Background: an optimization exercise with open tools, aiming at small area, a short achievable clock period and few clock cycles. Do not read the settings as production practice.
Function was checked by simulation only, so behaviour that the tests miss may differ from the original.
Not every run is shown, and edits may drop behaviour that the tests do not exercise.

--- config.mk ---
export PLATFORM = sky130hd
export DESIGN_NAME = ysyx_22041412_mdu
export DESIGN_NICKNAME = ysyx_22041412_mdu
export VERILOG_FILES = /design/flow/design.v
export SDC_FILE = /design/flow/constraint.sdc
export NUM_CORES = 4
export LEC_CHECK = 0
export CAP_MARGIN = 20
export CORE_MARGIN = 2
export CORE_UTILIZATION = 40
export PLACE_DENSITY = 0.6
export SLEW_MARGIN = 20
--- constraint.sdc ---
create_clock -name core_clock -period 6.0 [get_ports {clk}]
set_input_delay 1.2000 -clock core_clock [delete_from_list [all_inputs] [get_ports {clk}]]
set_output_delay 1.2000 -clock core_clock [all_outputs]
set_load 0.01 [all_outputs]
--- design.v ---
module ysyx_22041412_booth_code #(DATA_WIDTH = 64)(
    input  [DATA_WIDTH-1:0] multiplicand   , 
    input  [2:0]  code           , 
    output [DATA_WIDTH-1:0] product  
);
wire sign = multiplicand[DATA_WIDTH-1];
reg [DATA_WIDTH:0]op1;  
reg op2;        
always @(*)begin
	case (code)
		3'b000: op1= { (DATA_WIDTH+ 1 ){1'b0}};
		3'b001: op1= { sign, multiplicand    };
		3'b010: op1= { sign, multiplicand    };
		3'b011: op1= { multiplicand, 1'b0    };
		3'b100: op1= {~multiplicand, 1'b1    };
		3'b101: op1= {~sign, ~multiplicand   };
		3'b110: op1= {~sign, ~multiplicand   };
		default: op1= { (DATA_WIDTH + 1 ){1'b0}};
		endcase		
end          	
always @(*)begin
	case (code)
		3'b000: op2= 1'b0;
		3'b001: op2= 1'b0;
		3'b010: op2= 1'b0;
		3'b011: op2= 1'b0;
		3'b100: op2= 1'b1;
		3'b101: op2= 1'b1;
		3'b110: op2= 1'b1;
		default: op2= 1'b0;
		endcase		
end          	
assign product = op1[DATA_WIDTH-1:0] + {{DATA_WIDTH-1{1'b0}},op2};
endmodule
module ysyx_22041412_mul(
	input						clk,
	input						rst,
	input   					flush,			 
	input						mul_vaild_i,	 
	input		    [63:0]		multiplicand_i,	 
	input		    [63:0]		multiplier_i,	 
	input						mulw_i,			 
	input			[1:0]		mul_signed,		 
	input						mul_mode,   
	output  reg 		 	    mul_valid_o, 	 
	input						ready_i,
	output	reg		[63:0]		result_lo_o  	 
);
wire [129:0]multiplicand_abs;
wire [64:0]multiplier_abs;
reg [129:0]   multiplicand_r   	;
reg [66:0] 	  multiplier_r  	;
reg [129:0]   result;
wire [129:0]  product;
assign multiplicand_abs[129:64] = (mulw_i | ~mul_signed[1]) ? 66'b0 : {66{multiplicand_i[63]}};
assign multiplicand_abs[63:32]  = (mulw_i) ? 32'b0 : multiplicand_i[63:32];
assign multiplicand_abs[31:0]   = multiplicand_i[31:0];
assign multiplier_abs  [64]     = (mulw_i | ~mul_signed[0]) ? 1'b0 : multiplier_i[63];
assign multiplier_abs  [63:32]  = (mulw_i) ? 32'b0 : multiplier_i[63:32];
assign multiplier_abs  [31:0]   = multiplier_i[31:0];
reg [1:0]state;
parameter IDLE   = 2'b00;
parameter DOING  = 2'b01;
parameter FINISH = 2'b10;
always@(posedge clk) begin
  if(rst)state<=IDLE;
  else if(state==IDLE)  state<= (mul_vaild_i & ~mul_valid_o) ? DOING : IDLE ;
  else if(state==DOING) state<= (~|multiplier_r | &multiplier_r) ? FINISH :
  								(~mul_vaild_i) ? IDLE : DOING;
  else if(state==FINISH)state<= IDLE;
end
always @(posedge clk) begin
	if(rst)begin
			mul_valid_o         <= 1'b0;
			multiplicand_r		<= 0;
			multiplier_r		<= 0;  
	end else begin
		case (state)
		IDLE:begin
			if(mul_vaild_i & ~mul_valid_o)  begin
				multiplicand_r				<= multiplicand_abs;
				result					<= 0;
				multiplier_r				<= {multiplier_abs[64],multiplier_abs,1'b0};  
			end else if(ready_i)begin   
				mul_valid_o         <= 1'b0;
				multiplicand_r		<= 0;
				multiplier_r		<= 0;  
				result			    <= 0;
				result_lo_o         <= 0;
			end
		end
		DOING:begin
			if( |multiplier_r & ~&multiplier_r) begin
				result          <= result + product;
				multiplicand_r  <= multiplicand_r << 2;  
				multiplier_r    <= {{2{multiplier_r[66]}}, multiplier_r[66:2]};
			end  
		end
		FINISH:begin
			mul_valid_o     <= 1'b1;
			result_lo_o     <= (~mul_mode)?result[63:0] :result[127:64];
			multiplicand_r	<= 0;
			multiplier_r    <= 0;  
		end
		default:;
		endcase
	end
end
  ysyx_22041412_booth_code #(130) code (
	        .multiplicand     ( multiplicand_r     ),
			.code             ( multiplier_r[2:0]  ),
            .product          ( product            )
  );
endmodule
module ysyx_22041412_div (
input       clk,
input       rst,
input [63:0]dividend,   
input [63:0]divisor,    
input       div_valid,  
input       divw     ,  
input       div_signed, 
input       div_mode,   
output reg       out_valid, 
output reg[63:0] div_result
);
wire [31:0]dividend_b ;  
wire [31:0]divisor_b ;   
wire [63:0]dividend_abs;
wire [63:0]divisor_abs;
reg  [127:0]dividend_r;
reg  [63:0]divisor_r; 
reg        div_valid_r;
reg [63:0]quotient;      
reg [64:0]remainder; 	 
reg       div_doing; 
reg [5:0] div_count;              
reg       div_end;
assign dividend_b = (divw) ? (div_signed & dividend[31] )?  ~dividend[31:0] +1'b1 :  dividend[31:0] : 32'b0;
assign divisor_b  = (divw) ? (div_signed & divisor[31]  )?  ~divisor [31:0] +1'b1 :  divisor [31:0] : 32'b0;
assign dividend_abs = (div_signed & dividend[63])? ~dividend[63:0] +1'b1 :  dividend;
assign divisor_abs =  (div_signed & divisor[63]) ? ~divisor [63:0] +1'b1 :  divisor;
wire [64:0] dividend_sub;
assign dividend_sub  = dividend_r[127:63] - {{1'b0},divisor_r};
wire [32:0] dividend_sub_32;
assign dividend_sub_32 = dividend_r[95:63] - {{1'b0},divisor_r[31:0]};
always @(posedge clk)begin
    if(rst)begin
        div_doing<=  1'b0; 
    end else begin
        if(div_valid & ~div_doing)begin
            div_doing<=  1'b1;
        end else if(div_doing & out_valid)begin
            div_doing<=  1'b0;      
        end
        else begin
            div_doing<=  div_doing;   
        end
    end
end
reg dividend_signed;
reg divisor_signed;
wire quotient_signed;
wire remainder_signed;
assign quotient_signed  = (((dividend_signed & ~divisor_signed) || (~dividend_signed & divisor_signed)) && (|divisor_r)) ? 1'b1 :1'b0;
assign remainder_signed = dividend_signed;
always @(posedge clk)begin
    if(rst)begin
        out_valid  <= 1'b0;
        div_end    <= 1'b0;
        div_valid_r<= 1'b0;
    end
    else if(div_valid & ~div_doing)begin    
        div_count  <= divw ? 'd31 : 'd63;
        quotient   <= 64'b0;
        div_end    <= 1'b0;
        dividend_r <=  (~divw) ? {{64{1'b0}},dividend_abs} : {{64{1'b0}},dividend_b,{32{1'b0}}};
        divisor_r  <=  (~divw) ? divisor_abs  : {{32{1'b0}},divisor_b };
        div_valid_r<=  1'b1;
        dividend_signed  <= divw ?  dividend[31] : dividend[63];
        divisor_signed   <= divw ?  divisor[31]  : divisor[63] ;
    end
    else if(div_valid_r & ~div_end & ~out_valid)begin  
        case (divw)
        'b1:begin    
            if ( dividend_r[95:63] >= {{1'b0},divisor_r[31:0]}) begin  
                quotient[div_count] <= 1'b1;  
                dividend_r[95:64]   <=dividend_sub_32[31:0];
                dividend_r[63:0]    <=dividend_r[63:0] <<1 ;
            end  
            else begin  
                quotient[div_count] <= 1'b0;  
                dividend_r          <=dividend_r  <<1 ;
            end  
        end
        default :begin   
            if ( dividend_r[127:63] >= {{1'b0},divisor_r}) begin  
                quotient[div_count] <= 1'b1;  
                dividend_r[127:64]  <=dividend_sub[63:0];
                dividend_r[63:0]    <=dividend_r[63:0] <<1 ;
            end  
            else begin  
                quotient[div_count] <= 1'b0;  
                dividend_r          <=dividend_r  <<1 ;
            end  
        end     
        endcase
        div_count  <= div_count - 1'b1;
        div_end    <= (div_count==0) ?1'b1 :1'b0;
    end else if(div_end)begin
        out_valid  <= 1'b1;
        div_end    <= 1'b0;
        div_result <=  div_mode ? (div_signed & remainder_signed  ) ? ((~dividend_r[127:64]) +1'b1): dividend_r[127:64]:
                                  (div_signed & quotient_signed   ) ? ((~quotient) +1'b1) : quotient;
        div_count  <= 6'd0;
    end 
    else if(out_valid)begin
        out_valid<= 1'b0;
        div_count<= 6'd0;
        dividend_r <=  128'b0;
        divisor_r  <=  64'b0;
        div_valid_r<=  1'b0;
    end
end
endmodule
module ysyx_22041412_mdu(
  input         clk,
  input         rst,
  input         valid_i,     
  input  [2:0]  func3_i,     
  input         word_i,      
  input  [63:0] a_i,         
  input  [63:0] b_i,         
  output        ready_o,     
  output [63:0] result_o
);
  wire        is_div = func3_i[2];
  wire [1:0]  mul_signed = (func3_i==3'b000 || func3_i==3'b001) ? 2'b11 :
                           (func3_i==3'b010)                    ? 2'b10 : 2'b00;
  wire        mul_mode   = |func3_i[1:0];
  wire        div_signed = (func3_i==3'b100 || func3_i==3'b110) ? 1'b1 : 1'b0;
  wire        div_mode   = (func3_i[2:1]==2'b11) ? 1'b1 : 1'b0;
  wire        mul_done;
  wire        div_done;
  wire [63:0] mul_result;
  wire [63:0] div_result;
  ysyx_22041412_mul mul (
    .clk           (clk),
    .rst           (rst),
    .flush         (1'b0),
    .mul_vaild_i   (valid_i & ~is_div),
    .multiplicand_i(a_i),
    .multiplier_i  (b_i),
    .mulw_i        (word_i),
    .mul_signed    (mul_signed),
    .mul_mode      (mul_mode),
    .mul_valid_o   (mul_done),
    .ready_i       (1'b1),
    .result_lo_o   (mul_result)
  );
  ysyx_22041412_div div (
    .clk           (clk),
    .rst           (rst),
    .dividend      (a_i),
    .divisor       (b_i),
    .div_valid     (valid_i & is_div),
    .divw          (word_i),
    .div_signed    (div_signed),
    .div_mode      (div_mode),
    .out_valid     (div_done),
    .div_result    (div_result)
  );
  wire [63:0] res = is_div ? div_result : mul_result;
  assign ready_o  = is_div ? div_done : mul_done;
  assign result_o = word_i ? {{32{res[31]}}, res[31:0]} : res;
endmodule
--- run.sh ---
#!/bin/bash
# synth_recipe.tcl (not shown) runs the flow's synth.tcl, then flattens the netlist and writes it again
# the make line also repeats each setting of config.mk as NAME=value (left out here)
make -C /OpenROAD-flow-scripts/flow DESIGN_CONFIG=/design/flow/config.mk WORK_HOME=/design/flow/orfs CLKGATE_MAP_FILE= SYNTH_SCRIPT=/design/flow/synth_recipe.tcl finish
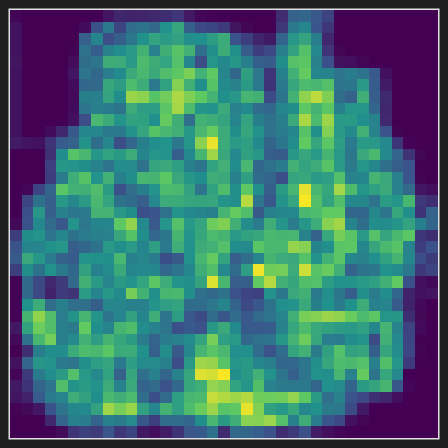
Figure 1: run 1, wiring heat map.
37 x 37 tiles, from dark purple (low) to yellow (high), scaled to the fullest tile. Values are wire area over tile area, all layers added.
The mean over all tiles is 0.23. 15% of the tiles are nearly empty. The densest ninth of the die: center. 39% of the tiles are over half the peak.

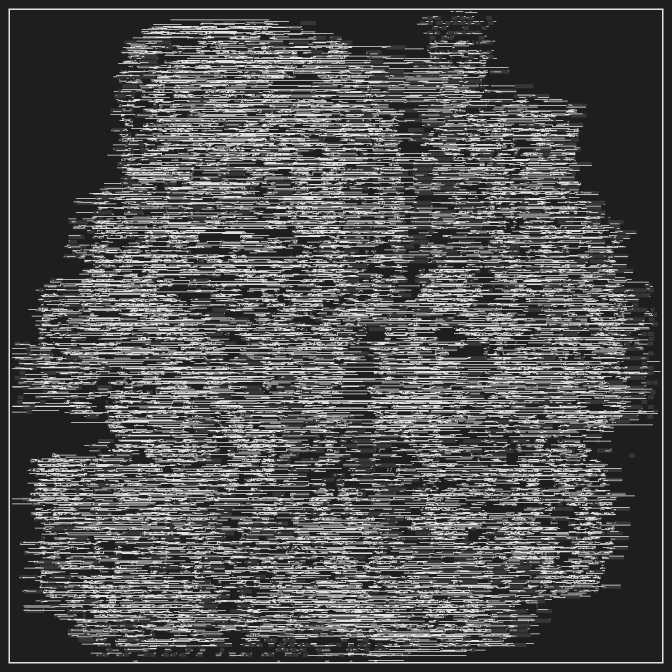
Figure 2: run 1, metal 1.
6,165 nets have wire on it. The layer holds 43% of the routed length. The wires run mostly horizontal. The layer carries 82.5 mm of wire.

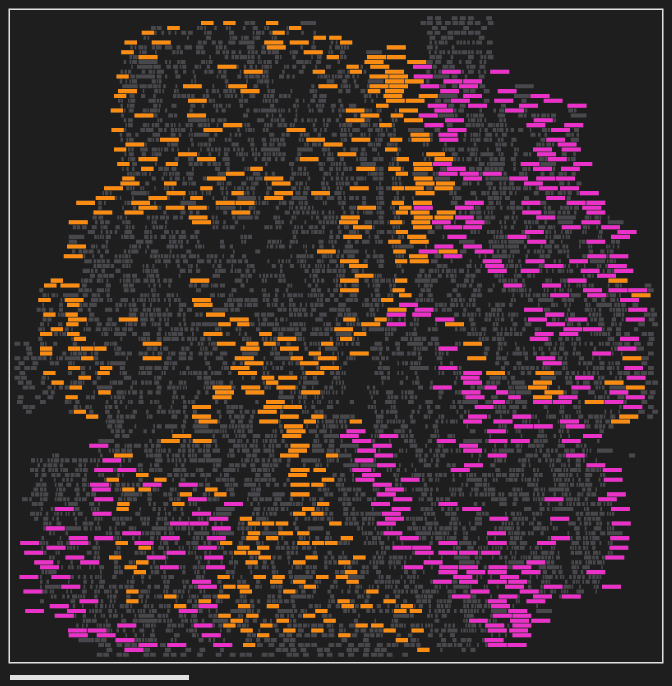
Figure 3: run 1, hierarchy map of the flops.
Scale bar: 100 um. Other cells in gray.
Key: `mul` = orange [flops 390]; `div` = magenta [flops 332, where spread over the die]

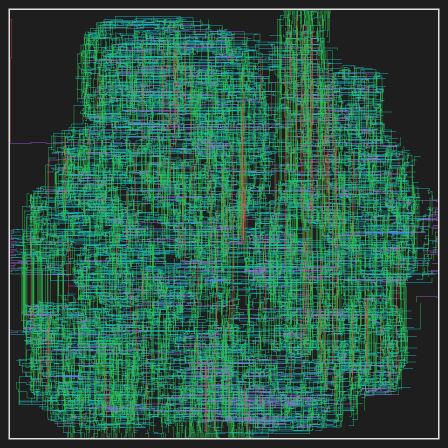
Figure 4: run 1, routed metal, one color a layer.
Key: metal 5 = blue [wire length 54.3 um]; metal 1 = cyan [wire length 82.5 mm]; metal 3 = purple [wire length 12,300 um]; metal 2 = green [wire length 88.2 mm]; metal 4 = red [wire length 6,760 um]

==> metrics.yaml, run 1 <==
synthMuxAreaShare_pct: 1.75
clock_sinks: 722
fin_area_um2: 58700
synth-edff-count: 520
cts_tree: "built"
regArea_um2: 19700
nFillCells: 12800
ys_ff_latch: 722
r2r_setup_slack_ns: 0.40
core_um2: 129000
met1_usage_pct: 37.8
wl_met1_mm: 82.5
synth_top_area_share_pct: 30.0
place_worst_setup_slack_ns: 0.522
crit_family: "compound AO/OA/AOI/OAI gates"
grt.total_usage_pct: 27.8
synthSimpleGateAreaFrac_pct: 19.6
slew_headroom_pct: 22.4
r2r-start: "mul.multiplier_r[1]"
worstHoldPathCells: 2
drt-initial-drc-count: 5031
hold_viol: 0
syn_avg_cell_area_um2: 8.43
nNonClkBuffers: 272
critPathKind: "flop to flop"
required_ns: 6.44
numCtsBuffers: 87
ys_seq_area_share_pct: 37.7
nClkBuffers: 112
die_y_um: 365
slew_violations: 0
maxCapViolCount: 0
synth_top_family_by_area: "compound AO/OA/AOI/OAI gates"
ys_types: 83
area_delta_synth_final_pct: 12.6
cpMaxStageDelayCell: "o41ai_2"
hp-start: "mul.multiplicand_r[127]"
fin_util_pct: 45.3
rsz0062_at_grt: "no"
syn_area_um2: 52100
whs_endpoint: "mul.multiplicand_r[127]"
fin_nets: 6471
nWellTaps: 1742
ant_nets: 0
setup_viol: 0
status: "finished clean"
grt-busiest-layer: "met2"
clk_pin_slew_worst_paths_ns: 0.06
seq_share_pct: 33.5
grt_pass1_vias: 44500
async_reset_ff_share_pct: 0
die_w_um: 365
top_layer_used: "met5"
Testbench counts for the RTL of run 1, summed over its fixed seeds: cycles 152,522.
Figure 5. Cell outlines without signal wires (run 1).
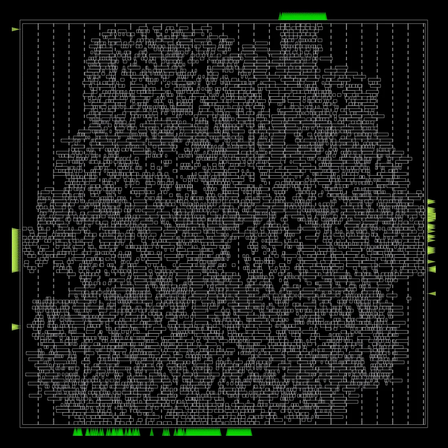

--- run 2 (changed files replaced; the others as in run 1) ---
==> design.v <==
module ysyx_22041412_mdu(
  input         clk,
  input         rst,
  input         valid_i,
  input  [2:0]  func3_i,
  input         word_i,
  input  [63:0] a_i,
  input  [63:0] b_i,
  output        ready_o,
  output [63:0] result_o
);
  localparam [2:0] S_IDLE = 3'd0, S_MUL = 3'd1, S_ABS = 3'd2, S_DIV = 3'd3,
                   S_FIXR = 3'd4, S_FIXQ = 3'd5, S_DONE = 3'd6;
  reg  [2:0]  state;
  reg  [2:0]  nstate;
  reg         align;       
  reg  [6:0]  cnt;         
  reg  [69:0] X;           
  reg  [67:0] Y;           
  reg  [64:0] M;           
  reg         hi_r;        
  reg         word_r;
  reg         rem_r;       
  reg         negq_r;      
  reg         negr_r;      
  reg         one0, two0, neg0, one1, two1, neg1, cin1;
  wire idle   = (state == S_IDLE);
  wire is_div = func3_i[2];
  wire sgn_d = ~func3_i[0];                                    
  wire sa    = is_div ? sgn_d : (func3_i[1:0] != 2'b11);        
  wire sb    = is_div ? sgn_d : ~func3_i[1];                    
  wire wdiv  = word_i & is_div;
  wire [63:0] ap = wdiv   ? {{32{sa & a_i[31]}}, a_i[31:0]} : a_i;
  wire [63:0] bp = word_i ? {{32{sb & b_i[31]}}, b_i[31:0]} : b_i;
  wire ea = sa & ap[63];
  wire eb = sb & bp[63];
  wire bzero = ~|bp;
  wire [15:0] bgrp;
  genvar gi, gj;
  generate for (gi = 0; gi < 16; gi = gi + 1) begin : g_bgrp
    assign bgrp[gi] = (bp[4*gi+3:4*gi] == {4{eb}});
  end endgenerate
  wire [31:0] rest_zero;
  assign rest_zero[31:17] = {15{1'b1}};
  assign rest_zero[0]     = 1'b0;
  generate for (gi = 1; gi < 17; gi = gi + 1) begin : g_rz
    assign rest_zero[gi] = (&bgrp[15:gi]) & (bp[4*gi-1] == eb);
  end endgenerate
  wire [6:0] cnt1 = cnt + 7'd1;
  wire mul_fin = rest_zero[cnt1[4:0]];
  wire [63:0] dp = M[63:0] ^ {64{M[64]}};
  wire [7:0]  gor;
  generate for (gi = 0; gi < 8; gi = gi + 1) begin : g_gor
    assign gor[gi] = |dp[8*gi+7:8*gi];
  end endgenerate
  wire [7:0] gabove;           
  assign gabove[7] = 1'b0;
  generate for (gi = 0; gi < 7; gi = gi + 1) begin : g_gab
    assign gabove[gi] = |gor[7:gi+1];
  end endgenerate
  wire [63:0] hm;              
  generate for (gi = 0; gi < 8; gi = gi + 1) begin : g_hmg
    for (gj = 0; gj < 8; gj = gj + 1) begin : g_hmb
      if (gj == 7) assign hm[8*gi+gj] = ~gabove[gi];
      else         assign hm[8*gi+gj] = ~(gabove[gi] | (|dp[8*gi+7:8*gi+gj+1]));
    end
  end endgenerate
  wire dnz = |gor;             
  wire [63:0] v16 = {X[47:0], Y[67:52]};
  wire [63:0] v4  = {X[59:0], Y[67:64]};
  wire pok    = ~X[69] & dnz;
  wire skip16 = pok & ~|X[63:48] & ~|(v16 & hm) & (cnt <= 7'd48);
  wire skip4  = pok & ~|X[63:60] & ~|(v4  & hm) & (cnt <= 7'd60);
  wire [65:0] pp0 = (({M[64], M} & {66{one0}}) | ({M, 1'b0} & {66{two0}})) ^ {66{neg0}};
  wire [65:0] pp1 = (({M[64], M} & {66{one1}}) | ({M, 1'b0} & {66{two1}})) ^ {66{neg1}};
  reg [69:0] acc;
  always @(*) begin
    case (state)
      S_MUL:   acc = {{4{X[69]}}, X[69:4]};
      S_DIV:   acc = {X[68:0], Y[67]};
      S_FIXR:  acc = X ^ {70{negr_r}};
      default: acc = {6'd0, ~Y[67:4]};      
    endcase
  end
  wire [69:0] t0 = {{4{pp0[65]}}, pp0};
  wire [69:0] t1 = {{2{pp1[65]}}, pp1, neg1, neg0};
  wire [69:0] cs_s = acc ^ t0 ^ t1;
  wire [69:0] cs_c = {((acc[68:0] & t0[68:0]) | (acc[68:0] & t1[68:0]) | (t0[68:0] & t1[68:0])), neg1};
  wire [70:0] sum_w = {cs_s, 1'b1} + {cs_c, cin1};
  wire [69:0] sum = sum_w[70:1];
  wire a_neg = ap[63];
  wire b_neg = bp[63];
  reg  next_align;
  always @(*) begin
    nstate     = state;
    next_align = align;
    case (state)
      S_IDLE: begin
        next_align = 1'b0;
        if (valid_i) nstate = is_div ? (ea ? S_ABS : S_DIV) : S_MUL;
      end
      S_MUL: begin
        if (align && cnt <= 7'd13) begin
          if (cnt == 7'd13) nstate = S_DONE;
        end else begin
          if (mul_fin) next_align = 1'b1;
          if (cnt == 7'd16) nstate = S_DONE;
        end
      end
      S_ABS: nstate = S_DIV;
      S_DIV: begin
        if (skip16 ? (cnt == 7'd48) : skip4 ? (cnt == 7'd60) : (cnt == 7'd63)) begin
          if (rem_r) nstate = (negr_r | (~(skip16 | skip4) & sum[69])) ? S_FIXR : S_DONE;
          else       nstate = negq_r ? S_FIXQ : S_DONE;
        end
      end
      S_FIXR: nstate = S_DONE;
      S_FIXQ: nstate = S_DONE;
      default: nstate = S_IDLE;      
    endcase
  end
  reg [2:0] nc0, nc1;
  reg       ncin;
  wire      bneg = M[64];            
  wire      npneg = (state == S_DIV) ? (~(skip16 | skip4) & sum[69]) : 1'b0;    
  always @(*) begin
    nc0 = 3'b000; nc1 = 3'b000; ncin = 1'b0;
    case (nstate)
      S_MUL: if (!next_align) begin
        if (idle) begin
          nc0 = {bp[1], bp[0], 1'b0};
          nc1 = bp[3:1];
        end else begin
          nc0 = Y[5:3];
          nc1 = Y[7:5];
        end
      end
      S_DIV: nc0 = (npneg == (idle ? eb : bneg)) ? 3'b110 : 3'b001;   
      S_FIXR: begin
        if (npneg) nc0 = (negr_r ^ bneg) ? 3'b110 : 3'b001;
        ncin = negr_r;
      end
      S_ABS, S_FIXQ: ncin = 1'b1;
      default: ;
    endcase
  end
  always @(posedge clk) begin
    one0 <= (nc0 == 3'b001) | (nc0 == 3'b010) | (nc0 == 3'b101) | (nc0 == 3'b110);
    two0 <= (nc0 == 3'b011) | (nc0 == 3'b100);
    neg0 <= (nc0 == 3'b100) | (nc0 == 3'b101) | (nc0 == 3'b110);
    one1 <= (nc1 == 3'b001) | (nc1 == 3'b010) | (nc1 == 3'b101) | (nc1 == 3'b110);
    two1 <= (nc1 == 3'b011) | (nc1 == 3'b100);
    neg1 <= (nc1 == 3'b100) | (nc1 == 3'b101) | (nc1 == 3'b110);
    cin1 <= ((nc1 == 3'b100) | (nc1 == 3'b101) | (nc1 == 3'b110)) | ncin;
  end
  always @(posedge clk) begin
    if (idle) begin
      M      <= is_div ? {eb, bp} : {ea, ap};
      word_r <= word_i;
      rem_r  <= func3_i[1];
      hi_r   <= is_div ? func3_i[1] : (func3_i[1:0] != 2'b00);
      negq_r <= sgn_d & (a_neg ^ b_neg) & ~bzero;
      negr_r <= sgn_d & a_neg;
    end
  end
  always @(posedge clk) begin
    X    <= sum;
    Y    <= {X[3:0], Y[67:4]};
    cnt  <= cnt1;
    case (state)
      S_IDLE: begin
        X   <= 70'd0;
        cnt <= 7'd0;
        Y   <= is_div ? {ap, 4'd0} : {{4{eb}}, bp};
      end
      S_MUL: begin
        if (align && cnt <= 7'd13) begin
          X   <= {{16{X[69]}}, X[69:16]};
          Y   <= {X[15:0], Y[67:16]};
          cnt <= cnt + 7'd4;
        end
      end
      S_ABS: begin
        X   <= 70'd0;
        cnt <= 7'd0;
        Y   <= {sum[63:0], 4'd0};
      end
      S_DIV: begin
        if (skip16) begin
          X   <= {X[53:0], Y[67:52]};
          Y   <= {Y[51:4], 20'd0};
          cnt <= cnt + 7'd16;
        end else if (skip4) begin
          X   <= {X[65:0], Y[67:64]};
          Y   <= {Y[63:4], 8'd0};
          cnt <= cnt + 7'd4;
        end else begin
          Y   <= {Y[66:4], ~sum[69], 4'd0};
        end
      end
      S_FIXQ: Y <= {sum[63:0], 4'd0};
      default: ;
    endcase
  end
  always @(posedge clk) begin
    if (rst) begin
      state <= S_IDLE;
      align <= 1'b0;
    end else begin
      state <= nstate;
      align <= next_align;
    end
  end
  wire [63:0] res = hi_r ? X[63:0] : Y[67:4];
  assign ready_o  = (state == S_DONE);
  assign result_o = word_r ? {{32{res[31]}}, res[31:0]} : res;
endmodule
==> config.mk <==
export PLATFORM = sky130hd
export DESIGN_NAME = ysyx_22041412_mdu
export DESIGN_NICKNAME = ysyx_22041412_mdu
export VERILOG_FILES = /design/flow/design.v
export SDC_FILE = /design/flow/constraint.sdc
export NUM_CORES = 4
export LEC_CHECK = 0
export CAP_MARGIN = 20
export CORE_MARGIN = 2
export CORE_UTILIZATION = 30
export PLACE_DENSITY = 0.55
export SLEW_MARGIN = 20
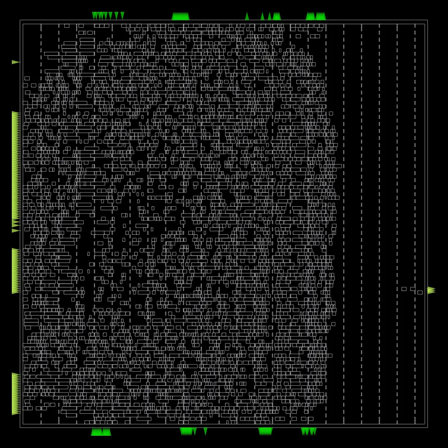
Figure 6: run 2, cell outlines without signal wires.
sequential cell area share: 14.5%
fin cells: 5,474

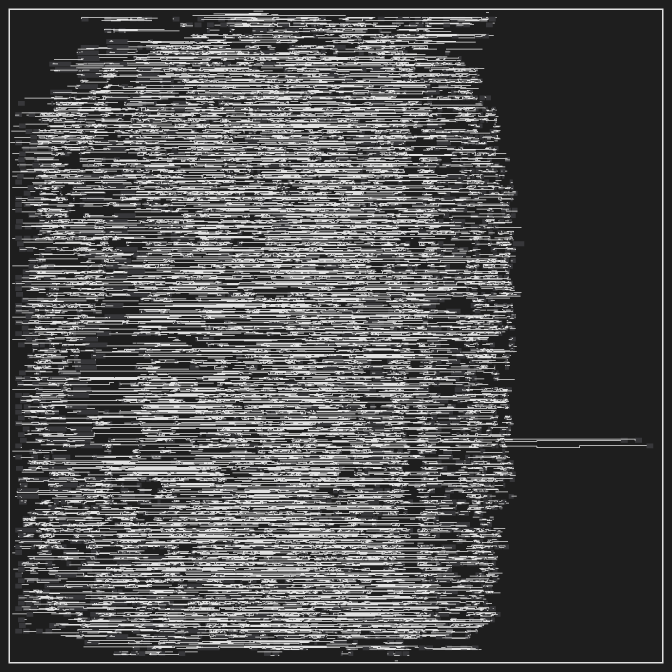
Figure 7: run 2, metal 1.
The wires run mostly horizontal. The layer carries 69.8 mm of wire. 4,165 nets have wire on it. The layer holds 39% of the routed length.

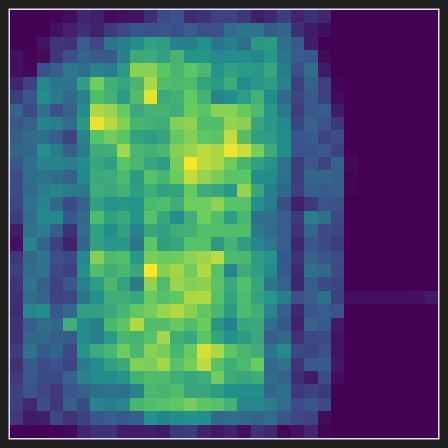
Figure 8: run 2, wiring heat map.
32 x 32 tiles, from dark purple (low) to yellow (high), scaled to the fullest tile. Values are wire area over tile area, all layers added.
The fullest tile reaches 0.94. The densest ninth of the die: center. 24% of the tiles are nearly empty.

==> metrics.yaml, run 2 <==
largestRegisters: "X: 70 flops, M: 65 flops, Y: 65 flops"
required_ns: 6.45  # about the same
ant_nets: 0  # unchanged
area_delta_synth_final_pct: 23.3
fin_util_pct: 37.3  # -8.1 points
synthSimpleGateAreaFrac_pct: 16.4  # -3.2 points
drt_wl_total_mm: 180
numCtsBuffers: 27  # -69%
maxCapViolCount: 0  # unchanged
fin_nets: 4460  # -31%
yosysWarnings: 2
slew_violations: 0  # unchanged
ys_types: 107  # +29%
synthMuxAreaShare_pct: 8.09  # +6.3 points
ys_seq_area_share_pct: 17.9  # -20 points
slowest_delay_ns: 0.57
hold_class: "flop to flop"
async_reset_ff_share_pct: 0  # unchanged
cpMaxStageDelayCell: "or4_1"
fin_area_um2: 36000  # -39%
multi_input_comb_cells: 3160
wl_met1_mm: 69.8  # -15%
post-route-period-util_pct: 97.8
hp-start: "cnt[4]"
largest_register_ffs: 70
r2r_setup_slack_ns: 0.13  # -0.27 ns
area_share_clock_buf_inv_pct: 2.59
cts_tree: "built"
clockBufferDepth: 3
setup_viol: 0  # unchanged
nClkBuffers: 35  # -69%
synth_top_family_by_area: "compound AO/OA/AOI/OAI gates"
synth_common_cells: "a21oi_1 (406), nand2_1 (383), clkbuf_1 (322)"
synth_top_area_share_pct: 10.2  # -20 points
grt_pass1_vias: 32700  # -27%
regArea_um2: 5230  # -73%
met1_usage_pct: 44.1  # +6.3 points
grt.total_usage_pct: 34.5  # +6.7 points
status: "finished clean"
nWellTaps: 1276  # -27%
syn_area_um2: 29200  # -44%
slew_headroom_pct: 29.1  # +6.7 points
clk_pin_slew_worst_paths_ns: 0.06  # about the same
syn_avg_cell_area_um2: 7.48  # -11%
nFillCells: 10100  # -21%
whs_endpoint: "cnt[4]"
die_y_um: 316  # -13%
nNonClkBuffers: 658  # +140%
grt-busiest-layer: "met2"
gp_congestion: 1.06
ys_ff_latch: 223  # -69%
core_um2: 96600  # -25%
worstHoldPathCells: 1  # -1
critPathKind: "flop to flop"
hold_viol: 0  # unchanged
Testbench counts for the RTL of run 2, summed over its fixed seeds: cycles 60,683.
Figure 9. I/O nets highlighted (run 2).
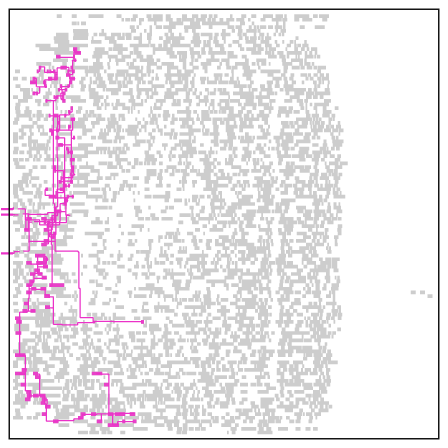

--- run 3 (diff from run 2) ---
--- a/design.v
+++ b/design.v
@@ -23,7 +23,10 @@
   reg         rem_r;       
   reg         negq_r;      
   reg         negr_r;      
-  reg         one0, two0, neg0, one1, two1, neg1, cin1;
+  reg         one0r, two0, neg0r, one1, two1, neg1, cin1;
+  reg         dsgn_r;      
+  reg         fixr_r;      
+  reg         am_r, ad_r, af_r;    
   wire idle   = (state == S_IDLE);
   wire is_div = func3_i[2];
   wire sgn_d = ~func3_i[0];                                    
@@ -71,22 +74,39 @@
   wire pok    = ~X[69] & dnz;
   wire skip16 = pok & ~|X[63:48] & ~|(v16 & hm) & (cnt <= 7'd48);
   wire skip4  = pok & ~|X[63:60] & ~|(v4  & hm) & (cnt <= 7'd60);
+  wire one0 = one0r | (fixr_r & X[69]);
+  wire neg0 = neg0r ^ (dsgn_r & X[69]);
   wire [65:0] pp0 = (({M[64], M} & {66{one0}}) | ({M, 1'b0} & {66{two0}})) ^ {66{neg0}};
   wire [65:0] pp1 = (({M[64], M} & {66{one1}}) | ({M, 1'b0} & {66{two1}})) ^ {66{neg1}};
-  reg [69:0] acc;
-  always @(*) begin
-    case (state)
-      S_MUL:   acc = {{4{X[69]}}, X[69:4]};
-      S_DIV:   acc = {X[68:0], Y[67]};
-      S_FIXR:  acc = X ^ {70{negr_r}};
-      default: acc = {6'd0, ~Y[67:4]};      
-    endcase
-  end
+  wire [69:0] acc = am_r ? {{4{X[69]}}, X[69:4]} :
+                    ad_r ? {X[68:0], Y[67]} :
+                    af_r ? X ^ {70{negr_r}} :
+                           {6'd0, ~Y[67:4]};      
   wire [69:0] t0 = {{4{pp0[65]}}, pp0};
   wire [69:0] t1 = {{2{pp1[65]}}, pp1, neg1, neg0};
   wire [69:0] cs_s = acc ^ t0 ^ t1;
   wire [69:0] cs_c = {((acc[68:0] & t0[68:0]) | (acc[68:0] & t1[68:0]) | (t0[68:0] & t1[68:0])), neg1};
-  wire [70:0] sum_w = {cs_s, 1'b1} + {cs_c, cin1};
+  wire [70:0] ax = {cs_s, 1'b1};
+  wire [70:0] bx = {cs_c, cin1};
+  wire [70:0] g0 = ax & bx, p0 = ax ^ bx;
+  wire [70:0] G [0:7];
+  wire [70:0] P [0:7];
+  assign G[0] = g0;
+  assign P[0] = p0;
+  genvar l, bi;
+  generate for (l = 0; l < 7; l = l + 1) begin : g_lv
+    for (bi = 0; bi < 71; bi = bi + 1) begin : g_bt
+      if (((bi >> l) & 1) == 1) begin : g_op
+        localparam integer J = ((bi >> l) << l) - 1;
+        assign G[l+1][bi] = G[l][bi] | (P[l][bi] & G[l][J]);
+        assign P[l+1][bi] = P[l][bi] & P[l][J];
+      end else begin : g_pass
+        assign G[l+1][bi] = G[l][bi];
+        assign P[l+1][bi] = P[l][bi];
+      end
+    end
+  end endgenerate
+  wire [70:0] sum_w = p0 ^ {G[7][69:0], 1'b0};
   wire [69:0] sum = sum_w[70:1];
   wire a_neg = ap[63];
   wire b_neg = bp[63];
@@ -110,7 +130,7 @@
       S_ABS: nstate = S_DIV;
       S_DIV: begin
         if (skip16 ? (cnt == 7'd48) : skip4 ? (cnt == 7'd60) : (cnt == 7'd63)) begin
-          if (rem_r) nstate = (negr_r | (~(skip16 | skip4) & sum[69])) ? S_FIXR : S_DONE;
+          if (rem_r) nstate = S_FIXR;
           else       nstate = negq_r ? S_FIXQ : S_DONE;
         end
       end
@@ -121,8 +141,7 @@
   end
   reg [2:0] nc0, nc1;
   reg       ncin;
-  wire      bneg = M[64];            
-  wire      npneg = (state == S_DIV) ? (~(skip16 | skip4) & sum[69]) : 1'b0;    
+  wire      bneg = idle ? eb : M[64];       
   always @(*) begin
     nc0 = 3'b000; nc1 = 3'b000; ncin = 1'b0;
     case (nstate)
@@ -135,9 +154,9 @@
           nc1 = Y[7:5];
         end
       end
-      S_DIV: nc0 = (npneg == (idle ? eb : bneg)) ? 3'b110 : 3'b001;   
+      S_DIV: nc0 = bneg ? 3'b001 : 3'b110;        
       S_FIXR: begin
-        if (npneg) nc0 = (negr_r ^ bneg) ? 3'b110 : 3'b001;
+        nc0 = (negr_r ^ bneg) ? 3'b111 : 3'b000;  
         ncin = negr_r;
       end
       S_ABS, S_FIXQ: ncin = 1'b1;
@@ -145,13 +164,18 @@
     endcase
   end
   always @(posedge clk) begin
-    one0 <= (nc0 == 3'b001) | (nc0 == 3'b010) | (nc0 == 3'b101) | (nc0 == 3'b110);
-    two0 <= (nc0 == 3'b011) | (nc0 == 3'b100);
-    neg0 <= (nc0 == 3'b100) | (nc0 == 3'b101) | (nc0 == 3'b110);
-    one1 <= (nc1 == 3'b001) | (nc1 == 3'b010) | (nc1 == 3'b101) | (nc1 == 3'b110);
-    two1 <= (nc1 == 3'b011) | (nc1 == 3'b100);
-    neg1 <= (nc1 == 3'b100) | (nc1 == 3'b101) | (nc1 == 3'b110);
-    cin1 <= ((nc1 == 3'b100) | (nc1 == 3'b101) | (nc1 == 3'b110)) | ncin;
+    one0r  <= (nc0 == 3'b001) | (nc0 == 3'b010) | (nc0 == 3'b101) | (nc0 == 3'b110);
+    two0   <= (nc0 == 3'b011) | (nc0 == 3'b100);
+    neg0r  <= (nc0 == 3'b100) | (nc0 == 3'b101) | (nc0 == 3'b110) | (nc0 == 3'b111 && nstate == S_FIXR);
+    one1   <= (nc1 == 3'b001) | (nc1 == 3'b010) | (nc1 == 3'b101) | (nc1 == 3'b110);
+    two1   <= (nc1 == 3'b011) | (nc1 == 3'b100);
+    neg1   <= (nc1 == 3'b100) | (nc1 == 3'b101) | (nc1 == 3'b110);
+    cin1   <= ((nc1 == 3'b100) | (nc1 == 3'b101) | (nc1 == 3'b110)) | ncin;
+    dsgn_r <= (nstate == S_DIV);
+    fixr_r <= (nstate == S_FIXR);
+    am_r   <= (nstate == S_MUL);
+    ad_r   <= (nstate == S_DIV);
+    af_r   <= (nstate == S_FIXR);
   end
   always @(posedge clk) begin
     if (idle) begin
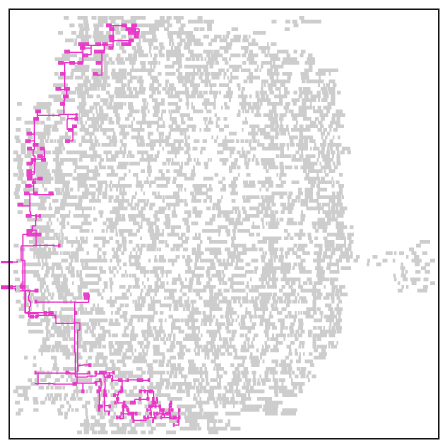
Figure 10: run 3, I/O nets highlighted.
Key: `func3_i` = magenta [bits 3, direction input, end cells 173, buffers 7, wire 1,420 um]

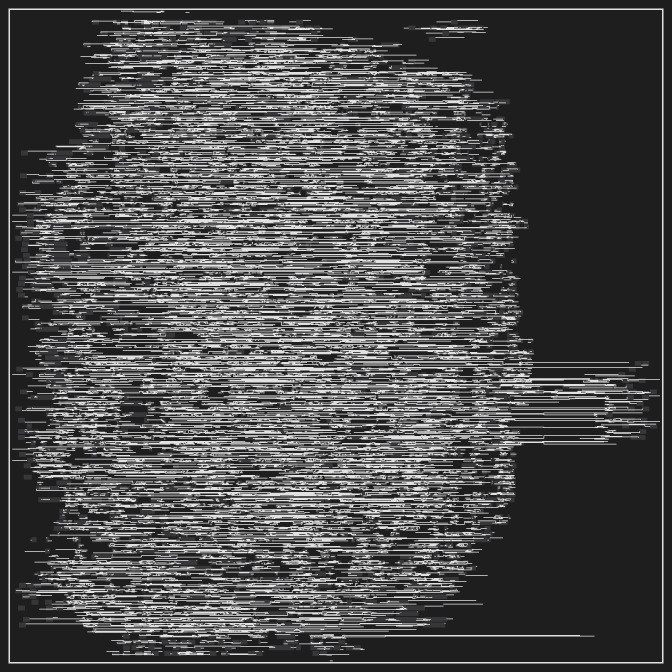
Figure 11: run 3, metal 1.
3,971 nets have wire on it. The wires run mostly horizontal. The longest straight run is 176 um. The layer holds 39% of the routed length.

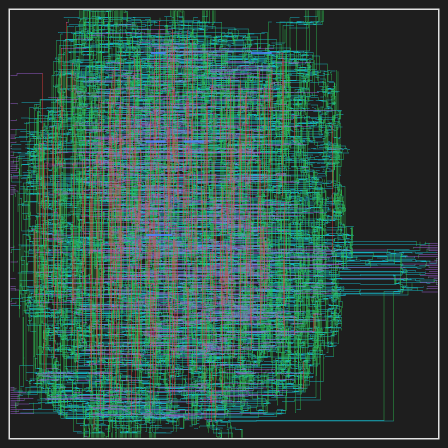
Figure 12: run 3, routed metal, one color a layer.
Key: metal 1 = cyan [wire length 64.1 mm]; metal 3 = purple [wire length 19,900 um]; metal 5 = blue [wire length 66.2 um]; metal 2 = green [wire length 66.9 mm]; metal 4 = red [wire length 12,500 um]

==> metrics.yaml, run 3 <==
largest_register_ffs: 70  # unchanged
dr_wl_met3_mm: 19.9
crit_top_cell: "buf_4"
post_dp_cell_area_um2: 33600
ant_nets: 0  # unchanged
ys_top_cells_by_area: "dfxtp_1 (11%), edfxtp_1 (7.9%), xnor2_1 (7.6%)"
timing.fmax_mhz: 171
nWellTaps: 1254  # -1.7%
hold_slack_ns: 0.541
numCtsBuffers: 27  # unchanged
setup.worst_path.end: "X[69]"
synth_top_area_share_pct: 10.6  # +0.48 points
period_needed_ns: 5.83
worstHoldPathCells: 1  # unchanged
layout_common_cells: "buf_4 (360), a21oi_1 (343), nand2_1 (334), nor2_1 (271), xnor2_1 (246)"
grt_max_degree: 121
initial_core_util_pct: 30.4
gp_congestion: 1.02  # -3.8%
htree_levels: 1
clock_skew_ns: 0.0230
status: "finished clean"
viasPerCell: 6.21
slowest_delay_ns: 0.76  # +0.19 ns
required_ns: 6.33  # -0.12 ns
io_buffer_count: 199
hold_class: "flop to flop"
r2r-start: "negr_r"
netlist_instances: 3757
synth_compound_area_share_pct: 29.4
cts_tree: "built"
synth_xor_area_share_pct: 8.66
final_cells: 5263  # -3.9%
maxCapViolCount: 0  # unchanged
hp-start: "cnt[4]"
diodes: 6
cp.arrival_ns: 6.16
slew_headroom_pct: 25.9  # -3.2 points
fin_area_um2: 34600  # -3.7%
hold_viol: 0  # unchanged
drive_gt1_share_pct: 14.9
critPathKind: "flop to flop"
gr-usage-met2_pct: 47.1
nClkBuffers: 43  # +23%
synth_common_cells: "a21oi_1 (345), nand2_1 (336), nor2_1 (277)"
fin_nets: 4279  # -4.1%
clock_sinks: 226
first_pass_iters: 6
r2r_setup_slack_ns: 0.17  # +0.03 ns
drt_wl_total_mm: 164  # -8.9%
ys_types: 96  # -10%
num_vias: 32700
seq_share_pct: 15.3  # +0.73 points
ctsResizeCount: 6
synthAdderAreaFrac_pct: 9.07
syn_avg_cell_area_um2: 7.57  # +1.2%
cpMaxStageDelayCell: "or4b_2"
async_reset_ff_share_pct: 0  # unchanged
slew_violations: 0  # unchanged
cp-end-kind: "flop"
root_buffer: "clkbuf_16"
synth_top_family_by_area: "compound AO/OA/AOI/OAI gates"
fin_util_pct: 37.0  # -0.25 points
die_y_um: 312  # -1.3%
setup_viol: 0  # unchanged
clk_latency_ns: 0.60
synth-edff-count: 75
ys_seq_area_share_pct: 18.6  # +0.69 points
whs_endpoint: "cnt[4]"
post-route-period-util_pct: 97.2  # -0.54 points
multi_input_comb_cells: 2940  # -7.0%
grt_pass1_vias: 30500  # -6.7%
yosysWarnings: 2  # unchanged
largestRegisters: "X: 70 flops, M: 65 flops, Y: 65 flops"
clockBufferDepth: 3  # unchanged
nNonClkBuffers: 579  # -12%
core_um2: 93600  # -3.1%
clk_pin_slew_worst_paths_ns: 0.07  # about the same
cp.depth: 24
syn_area_um2: 28400  # -2.6%
synthSimpleGateAreaFrac_pct: 14.9  # -1.5 points
ys_ff_latch: 226  # +1.3%
ctsHoldBuffers: 0
area_delta_synth_final_pct: 21.9
crit_family: "compound AO/OA/AOI/OAI gates"
regArea_um2: 5290  # +1.1%
grt-busiest-layer: "met2"
wl_met1_mm: 64.1  # -8.1%
routed-wl-met2_mm: 66.9
setup_ws_ns: 0.167
synthMuxAreaShare_pct: 11.2  # +3.1 points
seq_cells: 226
grt.total_usage_pct: 32.1  # -2.4 points
nFillCells: 9979  # -0.90%
startpoint_type: "flop"
area_share_clock_buf_inv_pct: 2.60  # +0.0027 points
met1_usage_pct: 42.1  # -2.0 points
Testbench counts for the RTL of run 3, summed over its fixed seeds: cycles 61,237.
Figure 13. Cell outlines without signal wires (run 3).
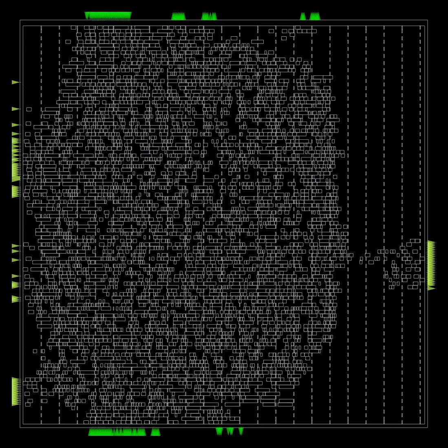

## Run 4: files that changed since run 3, shown whole
==> design.v <==
module ysyx_22041412_mdu(
  input         clk,
  input         rst,
  input         valid_i,
  input  [2:0]  func3_i,
  input         word_i,
  input  [63:0] a_i,
  input  [63:0] b_i,
  output        ready_o,
  output [63:0] result_o
);
  localparam [2:0] S_IDLE = 3'd0, S_MUL = 3'd1, S_ABS = 3'd2, S_DIV = 3'd3,
                   S_FIXR = 3'd4, S_FIXQ = 3'd5, S_DONE = 3'd6;
  reg  [2:0]  state;
  reg  [2:0]  nstate;
  reg         align;       
  reg  [6:0]  cnt;         
  reg  [69:0] X;           
  reg  [67:0] Y;           
  reg  [64:0] M;           
  reg         hi_r;        
  reg         word_r;
  reg         rem_r;       
  reg         negq_r;      
  reg         negr_r;      
  reg         one0r, two0, neg0r, one1, two1, neg1, cin1;
  reg         dsgn_r;      
  reg         fixr_r;      
  reg         am_r, ad_r, af_r;    
  wire idle   = (state == S_IDLE);
  wire is_div = func3_i[2];
  wire sgn_d = ~func3_i[0];                                    
  wire sa    = is_div ? sgn_d : (func3_i[1:0] != 2'b11);        
  wire sb    = is_div ? sgn_d : ~func3_i[1];                    
  wire wdiv  = word_i & is_div;
  wire [63:0] ap = wdiv   ? {{32{sa & a_i[31]}}, a_i[31:0]} : a_i;
  wire [63:0] bp = word_i ? {{32{sb & b_i[31]}}, b_i[31:0]} : b_i;
  wire ea = sa & ap[63];
  wire eb = sb & bp[63];
  wire bzero = ~|bp;
  wire [15:0] bgrp;
  genvar gi, gj;
  generate for (gi = 0; gi < 16; gi = gi + 1) begin : g_bgrp
    assign bgrp[gi] = (bp[4*gi+3:4*gi] == {4{eb}});
  end endgenerate
  wire [31:0] rest_zero;
  assign rest_zero[31:17] = {15{1'b1}};
  assign rest_zero[0]     = 1'b0;
  generate for (gi = 1; gi < 17; gi = gi + 1) begin : g_rz
    assign rest_zero[gi] = (&bgrp[15:gi]) & (bp[4*gi-1] == eb);
  end endgenerate
  wire [6:0] cnt1 = cnt + 7'd1;
  wire mul_fin = rest_zero[cnt1[4:0]];
  wire [63:0] dp = M[63:0] ^ {64{M[64]}};
  wire [7:0]  gor;
  generate for (gi = 0; gi < 8; gi = gi + 1) begin : g_gor
    assign gor[gi] = |dp[8*gi+7:8*gi];
  end endgenerate
  wire [7:0] gabove;           
  assign gabove[7] = 1'b0;
  generate for (gi = 0; gi < 7; gi = gi + 1) begin : g_gab
    assign gabove[gi] = |gor[7:gi+1];
  end endgenerate
  wire [63:0] hm;              
  generate for (gi = 0; gi < 8; gi = gi + 1) begin : g_hmg
    for (gj = 0; gj < 8; gj = gj + 1) begin : g_hmb
      if (gj == 7) assign hm[8*gi+gj] = ~gabove[gi];
      else         assign hm[8*gi+gj] = ~(gabove[gi] | (|dp[8*gi+7:8*gi+gj+1]));
    end
  end endgenerate
  wire dnz = |gor;             
  wire [63:0] v16 = {X[47:0], Y[67:52]};
  wire [63:0] v4  = {X[59:0], Y[67:64]};
  wire pok    = ~X[69] & dnz;
  wire skip16 = pok & ~|X[63:48] & ~|(v16 & hm) & (cnt <= 7'd48);
  wire skip4  = pok & ~|X[63:60] & ~|(v4  & hm) & (cnt <= 7'd60);
  wire one0 = one0r | (fixr_r & X[69]);
  wire neg0 = neg0r ^ (dsgn_r & X[69]);
  wire [65:0] pp0 = (({M[64], M} & {66{one0}}) | ({M, 1'b0} & {66{two0}})) ^ {66{neg0}};
  wire [65:0] pp1 = (({M[64], M} & {66{one1}}) | ({M, 1'b0} & {66{two1}})) ^ {66{neg1}};
  wire [69:0] acc = am_r ? {{4{X[69]}}, X[69:4]} :
                    ad_r ? {X[68:0], Y[67]} :
                    af_r ? X ^ {70{negr_r}} :
                           {6'd0, ~Y[67:4]};      
  wire [69:0] t0 = {{4{pp0[65]}}, pp0};
  wire [69:0] t1 = {{2{pp1[65]}}, pp1, neg1, neg0};
  wire [69:0] cs_s = acc ^ t0 ^ t1;
  wire [69:0] cs_c = {((acc[68:0] & t0[68:0]) | (acc[68:0] & t1[68:0]) | (t0[68:0] & t1[68:0])), neg1};
  wire [70:0] ax = {cs_s, 1'b1};
  wire [70:0] bx = {cs_c, cin1};
  wire [70:0] sum_w;
  ysyx_22041412_add71 u_add (.a(ax), .b(bx), .s(sum_w));
  wire [69:0] sum = sum_w[70:1];
  wire a_neg = ap[63];
  wire b_neg = bp[63];
  reg  next_align;
  always @(*) begin
    nstate     = state;
    next_align = align;
    case (state)
      S_IDLE: begin
        next_align = 1'b0;
        if (valid_i) nstate = is_div ? (ea ? S_ABS : S_DIV) : S_MUL;
      end
      S_MUL: begin
        if (align && cnt <= 7'd13) begin
          if (cnt == 7'd13) nstate = S_DONE;
        end else begin
          if (mul_fin) next_align = 1'b1;
          if (cnt == 7'd16) nstate = S_DONE;
        end
      end
      S_ABS: nstate = S_DIV;
      S_DIV: begin
        if (skip16 ? (cnt == 7'd48) : skip4 ? (cnt == 7'd60) : (cnt == 7'd63)) begin
          if (rem_r) nstate = S_FIXR;
          else       nstate = negq_r ? S_FIXQ : S_DONE;
        end
      end
      S_FIXR: nstate = S_DONE;
      S_FIXQ: nstate = S_DONE;
      default: nstate = S_IDLE;      
    endcase
  end
  reg [2:0] nc0, nc1;
  reg       ncin;
  wire      bneg = idle ? eb : M[64];       
  always @(*) begin
    nc0 = 3'b000; nc1 = 3'b000; ncin = 1'b0;
    case (nstate)
      S_MUL: if (!next_align) begin
        if (idle) begin
          nc0 = {bp[1], bp[0], 1'b0};
          nc1 = bp[3:1];
        end else begin
          nc0 = Y[5:3];
          nc1 = Y[7:5];
        end
      end
      S_DIV: nc0 = bneg ? 3'b001 : 3'b110;        
      S_FIXR: begin
        nc0 = (negr_r ^ bneg) ? 3'b111 : 3'b000;  
        ncin = negr_r;
      end
      S_ABS, S_FIXQ: ncin = 1'b1;
      default: ;
    endcase
  end
  always @(posedge clk) begin
    one0r  <= (nc0 == 3'b001) | (nc0 == 3'b010) | (nc0 == 3'b101) | (nc0 == 3'b110);
    two0   <= (nc0 == 3'b011) | (nc0 == 3'b100);
    neg0r  <= (nc0 == 3'b100) | (nc0 == 3'b101) | (nc0 == 3'b110) | (nc0 == 3'b111 && nstate == S_FIXR);
    one1   <= (nc1 == 3'b001) | (nc1 == 3'b010) | (nc1 == 3'b101) | (nc1 == 3'b110);
    two1   <= (nc1 == 3'b011) | (nc1 == 3'b100);
    neg1   <= (nc1 == 3'b100) | (nc1 == 3'b101) | (nc1 == 3'b110);
    cin1   <= ((nc1 == 3'b100) | (nc1 == 3'b101) | (nc1 == 3'b110)) | ncin;
    dsgn_r <= (nstate == S_DIV);
    fixr_r <= (nstate == S_FIXR);
    am_r   <= (nstate == S_MUL);
    ad_r   <= (nstate == S_DIV);
    af_r   <= (nstate == S_FIXR);
  end
  always @(posedge clk) begin
    if (idle) begin
      M      <= is_div ? {eb, bp} : {ea, ap};
      word_r <= word_i;
      rem_r  <= func3_i[1];
      hi_r   <= is_div ? func3_i[1] : (func3_i[1:0] != 2'b00);
      negq_r <= sgn_d & (a_neg ^ b_neg) & ~bzero;
      negr_r <= sgn_d & a_neg;
    end
  end
  always @(posedge clk) begin
    X    <= sum;
    Y    <= {X[3:0], Y[67:4]};
    cnt  <= cnt1;
    case (state)
      S_IDLE: begin
        X   <= 70'd0;
        cnt <= 7'd0;
        Y   <= is_div ? {ap, 4'd0} : {{4{eb}}, bp};
      end
      S_MUL: begin
        if (align && cnt <= 7'd13) begin
          X   <= {{16{X[69]}}, X[69:16]};
          Y   <= {X[15:0], Y[67:16]};
          cnt <= cnt + 7'd4;
        end
      end
      S_ABS: begin
        X   <= 70'd0;
        cnt <= 7'd0;
        Y   <= {sum[63:0], 4'd0};
      end
      S_DIV: begin
        if (skip16) begin
          X   <= {X[53:0], Y[67:52]};
          Y   <= {Y[51:4], 20'd0};
          cnt <= cnt + 7'd16;
        end else if (skip4) begin
          X   <= {X[65:0], Y[67:64]};
          Y   <= {Y[63:4], 8'd0};
          cnt <= cnt + 7'd4;
        end else begin
          Y   <= {Y[66:4], ~sum[69], 4'd0};
        end
      end
      S_FIXQ: Y <= {sum[63:0], 4'd0};
      default: ;
    endcase
  end
  always @(posedge clk) begin
    if (rst) begin
      state <= S_IDLE;
      align <= 1'b0;
    end else begin
      state <= nstate;
      align <= next_align;
    end
  end
  wire [63:0] res = hi_r ? X[63:0] : Y[67:4];
  assign ready_o  = (state == S_DONE);
  assign result_o = word_r ? {{32{res[31]}}, res[31:0]} : res;
endmodule
module ysyx_22041412_add71(
  input  [70:0] a,
  input  [70:0] b,
  output [70:0] s
);
  wire [70:0] g0 = a & b, p0 = a ^ b;
  wire [70:0] G [0:7];
  wire [70:0] P [0:7];
  assign G[0] = g0;
  assign P[0] = p0;
  genvar l, bi;
  generate for (l = 0; l < 7; l = l + 1) begin : g_lv
    for (bi = 0; bi < 71; bi = bi + 1) begin : g_bt
      if (((bi >> l) & 1) == 1) begin : g_op
        localparam integer J = ((bi >> l) << l) - 1;
        assign G[l+1][bi] = G[l][bi] | (P[l][bi] & G[l][J]);
        assign P[l+1][bi] = P[l][bi] & P[l][J];
      end else begin : g_pass
        assign G[l+1][bi] = G[l][bi];
        assign P[l+1][bi] = P[l][bi];
      end
    end
  end endgenerate
  assign s = p0 ^ {G[7][69:0], 1'b0};
endmodule
==> config.mk <==
export PLATFORM = sky130hd
export DESIGN_NAME = ysyx_22041412_mdu
export DESIGN_NICKNAME = ysyx_22041412_mdu
export VERILOG_FILES = /design/flow/design.v
export SDC_FILE = /design/flow/constraint.sdc
export NUM_CORES = 4
export LEC_CHECK = 0
export CAP_MARGIN = 20
export CORE_MARGIN = 2
export CORE_UTILIZATION = 30
export PLACE_DENSITY = 0.55
export SETUP_SLACK_MARGIN = 2.0
export SLEW_MARGIN = 20
export SYNTH_HIERARCHICAL = 1
export SYNTH_MINIMUM_KEEP_SIZE = 0
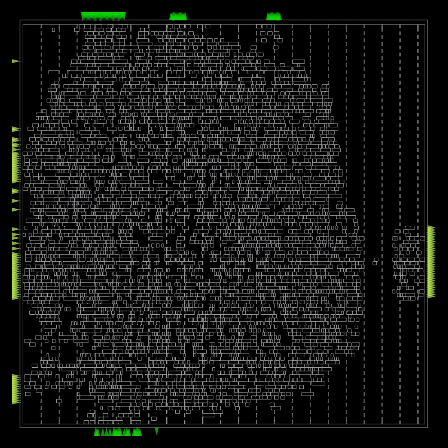
Figure 14: run 4, cell outlines without signal wires.
fillcell total: 9,689
sequential cell area share: 13.6%
fin cells: 5,420
core footprint: 95,000 um^2
Core Rows: 113

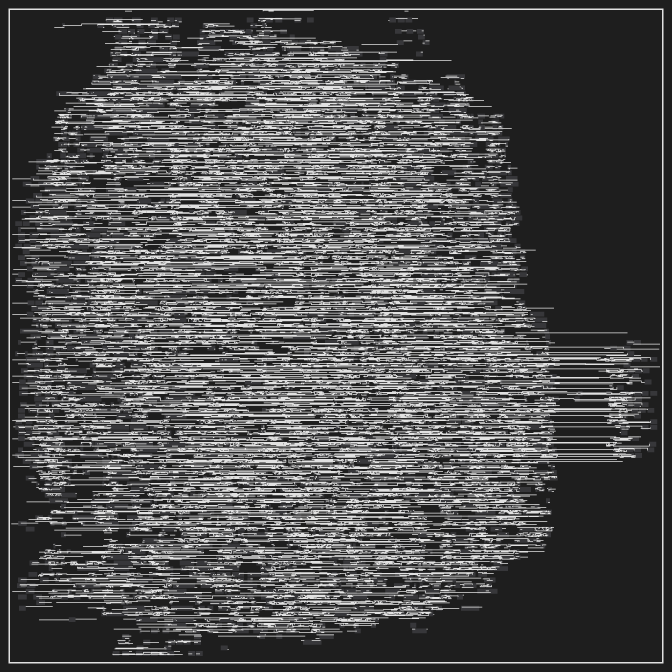
Figure 15: run 4, metal 1.
The longest straight run is 101 um. The layer carries 66.1 mm of wire. 4,118 nets have wire on it. The wires run mostly horizontal.

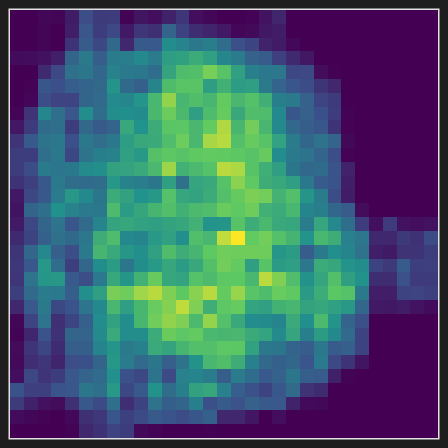
Figure 16: run 4, wiring heat map.
31 x 31 tiles, from dark purple (low) to yellow (high), scaled to the fullest tile. Values are wire area over tile area, all layers added.
The fullest tile reaches 0.96. The emptiest ninth of the die: upper right. The mean over all tiles is 0.31.

==> metrics.yaml, run 4 <==
cp-end-kind: "flop"
slew_headroom_pct: -3.25  # -29 points
clock_skew_ns: 0.0314  # +0.00839 ns
drt_wl_total_mm: 172  # +5.3%
htree_levels: 1  # unchanged
viasPerCell: 6.36  # +2.6%
hp-start: "Y[13]"
num_vias: 34500  # +5.6%
routed-wl-met2_mm: 69.9  # +4.4%
multi_input_area_um2: 24200
slew_violations: 2  # +2
fin_util_pct: 40.9  # +3.9 points
r2r_setup_slack_ns: 0.33  # +0.16 ns
clockBufferDepth: 3  # unchanged
syn_avg_cell_area_um2: 7.49  # -1.0%
setup.worst_path.end: "Y[67]"
cpMaxStageDelayCell: "or4_4"
die_y_um: 314  # +0.55%
area_share_clock_buf_inv_pct: 2.33  # -0.27 points
required_ns: 6.47  # +0.14 ns
fin_nets: 4424  # +3.4%
critPathKind: "flop to flop"
grt.total_usage_pct: 32.2  # +0.18 points
slowest_delay_ns: 0.58  # -0.18 ns
syn_area_um2: 28700  # +1.1%
cp.arrival_ns: 6.14  # -0.02 ns
cts_tree: "built"
ctsHoldBuffers: 0  # unchanged
maxCapViolCount: 1  # +1
nNonClkBuffers: 644  # +11%
drive_gt1_share_pct: 26.5  # +12 points
grt-busiest-layer: "met2"
regArea_um2: 5300  # +0.19%
period_needed_ns: 5.67  # -0.163 ns
io_buffer_count: 199  # unchanged
multi_input_comb_cells: 3067  # +4.3%
post-route-period-util_pct: 94.5  # -2.7 points
hold_viol: 0  # unchanged
timing.fmax_mhz: 176  # +2.9%
grt_pass1_vias: 31100  # +2.0%
clk_latency_ns: 0.63  # +0.03 ns
worstHoldPathCells: 2  # +1
nClkBuffers: 42  # -2.3%
yosysWarnings: 9  # +7
startpoint_type: "flop"
root_buffer: "clkbuf_16"
crit_family: "compound AO/OA/AOI/OAI gates"
seq_cells: 226  # unchanged
setup_viol: 0  # unchanged
clk_pin_slew_worst_paths_ns: 0.07  # about the same
failed_checks: "max-capacitance violations, max-slew violations"
first_pass_iters: 9  # +3
ctsResizeCount: 156  # +150
whs_endpoint: "Y[9]"
fin_area_um2: 38900  # +12%
largestRegisters: "X: 70 flops, M: 65 flops, Y: 65 flops"
hold_slack_ns: 0.639  # +0.0983 ns
status: "failed layout checks"
ant_nets: 0  # unchanged
initial_core_util_pct: 30.3  # -0.11 points
dr_wl_met3_mm: 23.3  # +17%
layout_common_cells: "a21oi_1 (392), buf_4 (357), nand2_1 (305), nor2_1 (236), o21ai_0 (230)"
post_dp_cell_area_um2: 33500  # -0.22%
Testbench counts for the RTL of run 4, summed over its fixed seeds: cycles 61,237.
Figure 17. I/O nets highlighted (run 4).
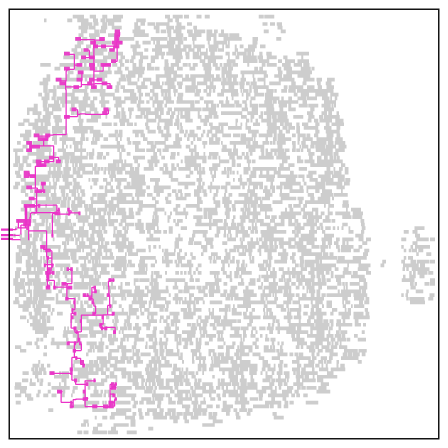

==> run 5: a larger rewrite; changed files in full <==
==> design.v <==
module ysyx_22041412_mdu(
  input         clk,
  input         rst,
  input         valid_i,
  input  [2:0]  func3_i,
  input         word_i,
  input  [63:0] a_i,
  input  [63:0] b_i,
  output        ready_o,
  output [63:0] result_o
);
  localparam [2:0] S_IDLE = 3'd0, S_MUL = 3'd1, S_ABS = 3'd2, S_DIV = 3'd3,
                   S_FIXR = 3'd4, S_FIXQ = 3'd5, S_DONE = 3'd6;
  reg  [2:0]  state;
  reg  [2:0]  nstate;
  reg         align;       
  reg  [6:0]  cnt;         
  reg  [69:0] X;           
  reg  [67:0] Y;           
  reg  [64:0] M;           
  reg         hi_r;        
  reg         word_r;
  reg         rem_r;       
  reg         negq_r;      
  reg         negr_r;      
  reg         one0r, two0, neg0r, one1, two1, neg1, cin1;
  reg         dsgn_r;      
  reg         fixr_r;      
  reg         am_r, ad_r, af_r;    
  wire idle   = (state == S_IDLE);
  wire is_div = func3_i[2];
  wire sgn_d = ~func3_i[0];                                    
  wire sa    = is_div ? sgn_d : (func3_i[1:0] != 2'b11);        
  wire sb    = is_div ? sgn_d : ~func3_i[1];                    
  wire wdiv  = word_i & is_div;
  wire [63:0] ap = wdiv   ? {{32{sa & a_i[31]}}, a_i[31:0]} : a_i;
  wire [63:0] bp = word_i ? {{32{sb & b_i[31]}}, b_i[31:0]} : b_i;
  wire ea = sa & ap[63];
  wire eb = sb & bp[63];
  wire bzero = ~|bp;
  wire [15:0] bgrp;
  genvar gi, gj;
  generate for (gi = 0; gi < 16; gi = gi + 1) begin : g_bgrp
    assign bgrp[gi] = (bp[4*gi+3:4*gi] == {4{eb}});
  end endgenerate
  wire [31:0] rest_zero;
  assign rest_zero[31:17] = {15{1'b1}};
  assign rest_zero[0]     = 1'b0;
  generate for (gi = 1; gi < 17; gi = gi + 1) begin : g_rz
    assign rest_zero[gi] = (&bgrp[15:gi]) & (bp[4*gi-1] == eb);
  end endgenerate
  wire [6:0] cnt1 = cnt + 7'd1;
  wire mul_fin = rest_zero[cnt1[4:0]];
  wire [63:0] dp = M[63:0] ^ {64{M[64]}};
  wire [7:0]  gor;
  generate for (gi = 0; gi < 8; gi = gi + 1) begin : g_gor
    assign gor[gi] = |dp[8*gi+7:8*gi];
  end endgenerate
  wire [7:0] gabove;           
  assign gabove[7] = 1'b0;
  generate for (gi = 0; gi < 7; gi = gi + 1) begin : g_gab
    assign gabove[gi] = |gor[7:gi+1];
  end endgenerate
  wire [63:0] hm;              
  generate for (gi = 0; gi < 8; gi = gi + 1) begin : g_hmg
    for (gj = 0; gj < 8; gj = gj + 1) begin : g_hmb
      if (gj == 7) assign hm[8*gi+gj] = ~gabove[gi];
      else         assign hm[8*gi+gj] = ~(gabove[gi] | (|dp[8*gi+7:8*gi+gj+1]));
    end
  end endgenerate
  wire dnz = |gor;             
  wire [63:0] v16 = {X[47:0], Y[67:52]};
  wire [63:0] v4  = {X[59:0], Y[67:64]};
  wire pok    = ~X[69] & dnz;
  wire skip16 = pok & ~|X[63:48] & ~|(v16 & hm) & (cnt <= 7'd48);
  wire skip4  = pok & ~|X[63:60] & ~|(v4  & hm) & (cnt <= 7'd60);
  wire [69:0] Xn;
  wire [67:0] Yn;
  wire [67:0] yload = is_div ? {ap, 4'd0} : {{4{eb}}, bp};
  reg  xs_zero, xs_a16, xs_k16, xs_k4;
  reg  ys_load, ys_a16, ys_sum, ys_k16, ys_k4, ys_dstep;
  always @(*) begin
    xs_zero = 1'b0; xs_a16 = 1'b0; xs_k16 = 1'b0; xs_k4 = 1'b0;
    ys_load = 1'b0; ys_a16 = 1'b0; ys_sum = 1'b0; ys_k16 = 1'b0; ys_k4 = 1'b0; ys_dstep = 1'b0;
    case (state)
      S_IDLE: begin xs_zero = 1'b1; ys_load = 1'b1; end
      S_MUL:  if (align && cnt <= 7'd13) begin xs_a16 = 1'b1; ys_a16 = 1'b1; end
      S_ABS:  begin xs_zero = 1'b1; ys_sum = 1'b1; end
      S_DIV:  if (skip16) begin xs_k16 = 1'b1; ys_k16 = 1'b1; end
              else if (skip4) begin xs_k4 = 1'b1; ys_k4 = 1'b1; end
              else ys_dstep = 1'b1;
      S_FIXQ: ys_sum = 1'b1;
      default: ;
    endcase
  end
  ysyx_22041412_dp u_dp (
    .X(X), .Y(Y), .M(M), .yload(yload),
    .one0r(one0r), .two0(two0), .neg0r(neg0r), .one1(one1), .two1(two1), .neg1(neg1), .cin1(cin1),
    .dsgn(dsgn_r), .fixr(fixr_r), .am(am_r), .ad(ad_r), .af(af_r), .negr(negr_r),
    .xs_zero(xs_zero), .xs_a16(xs_a16), .xs_k16(xs_k16), .xs_k4(xs_k4),
    .ys_load(ys_load), .ys_a16(ys_a16), .ys_sum(ys_sum), .ys_k16(ys_k16), .ys_k4(ys_k4), .ys_dstep(ys_dstep),
    .Xn(Xn), .Yn(Yn)
  );
  wire a_neg = ap[63];
  wire b_neg = bp[63];
  reg  next_align;
  always @(*) begin
    nstate     = state;
    next_align = align;
    case (state)
      S_IDLE: begin
        next_align = 1'b0;
        if (valid_i) nstate = is_div ? (ea ? S_ABS : S_DIV) : S_MUL;
      end
      S_MUL: begin
        if (align && cnt <= 7'd13) begin
          if (cnt == 7'd13) nstate = S_DONE;
        end else begin
          if (mul_fin) next_align = 1'b1;
          if (cnt == 7'd16) nstate = S_DONE;
        end
      end
      S_ABS: nstate = S_DIV;
      S_DIV: begin
        if (skip16 ? (cnt == 7'd48) : skip4 ? (cnt == 7'd60) : (cnt == 7'd63)) begin
          if (rem_r) nstate = S_FIXR;
          else       nstate = negq_r ? S_FIXQ : S_DONE;
        end
      end
      S_FIXR: nstate = S_DONE;
      S_FIXQ: nstate = S_DONE;
      default: nstate = S_IDLE;      
    endcase
  end
  reg [2:0] nc0, nc1;
  reg       ncin;
  wire      bneg = idle ? eb : M[64];       
  always @(*) begin
    nc0 = 3'b000; nc1 = 3'b000; ncin = 1'b0;
    case (nstate)
      S_MUL: if (!next_align) begin
        if (idle) begin
          nc0 = {bp[1], bp[0], 1'b0};
          nc1 = bp[3:1];
        end else begin
          nc0 = Y[5:3];
          nc1 = Y[7:5];
        end
      end
      S_DIV: nc0 = bneg ? 3'b001 : 3'b110;        
      S_FIXR: begin
        nc0 = (negr_r ^ bneg) ? 3'b111 : 3'b000;  
        ncin = negr_r;
      end
      S_ABS, S_FIXQ: ncin = 1'b1;
      default: ;
    endcase
  end
  always @(posedge clk) begin
    one0r  <= (nc0 == 3'b001) | (nc0 == 3'b010) | (nc0 == 3'b101) | (nc0 == 3'b110);
    two0   <= (nc0 == 3'b011) | (nc0 == 3'b100);
    neg0r  <= (nc0 == 3'b100) | (nc0 == 3'b101) | (nc0 == 3'b110) | (nc0 == 3'b111 && nstate == S_FIXR);
    one1   <= (nc1 == 3'b001) | (nc1 == 3'b010) | (nc1 == 3'b101) | (nc1 == 3'b110);
    two1   <= (nc1 == 3'b011) | (nc1 == 3'b100);
    neg1   <= (nc1 == 3'b100) | (nc1 == 3'b101) | (nc1 == 3'b110);
    cin1   <= ((nc1 == 3'b100) | (nc1 == 3'b101) | (nc1 == 3'b110)) | ncin;
    dsgn_r <= (nstate == S_DIV);
    fixr_r <= (nstate == S_FIXR);
    am_r   <= (nstate == S_MUL);
    ad_r   <= (nstate == S_DIV);
    af_r   <= (nstate == S_FIXR);
  end
  always @(posedge clk) begin
    if (idle) begin
      M      <= is_div ? {eb, bp} : {ea, ap};
      word_r <= word_i;
      rem_r  <= func3_i[1];
      hi_r   <= is_div ? func3_i[1] : (func3_i[1:0] != 2'b00);
      negq_r <= sgn_d & (a_neg ^ b_neg) & ~bzero;
      negr_r <= sgn_d & a_neg;
    end
  end
  always @(posedge clk) begin
    X <= Xn;
    Y <= Yn;
    case (state)
      S_IDLE, S_ABS: cnt <= 7'd0;
      S_MUL:   cnt <= (align && cnt <= 7'd13) ? cnt + 7'd4 : cnt1;
      S_DIV:   cnt <= skip16 ? cnt + 7'd16 : skip4 ? cnt + 7'd4 : cnt1;
      default: cnt <= cnt1;
    endcase
  end
  always @(posedge clk) begin
    if (rst) begin
      state <= S_IDLE;
      align <= 1'b0;
    end else begin
      state <= nstate;
      align <= next_align;
    end
  end
  wire [63:0] res = hi_r ? X[63:0] : Y[67:4];
  assign ready_o  = (state == S_DONE);
  assign result_o = word_r ? {{32{res[31]}}, res[31:0]} : res;
endmodule
module ysyx_22041412_dp(
  input  [69:0] X,
  input  [67:0] Y,
  input  [64:0] M,
  input  [67:0] yload,
  input         one0r, two0, neg0r, one1, two1, neg1, cin1,
  input         dsgn, fixr, am, ad, af, negr,
  input         xs_zero, xs_a16, xs_k16, xs_k4,
  input         ys_load, ys_a16, ys_sum, ys_k16, ys_k4, ys_dstep,
  output [69:0] Xn,
  output [67:0] Yn
);
  wire one0 = one0r | (fixr & X[69]);
  wire neg0 = neg0r ^ (dsgn & X[69]);
  wire [65:0] pp0 = (({M[64], M} & {66{one0}}) | ({M, 1'b0} & {66{two0}})) ^ {66{neg0}};
  wire [65:0] pp1 = (({M[64], M} & {66{one1}}) | ({M, 1'b0} & {66{two1}})) ^ {66{neg1}};
  wire        ay  = ~(am | ad | af);
  wire [69:0] acc = ({70{am}} & {{4{X[69]}}, X[69:4]}) |
                    ({70{ad}} & {X[68:0], Y[67]}) |
                    ({70{af}} & (X ^ {70{negr}})) |
                    ({70{ay}} & {6'd0, ~Y[67:4]});      
  wire [69:0] t0 = {{4{pp0[65]}}, pp0};
  wire [69:0] t1 = {{2{pp1[65]}}, pp1, neg1, neg0};
  wire [69:0] cs_s = acc ^ t0 ^ t1;
  wire [69:0] cs_c = {((acc[68:0] & t0[68:0]) | (acc[68:0] & t1[68:0]) | (t0[68:0] & t1[68:0])), neg1};
  wire [70:0] p, c;
  ysyx_22041412_pfx u_pfx (.a({cs_s, 1'b1}), .b({cs_c, cin1}), .p(p), .c(c));
  wire [70:0] sum_w = p ^ c;
  wire [69:0] sum = sum_w[70:1];
  wire [69:0] xo = ({70{xs_a16}} & {{16{X[69]}}, X[69:16]}) |
                   ({70{xs_k16}} & {X[53:0], Y[67:52]}) |
                   ({70{xs_k4}}  & {X[65:0], Y[67:64]});
  wire        xsum = ~(xs_zero | xs_a16 | xs_k16 | xs_k4);
  assign Xn = xsum ? sum : xo;
  wire [67:0] yo = ({68{ys_load}} & yload) |
                   ({68{ys_a16}}  & {X[15:0], Y[67:16]}) |
                   ({68{ys_k16}}  & {Y[51:4], 20'd0}) |
                   ({68{ys_k4}}   & {Y[63:4], 8'd0}) |
                   ({68{ys_dstep}} & {Y[66:4], 5'd0}) |
                   ({68{~(ys_load | ys_a16 | ys_k16 | ys_k4 | ys_sum | ys_dstep)}} & {X[3:0], Y[67:4]});
  assign Yn = ys_sum ? {sum[63:0], 4'd0} : (yo | {63'd0, ys_dstep & ~sum[69], 4'd0});
endmodule
module ysyx_22041412_pfx(
  input  [70:0] a,
  input  [70:0] b,
  output [70:0] p,
  output [70:0] c
);
  wire [70:0] G [0:7];
  wire [70:0] P [0:7];
  assign G[0] = a & b;
  assign P[0] = a ^ b;
  genvar l, bi;
  generate for (l = 0; l < 7; l = l + 1) begin : g_lv
    for (bi = 0; bi < 71; bi = bi + 1) begin : g_bt
      if (((bi >> l) & 1) == 1) begin : g_op
        localparam integer J = ((bi >> l) << l) - 1;
        assign G[l+1][bi] = G[l][bi] | (P[l][bi] & G[l][J]);
        assign P[l+1][bi] = P[l][bi] & P[l][J];
      end else begin : g_pass
        assign G[l+1][bi] = G[l][bi];
        assign P[l+1][bi] = P[l][bi];
      end
    end
  end endgenerate
  assign p = P[0];
  assign c = {G[7][69:0], 1'b0};
endmodule
==> config.mk <==
export PLATFORM = sky130hd
export DESIGN_NAME = ysyx_22041412_mdu
export DESIGN_NICKNAME = ysyx_22041412_mdu
export VERILOG_FILES = /design/flow/design.v
export SDC_FILE = /design/flow/constraint.sdc
export NUM_CORES = 4
export LEC_CHECK = 0
export CAP_MARGIN = 20
export CORE_MARGIN = 2
export CORE_UTILIZATION = 30
export PLACE_DENSITY = 0.55
export SETUP_SLACK_MARGIN = 1.5
export SLEW_MARGIN = 20
export SYNTH_HIERARCHICAL = 1
export SYNTH_MINIMUM_KEEP_SIZE = 0
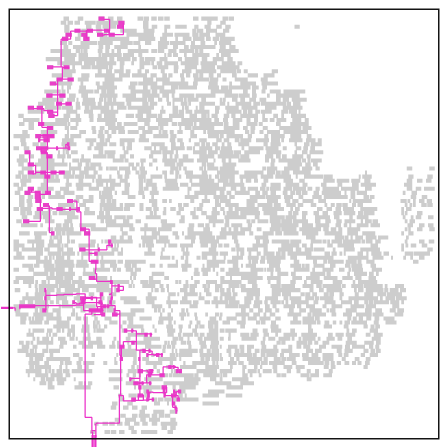
Figure 18: run 5, I/O nets highlighted.
Key: `func3_i` = magenta [bits 3, direction input, end cells 145, buffers 6, wire 1,290 um]

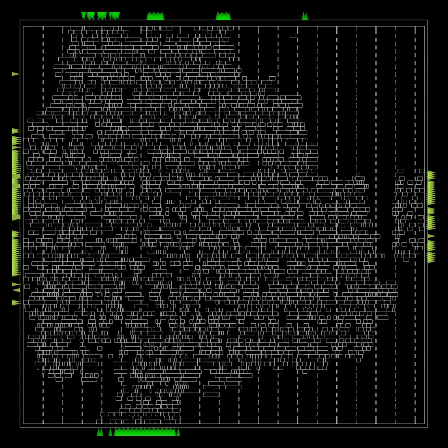
Figure 19: run 5, cell outlines without signal wires.
fin cells: 4,151
sequential cell area share: 16.5%
core footprint: 79,300 um^2
fillcell total: 7,891

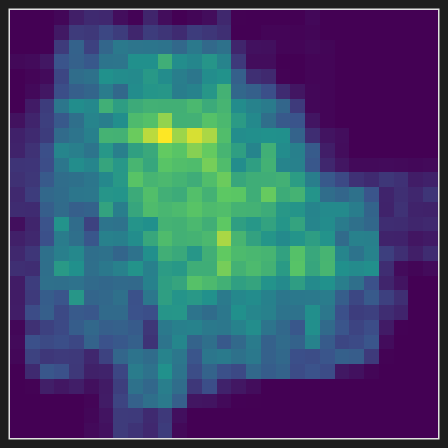
Figure 20: run 5, wiring heat map.
29 x 29 tiles, from dark purple (low) to yellow (high), scaled to the fullest tile. Values are wire area over tile area, all layers added.
The densest ninth of the die: center. The mean over all tiles is 0.33. The fullest tile reaches 1.2. The emptiest ninth of the die: upper right.

==> metrics.yaml, run 5 <==
crit_family: "simple AND/OR/NAND/NOR gates"
ant_nets: 0  # unchanged
slew_headroom_pct: 25.1  # +28 points
viasPerCell: 6.95  # +9.2%
drt_wl_total_mm: 148  # -14%
grt_pass1_vias: 26500  # -15%
syn_area_um2: 24100  # -16%
period_needed_ns: 5.14  # -0.529 ns
slew_violations: 0  # -2
initial_core_util_pct: 30.4  # +0.13 points
fin_util_pct: 40.6  # -0.37 points
clock_skew_ns: 0.0221  # -0.00933 ns
cpMaxStageDelayCell: "edfxtp_1"
clk_pin_slew_worst_paths_ns: 0.07  # about the same
hold_viol: 0  # unchanged
status: "finished clean"
htree_levels: 1  # unchanged
ctsResizeCount: 279  # +79%
layout_common_cells: "a21oi_1 (203), a22oi_1 (201), clkdlybuf4s50_1 (198), a222oi_1 (182), buf_4 (173)"
setup_viol: 0  # unchanged
nClkBuffers: 40  # -4.8%
post-route-period-util_pct: 85.7  # -8.8 points
slowest_delay_ns: 0.63  # +0.05 ns
seq_cells: 226  # unchanged
area_share_clock_buf_inv_pct: 3.59  # +1.3 points
die_y_um: 287  # -8.4%
whs_endpoint: "state[1]"
dr_wl_met3_mm: 22.5  # -3.3%
die_w_um: 287
clockBufferDepth: 3  # unchanged
timing.fmax_mhz: 195  # +10%
ctsHoldBuffers: 0  # unchanged
hpwl_mm: 98.6
drive_gt1_share_pct: 21.5  # -5.0 points
maxCapViolCount: 0  # -1
grt_pass1_wl_mm: 200
cp-end-kind: "flop"
gr-usage-met2_pct: 47.8
routed-wl-met2_mm: 58.9  # -16%
largest_register_ffs: 70
clock_sinks: 226
nNonClkBuffers: 456  # -29%
required_ns: 6.47  # about the same
hp-start: "negq_r"
num_vias: 28800  # -16%
clk_latency_ns: 0.63  # about the same
rsz0062_at_grt: "yes"
root_buffer: "clkbuf_16"
cp.arrival_ns: 5.62  # -0.52 ns
placementRows: 103  # -8.8%
antenna_found_initial: 8
post_dp_cell_area_um2: 27600  # -17%
r2r_setup_slack_ns: 0.86  # +0.53 ns
hold_class: "flop to flop"
multi_input_area_um2: 19000  # -21%
syn_avg_cell_area_um2: 8.55  # +14%
worstHoldPathCells: 3  # +1
numCtsBuffers: 31
io_buffer_count: 199  # unchanged
setup-tns-final_ns: 0
setup.worst_path.end: "Y[34]"
regArea_um2: 5290  # -0.26%
hold_slack_ns: 0.647  # +0.00719 ns
critPathKind: "flop to flop"
fin_area_um2: 32100  # -17%
grt-busiest-layer: "met2"
yosysWarnings: 9  # unchanged
startpoint_type: "flop"
multi_input_comb_cells: 2301  # -25%
largestRegisters: "X: 70 flops, M: 65 flops, Y: 65 flops"
Testbench counts for the RTL of run 5, summed over its fixed seeds: cycles 61,237.
Figure 21. Metal 1 (run 5).
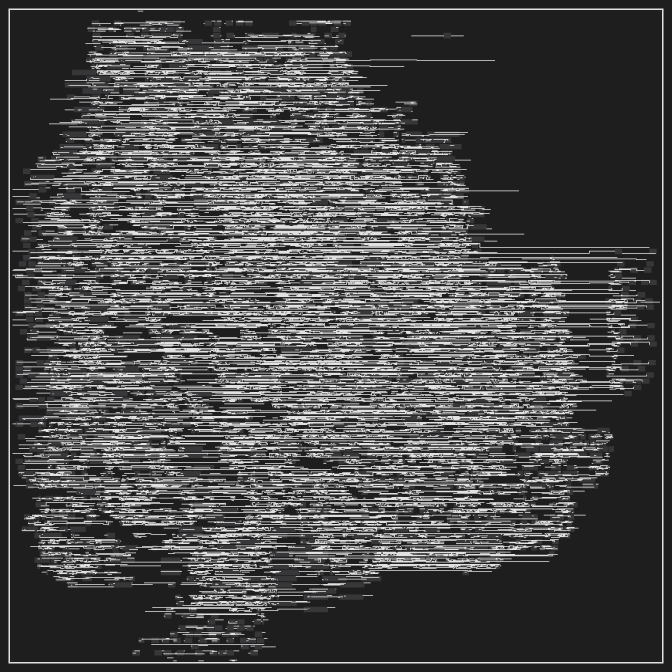

## Run 6: files that changed since run 5, shown whole
==> design.v <==
module ysyx_22041412_mdu(
  input         clk,
  input         rst,
  input         valid_i,
  input  [2:0]  func3_i,
  input         word_i,
  input  [63:0] a_i,
  input  [63:0] b_i,
  output        ready_o,
  output [63:0] result_o
);
  localparam [2:0] S_IDLE = 3'd0, S_MUL = 3'd1, S_ABS = 3'd2, S_DIV = 3'd3,
                   S_FIXR = 3'd4, S_FIXQ = 3'd5, S_DONE = 3'd6;
  reg  [2:0]  state;
  reg  [2:0]  nstate;
  reg         align;       
  reg  [6:0]  cnt;         
  reg  [69:0] X;           
  reg  [67:0] Y;           
  reg  [64:0] M;           
  reg         hi_r;        
  reg         word_r;
  reg         rem_r;       
  reg         negq_r;      
  reg         negr_r;      
  reg         one0r, two0, neg0r, one1, two1, neg1, cin1;
  reg         dsgn_r;      
  reg         fixr_r;      
  reg         am_r, ad_r, afp_r, afn_r, ay_r;    
  wire idle   = (state == S_IDLE);
  wire is_div = func3_i[2];
  wire sgn_d = ~func3_i[0];                                    
  wire sa    = is_div ? sgn_d : (func3_i[1:0] != 2'b11);        
  wire sb    = is_div ? sgn_d : ~func3_i[1];                    
  wire wdiv  = word_i & is_div;
  wire [63:0] ap = wdiv   ? {{32{sa & a_i[31]}}, a_i[31:0]} : a_i;
  wire [63:0] bp = word_i ? {{32{sb & b_i[31]}}, b_i[31:0]} : b_i;
  wire ea = sa & ap[63];
  wire eb = sb & bp[63];
  wire bzero = ~|bp;
  wire [15:0] bgrp;
  genvar gi, gj;
  generate for (gi = 0; gi < 16; gi = gi + 1) begin : g_bgrp
    assign bgrp[gi] = (bp[4*gi+3:4*gi] == {4{eb}});
  end endgenerate
  wire [31:0] rest_zero;
  assign rest_zero[31:17] = {15{1'b1}};
  assign rest_zero[0]     = 1'b0;
  generate for (gi = 1; gi < 17; gi = gi + 1) begin : g_rz
    assign rest_zero[gi] = (&bgrp[15:gi]) & (bp[4*gi-1] == eb);
  end endgenerate
  wire [6:0] cnt1 = cnt + 7'd1;
  wire mul_fin = rest_zero[cnt1[4:0]];
  wire       dv;
  wire [5:0] dpos;
  ysyx_22041412_msb64 u_msbd (.x(bp ^ {64{eb}}), .v(dv), .pos(dpos));
  reg        dnz_r;          
  reg  [5:0] mpos_r;
  wire s16raw, s4raw;
  ysyx_22041412_skipchk u_skc (.mpos(mpos_r), .X(X[63:0]), .Ytop(Y[67:52]), .s16(s16raw), .s4(s4raw));
  wire pok    = ~X[69] & dnz_r;
  wire skip16 = pok & s16raw & (cnt <= 7'd48);
  wire skip4  = pok & s4raw  & (cnt <= 7'd60);
  wire [69:0] Xn;
  wire [67:0] Yn;
  wire [67:0] yload = is_div ? {ap, 4'd0} : {{4{eb}}, bp};
  reg  xs_zero, xs_a16, xs_k16, xs_k4;
  reg  ys_load, ys_a16, ys_sum, ys_k16, ys_k4, ys_dstep;
  always @(*) begin
    xs_zero = 1'b0; xs_a16 = 1'b0; xs_k16 = 1'b0; xs_k4 = 1'b0;
    ys_load = 1'b0; ys_a16 = 1'b0; ys_sum = 1'b0; ys_k16 = 1'b0; ys_k4 = 1'b0; ys_dstep = 1'b0;
    case (state)
      S_IDLE: begin xs_zero = 1'b1; ys_load = 1'b1; end
      S_MUL:  if (align && cnt <= 7'd13) begin xs_a16 = 1'b1; ys_a16 = 1'b1; end
      S_ABS:  begin xs_zero = 1'b1; ys_sum = 1'b1; end
      S_DIV:  if (skip16) begin xs_k16 = 1'b1; ys_k16 = 1'b1; end
              else if (skip4) begin xs_k4 = 1'b1; ys_k4 = 1'b1; end
              else ys_dstep = 1'b1;
      S_FIXQ: ys_sum = 1'b1;
      default: ;
    endcase
  end
  ysyx_22041412_dp u_dp (
    .X(X), .Y(Y), .M(M), .yload(yload),
    .one0r(one0r), .two0(two0), .neg0r(neg0r), .one1(one1), .two1(two1), .neg1(neg1), .cin1(cin1),
    .dsgn(dsgn_r), .fixr(fixr_r), .am(am_r), .ad(ad_r), .afp(afp_r), .afn(afn_r), .ay(ay_r),
    .xs_zero(xs_zero), .xs_a16(xs_a16), .xs_k16(xs_k16), .xs_k4(xs_k4),
    .ys_load(ys_load), .ys_a16(ys_a16), .ys_sum(ys_sum), .ys_k16(ys_k16), .ys_k4(ys_k4), .ys_dstep(ys_dstep),
    .Xn(Xn), .Yn(Yn)
  );
  wire fixr_free = ~X[69] & ~negr_r;
  wire a_neg = ap[63];
  wire b_neg = bp[63];
  reg  next_align;
  always @(*) begin
    nstate     = state;
    next_align = align;
    case (state)
      S_IDLE: begin
        next_align = 1'b0;
        if (valid_i) nstate = is_div ? (ea ? S_ABS : S_DIV) : S_MUL;
      end
      S_MUL: begin
        if (align && cnt <= 7'd13) begin
          if (cnt == 7'd13) nstate = S_DONE;
        end else begin
          if (mul_fin) next_align = 1'b1;
          if (cnt == 7'd16) nstate = S_DONE;
        end
      end
      S_ABS: nstate = S_DIV;
      S_DIV: begin
        if (skip16 ? (cnt == 7'd48) : skip4 ? (cnt == 7'd60) : (cnt == 7'd63)) begin
          if (rem_r) nstate = S_FIXR;
          else       nstate = negq_r ? S_FIXQ : S_DONE;
        end
      end
      S_FIXR: nstate = fixr_free ? S_IDLE : S_DONE;    
      S_FIXQ: nstate = S_DONE;
      default: nstate = S_IDLE;      
    endcase
  end
  reg [2:0] nc0, nc1;
  reg       ncin;
  wire      bneg = idle ? eb : M[64];       
  always @(*) begin
    nc0 = 3'b000; nc1 = 3'b000; ncin = 1'b0;
    case (nstate)
      S_MUL: if (!next_align) begin
        if (idle) begin
          nc0 = {bp[1], bp[0], 1'b0};
          nc1 = bp[3:1];
        end else begin
          nc0 = Y[5:3];
          nc1 = Y[7:5];
        end
      end
      S_DIV: nc0 = bneg ? 3'b001 : 3'b110;        
      S_FIXR: begin
        nc0 = (negr_r ^ bneg) ? 3'b111 : 3'b000;  
        ncin = negr_r;
      end
      S_ABS, S_FIXQ: ncin = 1'b1;
      default: ;
    endcase
  end
  always @(posedge clk) begin
    one0r  <= (nc0 == 3'b001) | (nc0 == 3'b010) | (nc0 == 3'b101) | (nc0 == 3'b110);
    two0   <= (nc0 == 3'b011) | (nc0 == 3'b100);
    neg0r  <= (nc0 == 3'b100) | (nc0 == 3'b101) | (nc0 == 3'b110) | (nc0 == 3'b111 && nstate == S_FIXR);
    one1   <= (nc1 == 3'b001) | (nc1 == 3'b010) | (nc1 == 3'b101) | (nc1 == 3'b110);
    two1   <= (nc1 == 3'b011) | (nc1 == 3'b100);
    neg1   <= (nc1 == 3'b100) | (nc1 == 3'b101) | (nc1 == 3'b110);
    cin1   <= ((nc1 == 3'b100) | (nc1 == 3'b101) | (nc1 == 3'b110)) | ncin;
    dsgn_r <= (nstate == S_DIV);
    fixr_r <= (nstate == S_FIXR);
    am_r   <= (nstate == S_MUL);
    ad_r   <= (nstate == S_DIV);
    afp_r  <= (nstate == S_FIXR) & ~negr_r;
    afn_r  <= (nstate == S_FIXR) & negr_r;
    ay_r   <= (nstate == S_ABS) | (nstate == S_FIXQ);
  end
  always @(posedge clk) begin
    if (idle) begin
      M      <= is_div ? {eb, bp} : {ea, ap};
      word_r <= word_i;
      dnz_r  <= dv;
      mpos_r <= dpos;
      rem_r  <= func3_i[1];
      hi_r   <= is_div ? func3_i[1] : (func3_i[1:0] != 2'b00);
      negq_r <= sgn_d & (a_neg ^ b_neg) & ~bzero;
      negr_r <= sgn_d & a_neg;
    end
  end
  always @(posedge clk) begin
    X <= Xn;
    Y <= Yn;
    case (state)
      S_IDLE, S_ABS: cnt <= 7'd0;
      S_MUL:   cnt <= (align && cnt <= 7'd13) ? cnt + 7'd4 : cnt1;
      S_DIV:   cnt <= skip16 ? cnt + 7'd16 : skip4 ? cnt + 7'd4 : cnt1;
      default: cnt <= cnt1;
    endcase
  end
  always @(posedge clk) begin
    if (rst) begin
      state <= S_IDLE;
      align <= 1'b0;
    end else begin
      state <= nstate;
      align <= next_align;
    end
  end
  wire [63:0] res = hi_r ? X[63:0] : Y[67:4];
  assign ready_o  = (state == S_DONE) | ((state == S_FIXR) & fixr_free);
  assign result_o = word_r ? {{32{res[31]}}, res[31:0]} : res;
endmodule
module ysyx_22041412_dp(
  input  [69:0] X,
  input  [67:0] Y,
  input  [64:0] M,
  input  [67:0] yload,
  input         one0r, two0, neg0r, one1, two1, neg1, cin1,
  input         dsgn, fixr, am, ad, afp, afn, ay,
  input         xs_zero, xs_a16, xs_k16, xs_k4,
  input         ys_load, ys_a16, ys_sum, ys_k16, ys_k4, ys_dstep,
  output [69:0] Xn,
  output [67:0] Yn
);
  wire one0 = one0r | (fixr & X[69]);
  wire neg0 = neg0r ^ (dsgn & X[69]);
  wire [65:0] pp0 = (({M[64], M} & {66{one0}}) | ({M, 1'b0} & {66{two0}})) ^ {66{neg0}};
  wire [65:0] pp1 = (({M[64], M} & {66{one1}}) | ({M, 1'b0} & {66{two1}})) ^ {66{neg1}};
  wire [69:0] acc = ({70{am}}  & {{4{X[69]}}, X[69:4]}) |
                    ({70{ad}}  & {X[68:0], Y[67]}) |
                    ({70{afp}} & X) |
                    ({70{afn}} & ~X) |
                    ({70{ay}}  & {6'd0, ~Y[67:4]});      
  wire [69:0] t0 = {{4{pp0[65]}}, pp0};
  wire [69:0] t1 = {{2{pp1[65]}}, pp1, neg1, neg0};
  wire [69:0] cs_s = acc ^ t0 ^ t1;
  wire [69:0] cs_c = {((acc[68:0] & t0[68:0]) | (acc[68:0] & t1[68:0]) | (t0[68:0] & t1[68:0])), neg1};
  wire [70:0] p, c;
  ysyx_22041412_pfx u_pfx (.a({cs_s, 1'b1}), .b({cs_c, cin1}), .p(p), .c(c));
  wire [70:0] sum_w = p ^ c;
  wire [69:0] sum = sum_w[70:1];
  wire [69:0] xo = ({70{xs_a16}} & {{16{X[69]}}, X[69:16]}) |
                   ({70{xs_k16}} & {X[53:0], Y[67:52]}) |
                   ({70{xs_k4}}  & {X[65:0], Y[67:64]});
  wire        xsum = ~(xs_zero | xs_a16 | xs_k16 | xs_k4);
  assign Xn = xsum ? sum : xo;
  wire [67:0] yo = ({68{ys_load}} & yload) |
                   ({68{ys_a16}}  & {X[15:0], Y[67:16]}) |
                   ({68{ys_k16}}  & {Y[51:4], 20'd0}) |
                   ({68{ys_k4}}   & {Y[63:4], 8'd0}) |
                   ({68{ys_dstep}} & {Y[66:4], 5'd0}) |
                   ({68{~(ys_load | ys_a16 | ys_k16 | ys_k4 | ys_sum | ys_dstep)}} & {X[3:0], Y[67:4]});
  assign Yn = ys_sum ? {sum[63:0], 4'd0} : (yo | {63'd0, ys_dstep & ~sum[69], 4'd0});
endmodule
module ysyx_22041412_pfx(
  input  [70:0] a,
  input  [70:0] b,
  output [70:0] p,
  output [70:0] c
);
  wire [70:0] G [0:7];
  wire [70:0] P [0:7];
  assign G[0] = a & b;
  assign P[0] = a ^ b;
  genvar l, bi;
  generate for (l = 0; l < 7; l = l + 1) begin : g_lv
    for (bi = 0; bi < 71; bi = bi + 1) begin : g_bt
      if (((bi >> l) & 1) == 1) begin : g_op
        localparam integer J = ((bi >> l) << l) - 1;
        ysyx_22041412_pgc u_pgc (.gh(G[l][bi]), .ph(P[l][bi]), .gl(G[l][J]), .pl(P[l][J]),
                                 .g(G[l+1][bi]), .p(P[l+1][bi]));
      end else begin : g_pass
        assign G[l+1][bi] = G[l][bi];
        assign P[l+1][bi] = P[l][bi];
      end
    end
  end endgenerate
  assign p = P[0];
  assign c = {G[7][69:0], 1'b0};
endmodule
module ysyx_22041412_pgc(
  input  gh, ph, gl, pl,
  output g, p
);
  assign g = gh | (ph & gl);
  assign p = ph & pl;
endmodule
module ysyx_22041412_msb64(
  input  [63:0] x,
  output        v,
  output [5:0]  pos
);
  wire [15:0] nv;
  wire [1:0]  np [0:15];
  genvar i;
  generate for (i = 0; i < 16; i = i + 1) begin : g_nib
    assign nv[i] = |x[4*i+3:4*i];
    assign np[i] = x[4*i+3] ? 2'd3 : x[4*i+2] ? 2'd2 : x[4*i+1] ? 2'd1 : 2'd0;
  end endgenerate
  wire [3:0] gv;
  wire [3:0] gp [0:3];
  generate for (i = 0; i < 4; i = i + 1) begin : g_grp
    wire [1:0] sel = nv[4*i+3] ? 2'd3 : nv[4*i+2] ? 2'd2 : nv[4*i+1] ? 2'd1 : 2'd0;
    assign gv[i] = |nv[4*i+3:4*i];
    assign gp[i] = {sel, np[4*i+sel]};
  end endgenerate
  wire [1:0] tsel = gv[3] ? 2'd3 : gv[2] ? 2'd2 : gv[1] ? 2'd1 : 2'd0;
  assign v   = |gv;
  assign pos = {tsel, gp[tsel]};
endmodule
module ysyx_22041412_skipchk(
  input  [5:0]  mpos,
  input  [63:0] X,
  input  [15:0] Ytop,
  output        s16,
  output        s4
);
  wire [63:0] hm;            
  genvar i;
  generate for (i = 0; i < 64; i = i + 1) begin : g_hm
    assign hm[i] = (i >= mpos);
  end endgenerate
  wire [63:0] v16 = {X[47:0], Ytop};
  wire [63:0] v4  = {X[59:0], Ytop[15:12]};
  assign s16 = ~|X[63:48] & ~|(v16 & hm);
  assign s4  = ~|X[63:60] & ~|(v4  & hm);
endmodule
==> config.mk <==
export PLATFORM = sky130hd
export DESIGN_NAME = ysyx_22041412_mdu
export DESIGN_NICKNAME = ysyx_22041412_mdu
export VERILOG_FILES = /design/flow/design.v
export SDC_FILE = /design/flow/constraint.sdc
export NUM_CORES = 4
export LEC_CHECK = 0
export CAP_MARGIN = 20
export CORE_MARGIN = 2
export CORE_UTILIZATION = 30
export PLACE_DENSITY = 0.5
export SETUP_SLACK_MARGIN = 1.5
export SLEW_MARGIN = 20
export SYNTH_HIERARCHICAL = 1
export SYNTH_MINIMUM_KEEP_SIZE = 0
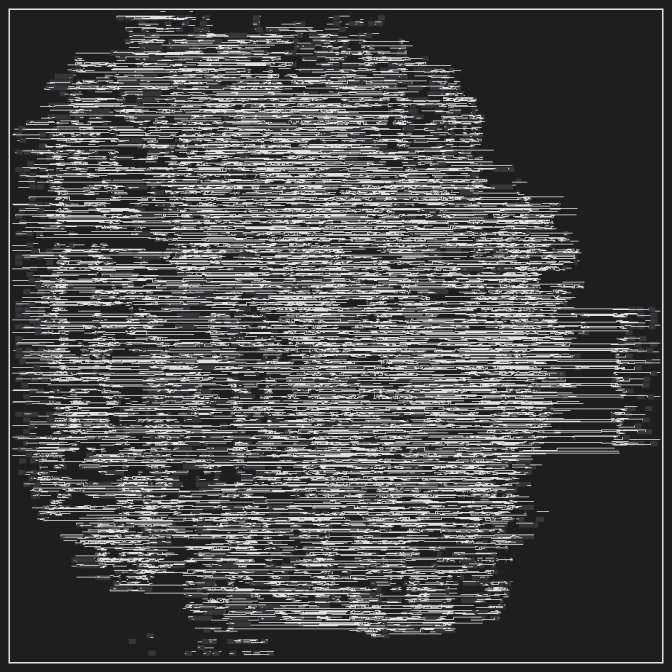
Figure 22: run 6, metal 1.
The wires run mostly horizontal. 3,401 nets have wire on it. The layer holds 40% of the routed length.

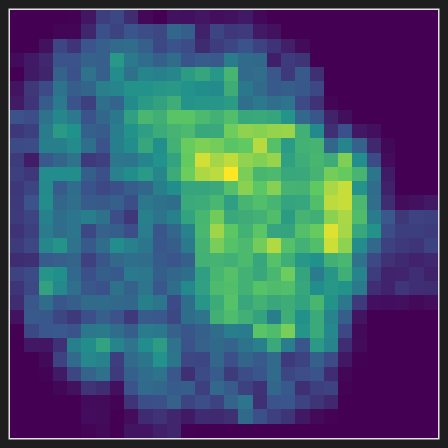
Figure 23: run 6, wiring heat map.
30 x 30 tiles, from dark purple (low) to yellow (high), scaled to the fullest tile. Values are wire area over tile area, all layers added.
22% of the tiles are nearly empty. The densest ninth of the die: center. The emptiest ninth of the die: upper right. The fullest tile reaches 0.94. The mean over all tiles is 0.28. 23% of the tiles are over half the peak.

==> metrics.yaml, run 6 <==
whs_endpoint: "cnt[0]"
numCtsBuffers: 30  # -3.2%
netlist_instances: 3236
cp-end-kind: "flop"
largestRegisters: "X: 70 flops, M: 65 flops, Y: 65 flops"
htree_levels: 1  # unchanged
die_y_um: 304  # +5.9%
fin_area_um2: 33900  # +5.4%
setup_viol: 0  # unchanged
nClkBuffers: 35  # -13%
grt_pass1_vias: 27700  # +4.7%
cp.arrival_ns: 5.30  # -0.32 ns
initial_core_util_pct: 30.1  # -0.24 points
area_share_clock_buf_inv_pct: 3.01  # -0.58 points
layout_common_cells: "nand2_1 (208), a22oi_1 (206), a21o_1 (205), clkdlybuf4s50_1 (196), xnor2_1 (191)"
nNonClkBuffers: 420  # -7.9%
die_w_um: 304  # +5.9%
crit_family: "compound AO/OA/AOI/OAI gates"
root_buffer: "clkbuf_16"
wl_met1_mm: 59.7
ant_nets: 0  # unchanged
syn_area_um2: 27000  # +12%
num_vias: 29600  # +2.7%
clock_sinks: 236  # +4.4%
grt_max_degree: 140
grt_pass1_wl_mm: 205  # +2.4%
grt-busiest-layer: "met2"
seq_cells: 236  # +4.4%
hold_viol: 0  # unchanged
clk_latency_ns: 0.61  # -0.02 ns
yosysWarnings: 10  # +1
top_layer_used: "met5"
antenna_found_initial: 4  # -4
setup.worst_path.end: "two0"
gr-usage-met2_pct: 44.0  # -3.8 points
seq_share_pct: 16.5  # +0.076 points
timing.fmax_mhz: 208  # +6.8%
hpwl_mm: 104  # +5.4%
core_um2: 89700  # +13%
ctsResizeCount: 145  # -48%
hold_class: "flop to flop"
maxCapViolCount: 0  # unchanged
multi_input_area_um2: 21000  # +10%
setup-tns-final_ns: 0  # unchanged
placementRows: 110  # +6.8%
largest_register_ffs: 70  # unchanged
slew_headroom_pct: 13.8  # -11 points
dp.cells: 4398
cpMaxStageDelayCell: "or4_4"
ctsHoldBuffers: 0  # unchanged
multi_input_comb_cells: 2564  # +11%
dr_wl_met3_mm: 18.0  # -20%
final_cells: 4563  # +9.9%
startpoint_type: "flop"
clock_skew_ns: 0.0147  # -0.00736 ns
grt.total_usage_pct: 29.9
io_pins: 200
drt_wl_total_mm: 148  # +0.57%
clockBufferDepth: 3  # unchanged
period_needed_ns: 4.81  # -0.329 ns
grt_overflow_total: 0
r2r_setup_slack_ns: 1.19  # +0.33 ns
cp.depth: 20
path_buf_inv: 5
slew_violations: 0  # unchanged
regArea_um2: 5600  # +5.9%
rsz0062_at_grt: "yes"
slowest_delay_ns: 0.54  # -0.09 ns
io_buffer_count: 199  # unchanged
syn_avg_cell_area_um2: 8.36  # -2.3%
routed-wl-met2_mm: 61.7  # +4.9%
hold_slack_ns: 0.564  # -0.0824 ns
required_ns: 6.49  # +0.02 ns
post_dp_cell_area_um2: 30100  # +8.9%
critPathKind: "flop to flop"
worstPathCellList: "buf_6 -> buf_4 -> nand3_1 -> a21o_1 -> a2111oi_4 -> nand3_1 -> nor4_4 -> buf_6 -> nand4bb_1 -> or4_4 -> a31oi_4 -> o21ai_2 -> a211oi_2 -> buf_4 -> buf_6 -> nor2_4 -> a22o_1 -> a31o_1 -> ha_2 -> mux2_4"
nFillCells: 9152  # +16%
wl_per_cell_um: 32.5
worstHoldPathCells: 1  # -2
status: "finished clean"
fin_util_pct: 37.7  # -2.8 points
post-route-period-util_pct: 80.2  # -5.5 points
drive_gt1_share_pct: 19.5  # -2.0 points
multi_input_area_share_pct: 62.0
clk_pin_slew_worst_paths_ns: 0.07  # about the same
hp-start: "cnt[0]"
viasPerCell: 6.49  # -6.6%
Testbench counts for the RTL of run 6, summed over its fixed seeds: cycles 60,683.
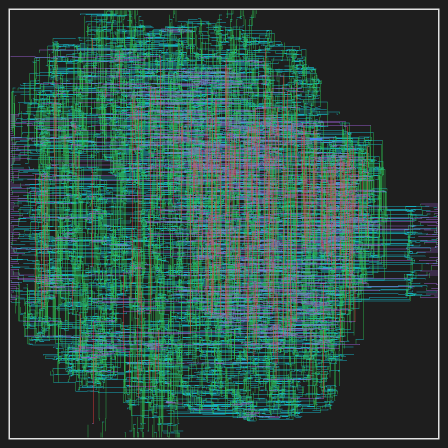
Figure 24: run 6, routed metal, one color a layer.
Key: metal 3 = purple [wire length 18,000 um]; metal 4 = red [wire length 8,890 um]; metal 5 = blue [wire length 7.40 um]; metal 1 = cyan [wire length 59.7 mm]; metal 2 = green [wire length 61.7 mm]

Figure 25. I/O nets highlighted (run 6).
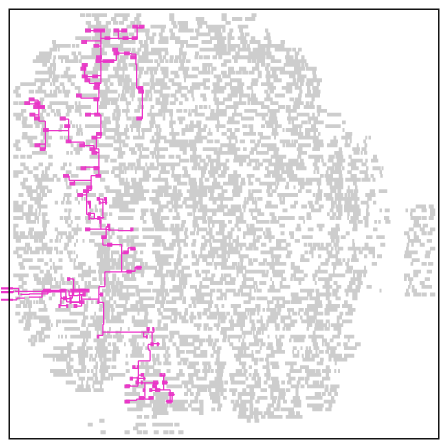

--- run 7 (diff from run 6) ---
--- a/design.v
+++ b/design.v
@@ -55,9 +55,9 @@
   wire [5:0] dpos;
   ysyx_22041412_msb64 u_msbd (.x(bp ^ {64{eb}}), .v(dv), .pos(dpos));
   reg        dnz_r;          
-  reg  [5:0] mpos_r;
+  reg  [7:0] gt_r, geq_r, jt_r;    
   wire s16raw, s4raw;
-  ysyx_22041412_skipchk u_skc (.mpos(mpos_r), .X(X[63:0]), .Ytop(Y[67:52]), .s16(s16raw), .s4(s4raw));
+  ysyx_22041412_skipchk u_skc (.gt(gt_r), .geq(geq_r), .jt(jt_r), .X(X[63:0]), .Ytop(Y[67:52]), .s16(s16raw), .s4(s4raw));
   wire pok    = ~X[69] & dnz_r;
   wire skip16 = pok & s16raw & (cnt <= 7'd48);
   wire skip4  = pok & s4raw  & (cnt <= 7'd60);
@@ -88,6 +88,8 @@
     .ys_load(ys_load), .ys_a16(ys_a16), .ys_sum(ys_sum), .ys_k16(ys_k16), .ys_k4(ys_k4), .ys_dstep(ys_dstep),
     .Xn(Xn), .Yn(Yn)
   );
+  wire e48 = (cnt == 7'd48), e60 = (cnt == 7'd60), e63 = (cnt == 7'd63);
+  wire div_exit = skip16 ? e48 : skip4 ? e60 : e63;    
   wire fixr_free = ~X[69] & ~negr_r;
   wire a_neg = ap[63];
   wire b_neg = bp[63];
@@ -110,62 +112,61 @@
       end
       S_ABS: nstate = S_DIV;
       S_DIV: begin
-        if (skip16 ? (cnt == 7'd48) : skip4 ? (cnt == 7'd60) : (cnt == 7'd63)) begin
-          if (rem_r) nstate = S_FIXR;
-          else       nstate = negq_r ? S_FIXQ : S_DONE;
-        end
+        if (div_exit) nstate = fix_state;
       end
       S_FIXR: nstate = fixr_free ? S_IDLE : S_DONE;    
       S_FIXQ: nstate = S_DONE;
       default: nstate = S_IDLE;      
     endcase
   end
-  reg [2:0] nc0, nc1;
-  reg       ncin;
-  wire      bneg = idle ? eb : M[64];       
-  always @(*) begin
-    nc0 = 3'b000; nc1 = 3'b000; ncin = 1'b0;
-    case (nstate)
-      S_MUL: if (!next_align) begin
-        if (idle) begin
-          nc0 = {bp[1], bp[0], 1'b0};
-          nc1 = bp[3:1];
-        end else begin
-          nc0 = Y[5:3];
-          nc1 = Y[7:5];
+  wire bneg = idle ? eb : M[64];       
+  function [13:0] ctl;                 
+    input [2:0] nst;
+    input       nalign, fromidle;
+    input [3:0] bq;                    
+    input [4:0] yq;                    
+    input       bn, nr;
+    reg   [2:0] c0, c1;
+    reg         cin, fx;
+    begin
+      c0 = 3'b000; c1 = 3'b000; cin = 1'b0; fx = 1'b0;
+      case (nst)
+        S_MUL: if (!nalign) begin
+          c0 = fromidle ? {bq[1], bq[0], 1'b0} : yq[2:0];
+          c1 = fromidle ? bq[3:1] : yq[4:2];
         end
-      end
-      S_DIV: nc0 = bneg ? 3'b001 : 3'b110;        
-      S_FIXR: begin
-        nc0 = (negr_r ^ bneg) ? 3'b111 : 3'b000;  
-        ncin = negr_r;
-      end
-      S_ABS, S_FIXQ: ncin = 1'b1;
-      default: ;
-    endcase
-  end
-  always @(posedge clk) begin
-    one0r  <= (nc0 == 3'b001) | (nc0 == 3'b010) | (nc0 == 3'b101) | (nc0 == 3'b110);
-    two0   <= (nc0 == 3'b011) | (nc0 == 3'b100);
-    neg0r  <= (nc0 == 3'b100) | (nc0 == 3'b101) | (nc0 == 3'b110) | (nc0 == 3'b111 && nstate == S_FIXR);
-    one1   <= (nc1 == 3'b001) | (nc1 == 3'b010) | (nc1 == 3'b101) | (nc1 == 3'b110);
-    two1   <= (nc1 == 3'b011) | (nc1 == 3'b100);
-    neg1   <= (nc1 == 3'b100) | (nc1 == 3'b101) | (nc1 == 3'b110);
-    cin1   <= ((nc1 == 3'b100) | (nc1 == 3'b101) | (nc1 == 3'b110)) | ncin;
-    dsgn_r <= (nstate == S_DIV);
-    fixr_r <= (nstate == S_FIXR);
-    am_r   <= (nstate == S_MUL);
-    ad_r   <= (nstate == S_DIV);
-    afp_r  <= (nstate == S_FIXR) & ~negr_r;
-    afn_r  <= (nstate == S_FIXR) & negr_r;
-    ay_r   <= (nstate == S_ABS) | (nstate == S_FIXQ);
-  end
+        S_DIV: c0 = bn ? 3'b001 : 3'b110;        
+        S_FIXR: begin fx = nr ^ bn; cin = nr; end  
+        S_ABS, S_FIXQ: cin = 1'b1;
+        default: ;
+      endcase
+      ctl = {(c0 == 3'b001) | (c0 == 3'b010) | (c0 == 3'b101) | (c0 == 3'b110),
+             (c0 == 3'b011) | (c0 == 3'b100),
+             (c0 == 3'b100) | (c0 == 3'b101) | (c0 == 3'b110) | fx,
+             (c1 == 3'b001) | (c1 == 3'b010) | (c1 == 3'b101) | (c1 == 3'b110),
+             (c1 == 3'b011) | (c1 == 3'b100),
+             (c1 == 3'b100) | (c1 == 3'b101) | (c1 == 3'b110),
+             (c1 == 3'b100) | (c1 == 3'b101) | (c1 == 3'b110) | cin,
+             nst == S_DIV, nst == S_FIXR, nst == S_MUL, nst == S_DIV,
+             (nst == S_FIXR) & ~nr, (nst == S_FIXR) & nr,
+             (nst == S_ABS) | (nst == S_FIXQ)};
+    end
+  endfunction
+  wire [2:0]  fix_state = rem_r ? S_FIXR : negq_r ? S_FIXQ : S_DONE;
+  wire [13:0] ctl_div   = ctl(S_DIV, 1'b0, 1'b0, 4'd0, 5'd0, bneg, negr_r);
+  wire [13:0] ctl_fix   = ctl(fix_state, 1'b0, 1'b0, 4'd0, 5'd0, bneg, negr_r);
+  wire [13:0] ctl_oth   = ctl(nstate, next_align, idle, bp[3:0], Y[7:3], bneg, negr_r);
+  wire [13:0] ctl_next  = (state == S_DIV) ? (div_exit ? ctl_fix : ctl_div) : ctl_oth;
+  always @(posedge clk)
+    {one0r, two0, neg0r, one1, two1, neg1, cin1, dsgn_r, fixr_r, am_r, ad_r, afp_r, afn_r, ay_r} <= ctl_next;
   always @(posedge clk) begin
     if (idle) begin
       M      <= is_div ? {eb, bp} : {ea, ap};
       word_r <= word_i;
       dnz_r  <= dv;
-      mpos_r <= dpos;
+      gt_r   <= ~(8'hff >> (3'd7 - dpos[5:3])) ;
+      geq_r  <= 8'd1 << dpos[5:3];
+      jt_r   <= 8'hff << dpos[2:0];
       rem_r  <= func3_i[1];
       hi_r   <= is_div ? func3_i[1] : (func3_i[1:0] != 2'b00);
       negq_r <= sgn_d & (a_neg ^ b_neg) & ~bzero;
@@ -294,7 +295,9 @@
   assign pos = {tsel, gp[tsel]};
 endmodule
 module ysyx_22041412_skipchk(
-  input  [5:0]  mpos,
+  input  [7:0]  gt,
+  input  [7:0]  geq,
+  input  [7:0]  jt,
   input  [63:0] X,
   input  [15:0] Ytop,
   output        s16,
@@ -303,7 +306,7 @@
   wire [63:0] hm;            
   genvar i;
   generate for (i = 0; i < 64; i = i + 1) begin : g_hm
-    assign hm[i] = (i >= mpos);
+    assign hm[i] = gt[i/8] | (geq[i/8] & jt[i%8]);
   end endgenerate
   wire [63:0] v16 = {X[47:0], Ytop};
   wire [63:0] v4  = {X[59:0], Ytop[15:12]};
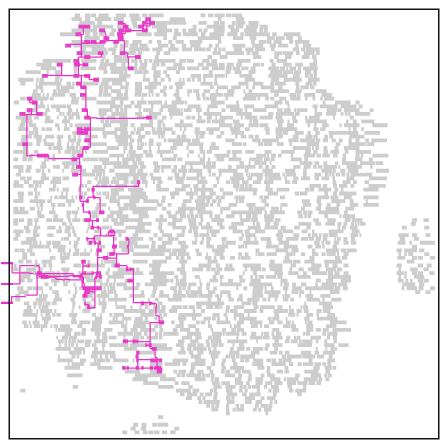
Figure 26: run 7, I/O nets highlighted.
Key: `func3_i` = magenta [bits 3, direction input, end cells 142, buffers 6, wire 1,320 um]

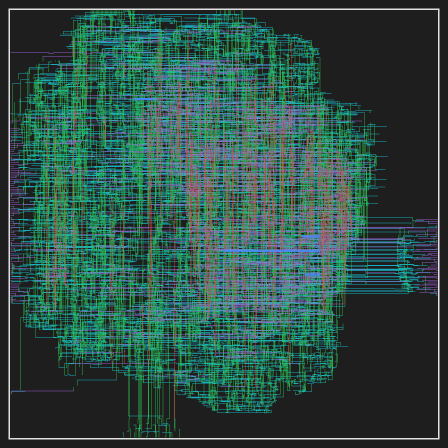
Figure 27: run 7, routed metal, one color a layer.
Key: metal 5 = blue [wire length 101 um]; metal 3 = purple [wire length 18,600 um]; metal 1 = cyan [wire length 58.9 mm]; metal 4 = red [wire length 8,930 um]; metal 2 = green [wire length 59.1 mm]

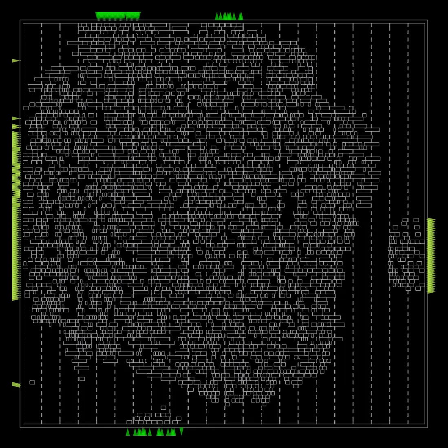
Figure 28: run 7, cell outlines without signal wires.
tap cells: 1,186
fillcell total: 9,377

==> metrics.yaml, run 7 <==
status: "finished clean"
num_vias: 29400  # -0.63%
routed-wl-met2_mm: 59.1  # -4.3%
maxCapViolCount: 0  # unchanged
dr_wl_met3_mm: 18.6  # +3.4%
root_buffer: "clkbuf_16"
grt-busiest-layer: "met2"
ctsResizeCount: 66  # -54%
post_dp_cell_area_um2: 30300  # +0.65%
nClkBuffers: 43  # +23%
crit_family: "simple AND/OR/NAND/NOR gates"
seq_share_pct: 18.2  # +1.7 points
nNonClkBuffers: 364  # -13%
grt_pass1_wl_mm: 200  # -2.4%
multi_input_comb_cells: 2543  # -0.82%
htree_levels: 2  # +1
multi_input_area_share_pct: 61.4  # -0.61 points
dp.cells: 4382  # -0.36%
slew_headroom_pct: 29.9  # +16 points
syn_avg_cell_area_um2: 8.50  # +1.7%
hold_slack_ns: 0.582  # +0.0177 ns
drt_wl_total_mm: 146  # -1.8%
startpoint_type: "flop"
largest_register_ffs: 70  # unchanged
clk_pin_slew_worst_paths_ns: 0.06  # about the same
numCtsBuffers: 34  # +13%
setup_viol: 0  # unchanged
ant_nets: 0  # unchanged
worstPathCellList: "a22o_1 -> a22oi_1 -> nand4_1 -> or4_1 -> nor4_4 -> buf_6 -> o211ai_1 -> buf_4 -> nand2_4 -> nor2_4 -> or4_4 -> nor3_4 -> buf_12 -> buf_12 -> clkbuf_16 -> a211oi_1 -> a21oi_1"
fin_util_pct: 36.5  # -1.2 points
wl_met1_mm: 58.9  # -1.4%
io_buffer_count: 199  # unchanged
clock_skew_ns: 0.0432  # +0.0285 ns
slowest_delay_ns: 0.62  # +0.08 ns
cp.depth: 17  # -15%
whs_endpoint: "afp_r"
largestRegisters: "X: 70 flops, M: 65 flops, Y: 65 flops"
worstHoldPathCells: 1  # unchanged
area_share_clock_buf_inv_pct: 3.47  # +0.46 points
rsz0062_at_grt: "no"
hold_class: "flop to flop"
grt_pass1_vias: 27200  # -1.8%
viasPerCell: 6.49  # about the same
grt_max_degree: 131  # -6.4%
wl_per_cell_um: 32.1  # -1.2%
core_um2: 91400  # +1.8%
top_layer_used: "met5"
die_y_um: 307  # +0.94%
cp-end-kind: "flop"
drive_gt1_share_pct: 15.2  # -4.3 points
hpwl_mm: 100  # -3.3%
layout_common_cells: "a21o_1 (231), a22oi_1 (223), nand2_1 (222), xnor2_1 (191), clkdlybuf4s50_1 (189)"
ctsHoldBuffers: 0  # unchanged
initial_core_util_pct: 30.2  # about the same
grt.total_usage_pct: 28.8  # -1.1 points
met1_usage_pct: 39.2
multi_input_area_um2: 20500  # -2.4%
cp.arrival_ns: 5.02  # -0.28 ns
gr-usage-met2_pct: 41.3  # -2.7 points
grt_overflow_total: 0  # unchanged
seq_cells: 252  # +6.8%
postCtsSetupBuffers: 46
final_cells: 4533  # -0.66%
netlist_instances: 3243  # +0.22%
critPathKind: "flop to flop"
syn_area_um2: 27600  # +1.9%
path_buf_inv: 5  # unchanged
cpMaxStageDelayCell: "or4_4"
fin_area_um2: 33400  # -1.4%
setup.worst_path.end: "Y[40]"
hold_viol: 0  # unchanged
regArea_um2: 6090  # +8.7%
die_w_um: 307  # +0.94%
setup-tns-final_ns: 0  # unchanged
io_pins: 200  # unchanged
clockBufferDepth: 3  # unchanged
clock_sinks: 252  # +6.8%
required_ns: 6.51  # +0.02 ns
placementRows: 111  # +0.91%
hp-start: "negr_r"
slew_violations: 0  # unchanged
post-route-period-util_pct: 75.2  # -5.1 points
path_max_fanout: 16
Testbench counts for the RTL of run 7, summed over its fixed seeds: cycles 60,683.
Figure 29. Wiring heat map (run 7).
31 x 31 tiles, from dark purple (low) to yellow (high), scaled to the fullest tile. Values are wire area over tile area, all layers added.
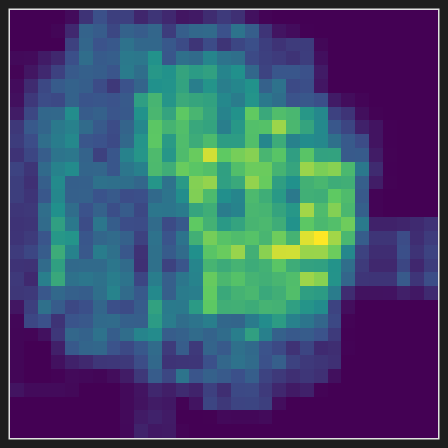

--- run 8 (diff from run 7) ---
--- a/config.mk
+++ b/config.mk
@@ -7,8 +7,8 @@
 export LEC_CHECK = 0
 export CAP_MARGIN = 20
 export CORE_MARGIN = 2
-export CORE_UTILIZATION = 30
-export PLACE_DENSITY = 0.5
+export CORE_UTILIZATION = 40
+export PLACE_DENSITY = 0.6
 export SETUP_SLACK_MARGIN = 1.5
 export SLEW_MARGIN = 20
 export SYNTH_HIERARCHICAL = 1
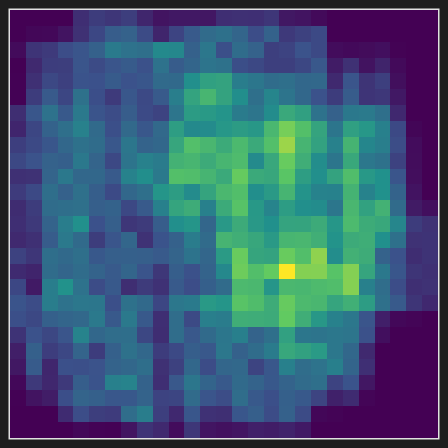
Figure 30: run 8, wiring heat map.
27 x 27 tiles, from dark purple (low) to yellow (high), scaled to the fullest tile. Values are wire area over tile area, all layers added.
12% of the tiles are nearly empty. The densest ninth of the die: center. The mean over all tiles is 0.35. 19% of the tiles are over half the peak. The fullest tile reaches 1.1.

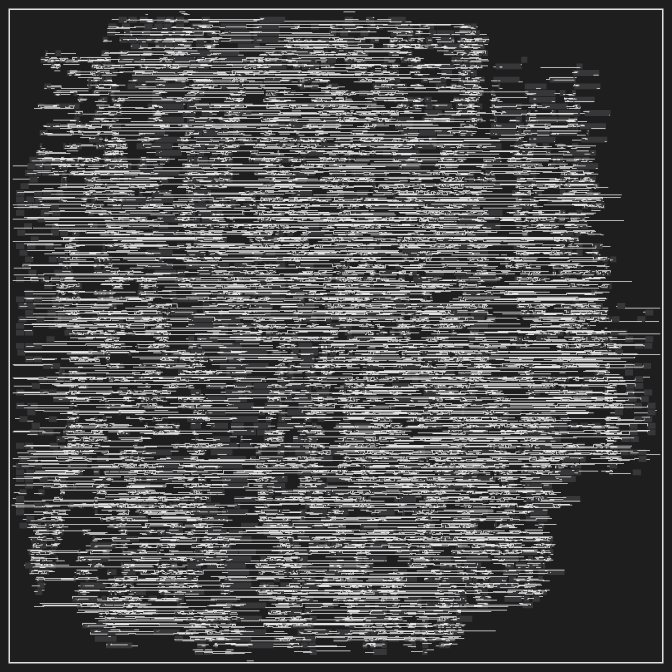
Figure 31: run 8, metal 1.
The longest straight run is 104 um. The wires run mostly horizontal. The layer holds 39% of the routed length. The layer carries 53.9 mm of wire.

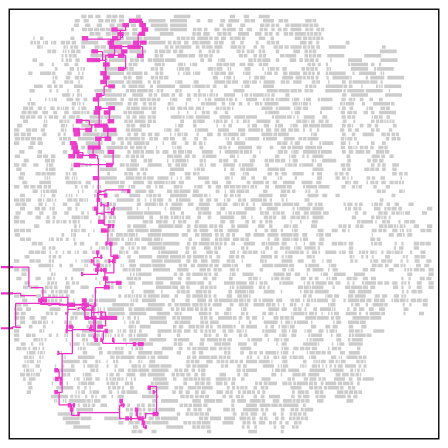
Figure 32: run 8, I/O nets highlighted.
Key: `func3_i` = magenta [bits 3, direction input, end cells 142, buffers 7, wire 1,190 um]

==> metrics.yaml, run 8 <==
status: "finished clean"
critPathKind: "flop to flop"
final_cells: 4205  # -7.2%
seq_cells: 252  # unchanged
cp.arrival_ns: 5.03  # about the same
path_buf_inv: 4  # -1
fin_area_um2: 32400  # -3.1%
placementRows: 96  # -14%
largestRegisters: "X: 70 flops, M: 65 flops, Y: 65 flops"
grt_pass1_wl_mm: 194  # -2.9%
startpoint_type: "flop"
rsz0062_at_grt: "yes"
syn_avg_cell_area_um2: 8.50  # unchanged
met1_usage_pct: 48.3  # +9.1 points
maxCapViolCount: 0  # unchanged
area_share_clock_buf_inv_pct: 3.37  # -0.099 points
worstPathCellList: "a22o_1 -> a221oi_1 -> nand4_1 -> nor4_4 -> buf_6 -> nor4bb_4 -> o21a_1 -> inv_1 -> nand2_2 -> nor2_4 -> or4_4 -> nor3_4 -> buf_12 -> clkbuf_16 -> a211oi_1 -> a21oi_1"
grt_pass1_vias: 27700  # +1.9%
multi_input_area_share_pct: 62.3  # +0.85 points
layout_common_cells: "a21o_1 (234), a22oi_1 (227), nand2_1 (222), clkdlybuf4s50_1 (195), a222oi_1 (188)"
postCtsSetupBuffers: 32  # -30%
netlist_instances: 3243  # unchanged
numCtsBuffers: 30  # -12%
nClkBuffers: 41  # -4.7%
whs_endpoint: "afp_r"
setup_viol: 0  # unchanged
dr_wl_met3_mm: 18.0  # -3.0%
viasPerCell: 6.99  # +7.6%
reg2regPathDepth: 16
post-route-period-util_pct: 75.3  # +0.094 points
top_layer_used: "met5"
grt_max_degree: 138  # +5.3%
hold_viol: 0  # unchanged
multi_input_comb_cells: 2540  # -0.12%
cpMaxStageDelayCell: "dfxtp_1"
core_um2: 68300  # -25%
post_dp_cell_area_um2: 30000  # -0.89%
multi_input_area_um2: 20100  # -1.7%
path_max_fanout: 33  # +17
root_buffer: "clkbuf_16"
grt.total_usage_pct: 36.9  # +8.1 points
wl_met1_mm: 53.9  # -8.6%
worstHoldPathCells: 1  # unchanged
syn_area_um2: 27600  # unchanged
htree_levels: 1  # -1
num_vias: 29400  # -0.15%
clockBufferDepth: 3  # unchanged
slew_violations: 0  # unchanged
wl_per_cell_um: 32.8  # +2.1%
die_w_um: 266  # -13%
setup-tns-final_ns: 0  # unchanged
routed-wl-met2_mm: 57.0  # -3.5%
drt_wl_total_mm: 138  # -5.3%
cp.depth: 16  # -1
slowest_delay_ns: 0.66  # +0.04 ns
nFillCells: 6497  # -31%
hold_slack_ns: 0.552  # -0.0300 ns
nNonClkBuffers: 355  # -2.5%
drive_gt1_share_pct: 13.5  # -1.8 points
required_ns: 6.52  # about the same
clk_pin_slew_worst_paths_ns: 0.07  # about the same
nWellTaps: 882  # -26%
io_buffer_count: 199  # unchanged
seq_share_pct: 18.8  # +0.53 points
ant_nets: 0  # unchanged
initial_core_util_pct: 40.3  # +10 points
gr-usage-met2_pct: 54.3  # +13 points
slew_headroom_pct: 28.2  # -1.7 points
crit_family: "simple AND/OR/NAND/NOR gates"
clock_skew_ns: 0.0198  # -0.0234 ns
grt_overflow_total: 0  # unchanged
Figure 33. Cell outlines without signal wires (run 8).
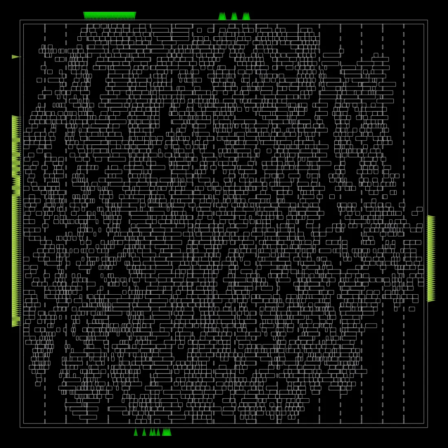

--- run 9: outline of the changes from run 8 ---
design.v: 315 -> 329 lines; modules unchanged: 4
  ysyx_22041412_mdu: edited, 198 -> 208 lines
  ysyx_22041412_dp: edited, 42 -> 46 lines
--- a/config.mk
+++ b/config.mk
@@ -8,6 +8,6 @@
 export CAP_MARGIN = 20
 export CORE_MARGIN = 2
-export CORE_UTILIZATION = 40
-export PLACE_DENSITY = 0.6
+export CORE_UTILIZATION = 30
+export PLACE_DENSITY = 0.5
 export SETUP_SLACK_MARGIN = 1.5
 export SLEW_MARGIN = 20
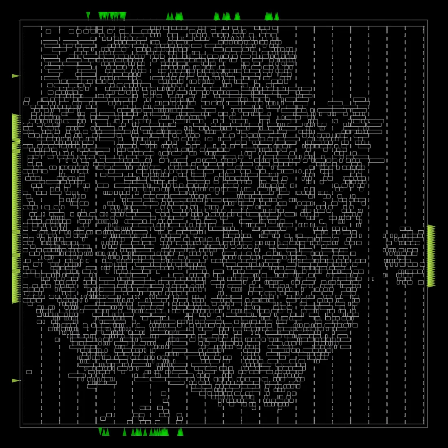
Figure 34: run 9, cell outlines without signal wires.
Core Rows: 111
FF+latch count: 251
fin cells: 4,632

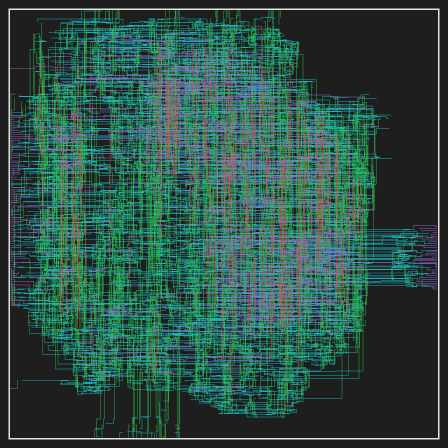
Figure 35: run 9, routed metal, one color a layer.
Key: metal 5 = blue [wire length 28.5 um]; metal 1 = cyan [wire length 60.6 mm]; metal 3 = purple [wire length 17,800 um]; metal 2 = green [wire length 59.9 mm]; metal 4 = red [wire length 8,110 um]

==> metrics.yaml, run 9 <==
drt_wl_total_mm: 146  # +6.2%
setup-tns-final_ns: 0  # unchanged
wl_met1_mm: 60.6  # +13%
required_ns: 6.44  # -0.08 ns
syn_area_um2: 28000  # +1.5%
worstPathCellList: "or4_4 -> a221o_1 -> a221oi_2 -> nand4_1 -> nor4_4 -> buf_6 -> o21ai_4 -> a32o_2 -> o2bb2ai_4 -> a31oi_4 -> nor2b_4 -> nand2b_1 -> a21boi_1 -> ha_1 -> nor3_2 -> nor2_1 -> a22o_1 -> xnor2_1"
nFillCells: 9480  # +46%
crit_family: "compound AO/OA/AOI/OAI gates"
viasPerCell: 6.38  # -8.7%
grt.total_usage_pct: 29.4  # -7.6 points
path_buf_inv: 1  # -3
critPathKind: "flop to flop"
post-route-period-util_pct: 75.9  # +0.63 points
initial_core_util_pct: 30.4  # -9.9 points
startpoint_type: "flop"
slowest_delay_ns: 0.54  # -0.12 ns
dr_wl_met3_mm: 17.8  # -1.6%
worstHoldPathCells: 2  # +1
grt_pass1_vias: 27300  # -1.7%
grt_overflow_total: 0  # unchanged
postCtsSetupBuffers: 47  # +47%
top_layer_used: "met5"
grt_max_degree: 131  # -5.1%
reg2regPathDepth: 18  # +2
num_vias: 29600  # +0.60%
cpMaxStageDelayCell: "or4_4"
largestRegisters: "X: 70 flops, M: 65 flops, Y: 65 flops"
nonClkBufAreaFrac_pct: 11.0
multi_input_area_um2: 20400  # +1.3%
numCtsBuffers: 34  # +13%
die_w_um: 309  # +16%
multi_input_comb_cells: 2553  # +0.51%
status: "finished clean"
hold_slack_ns: 0.573  # +0.0207 ns
clockBufferDepth: 3  # unchanged
layout_common_cells: "xnor2_1 (247), a21o_1 (235), clkdlybuf4s50_1 (192), nand2_1 (174), buf_4 (169)"
hold_viol: 0  # unchanged
wl_per_cell_um: 31.6  # -3.6%
io_buffer_count: 199  # unchanged
netlist_instances: 3274  # +0.96%
hp-start: "X[56]"
path_max_fanout: 6  # -82%
slew_headroom_pct: 29.3  # +1.1 points
htree_levels: 2  # +1
root_buffer: "clkbuf_16"
cp.arrival_ns: 4.99  # -0.04 ns
nClkBuffers: 52  # +27%
cp.depth: 18  # +2
nNonClkBuffers: 394  # +11%
clk_pin_slew_worst_paths_ns: 0.06  # about the same
multi_input_area_share_pct: 61.1  # -1.1 points
met1_usage_pct: 40.5  # -7.9 points
post_dp_cell_area_um2: 30900  # +2.9%
setup_viol: 0  # unchanged
gr-usage-met2_pct: 43.0  # -11 points
drive_gt1_share_pct: 15.0  # +1.5 points
nWellTaps: 1243  # +41%
routed-wl-met2_mm: 59.9  # +5.1%
rsz0062_at_grt: "yes"
Testbench counts for the RTL of run 9, summed over its fixed seeds: cycles 60,683.
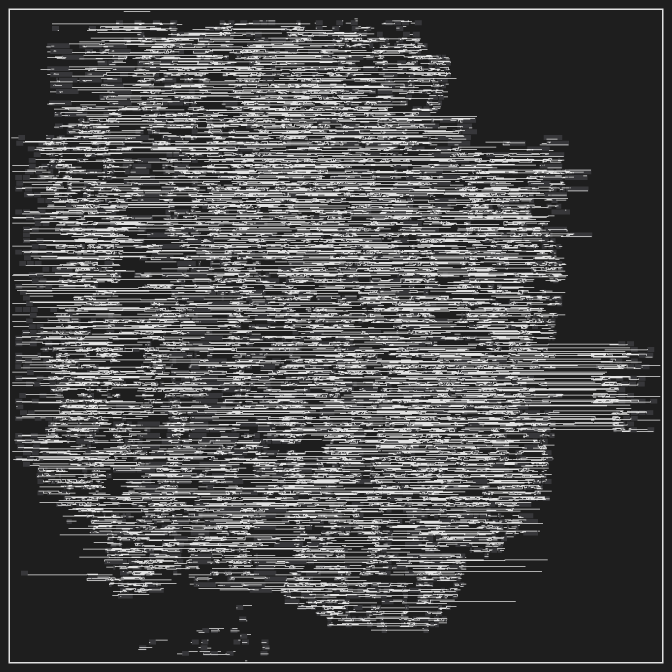
Figure 36: run 9, metal 1.
The layer holds 41% of the routed length. 3,410 nets have wire on it. The wires run mostly horizontal. The layer carries 60.6 mm of wire.

==> separate check: timing with driven ports <==
The flow's constraints put no driver on any port. The routed layouts listed below were extracted and timed again, unchanged, in two steps.
Step 1 sets driving cells, clkbuf_16 on the clock port and buf_2 on the other inputs (assumed; they add their load-dependent delay and slew).
Step 2 also shifts input and output timing later by t, the mid clock arrival at the registers, as if the neighbouring blocks saw the same clock.
Three values: ideal ports, drivers, drivers and shift; two values: the first two.
run | shift t [ns] | setup WS [ns] | clock arrival spread, ns | worst slew at a driven data input, ns
run 1 | 0.766 | 0.400 / 0.400 / 0.400 | 0.035 / 0.035 | 0.10
run 2 | 0.639 | 0.134 / 0.134 / 0.039 | 0.026 / 0.025 | 0.06
run 3 | 0.647 | 0.167 / 0.167 / 0.162 | 0.023 / 0.023 | 0.06
run 4 | 0.683 | 0.330 / 0.330 / 0.330 | 0.031 / 0.032 | 0.07
run 5 | 0.687 | 0.859 / 0.859 / 0.859 | 0.022 / 0.022 | 0.07
run 6 | 0.669 | 1.187 / 1.187 / 0.724 | 0.015 / 0.015 | 0.05
run 7 | 0.633 | 1.491 / 1.491 / 1.047 | 0.044 / 0.043 | 0.05
run 8 | 0.663 | 1.485 / 1.485 / 1.016 | 0.020 / 0.020 | 0.05
run 9 | 0.629 | 1.447 / 1.447 / 0.926 | 0.026 / 0.025 | 0.08
The setup slack of run 9, which loses most, moves by 0.000 ns with the drivers and by -0.521 ns with both steps.
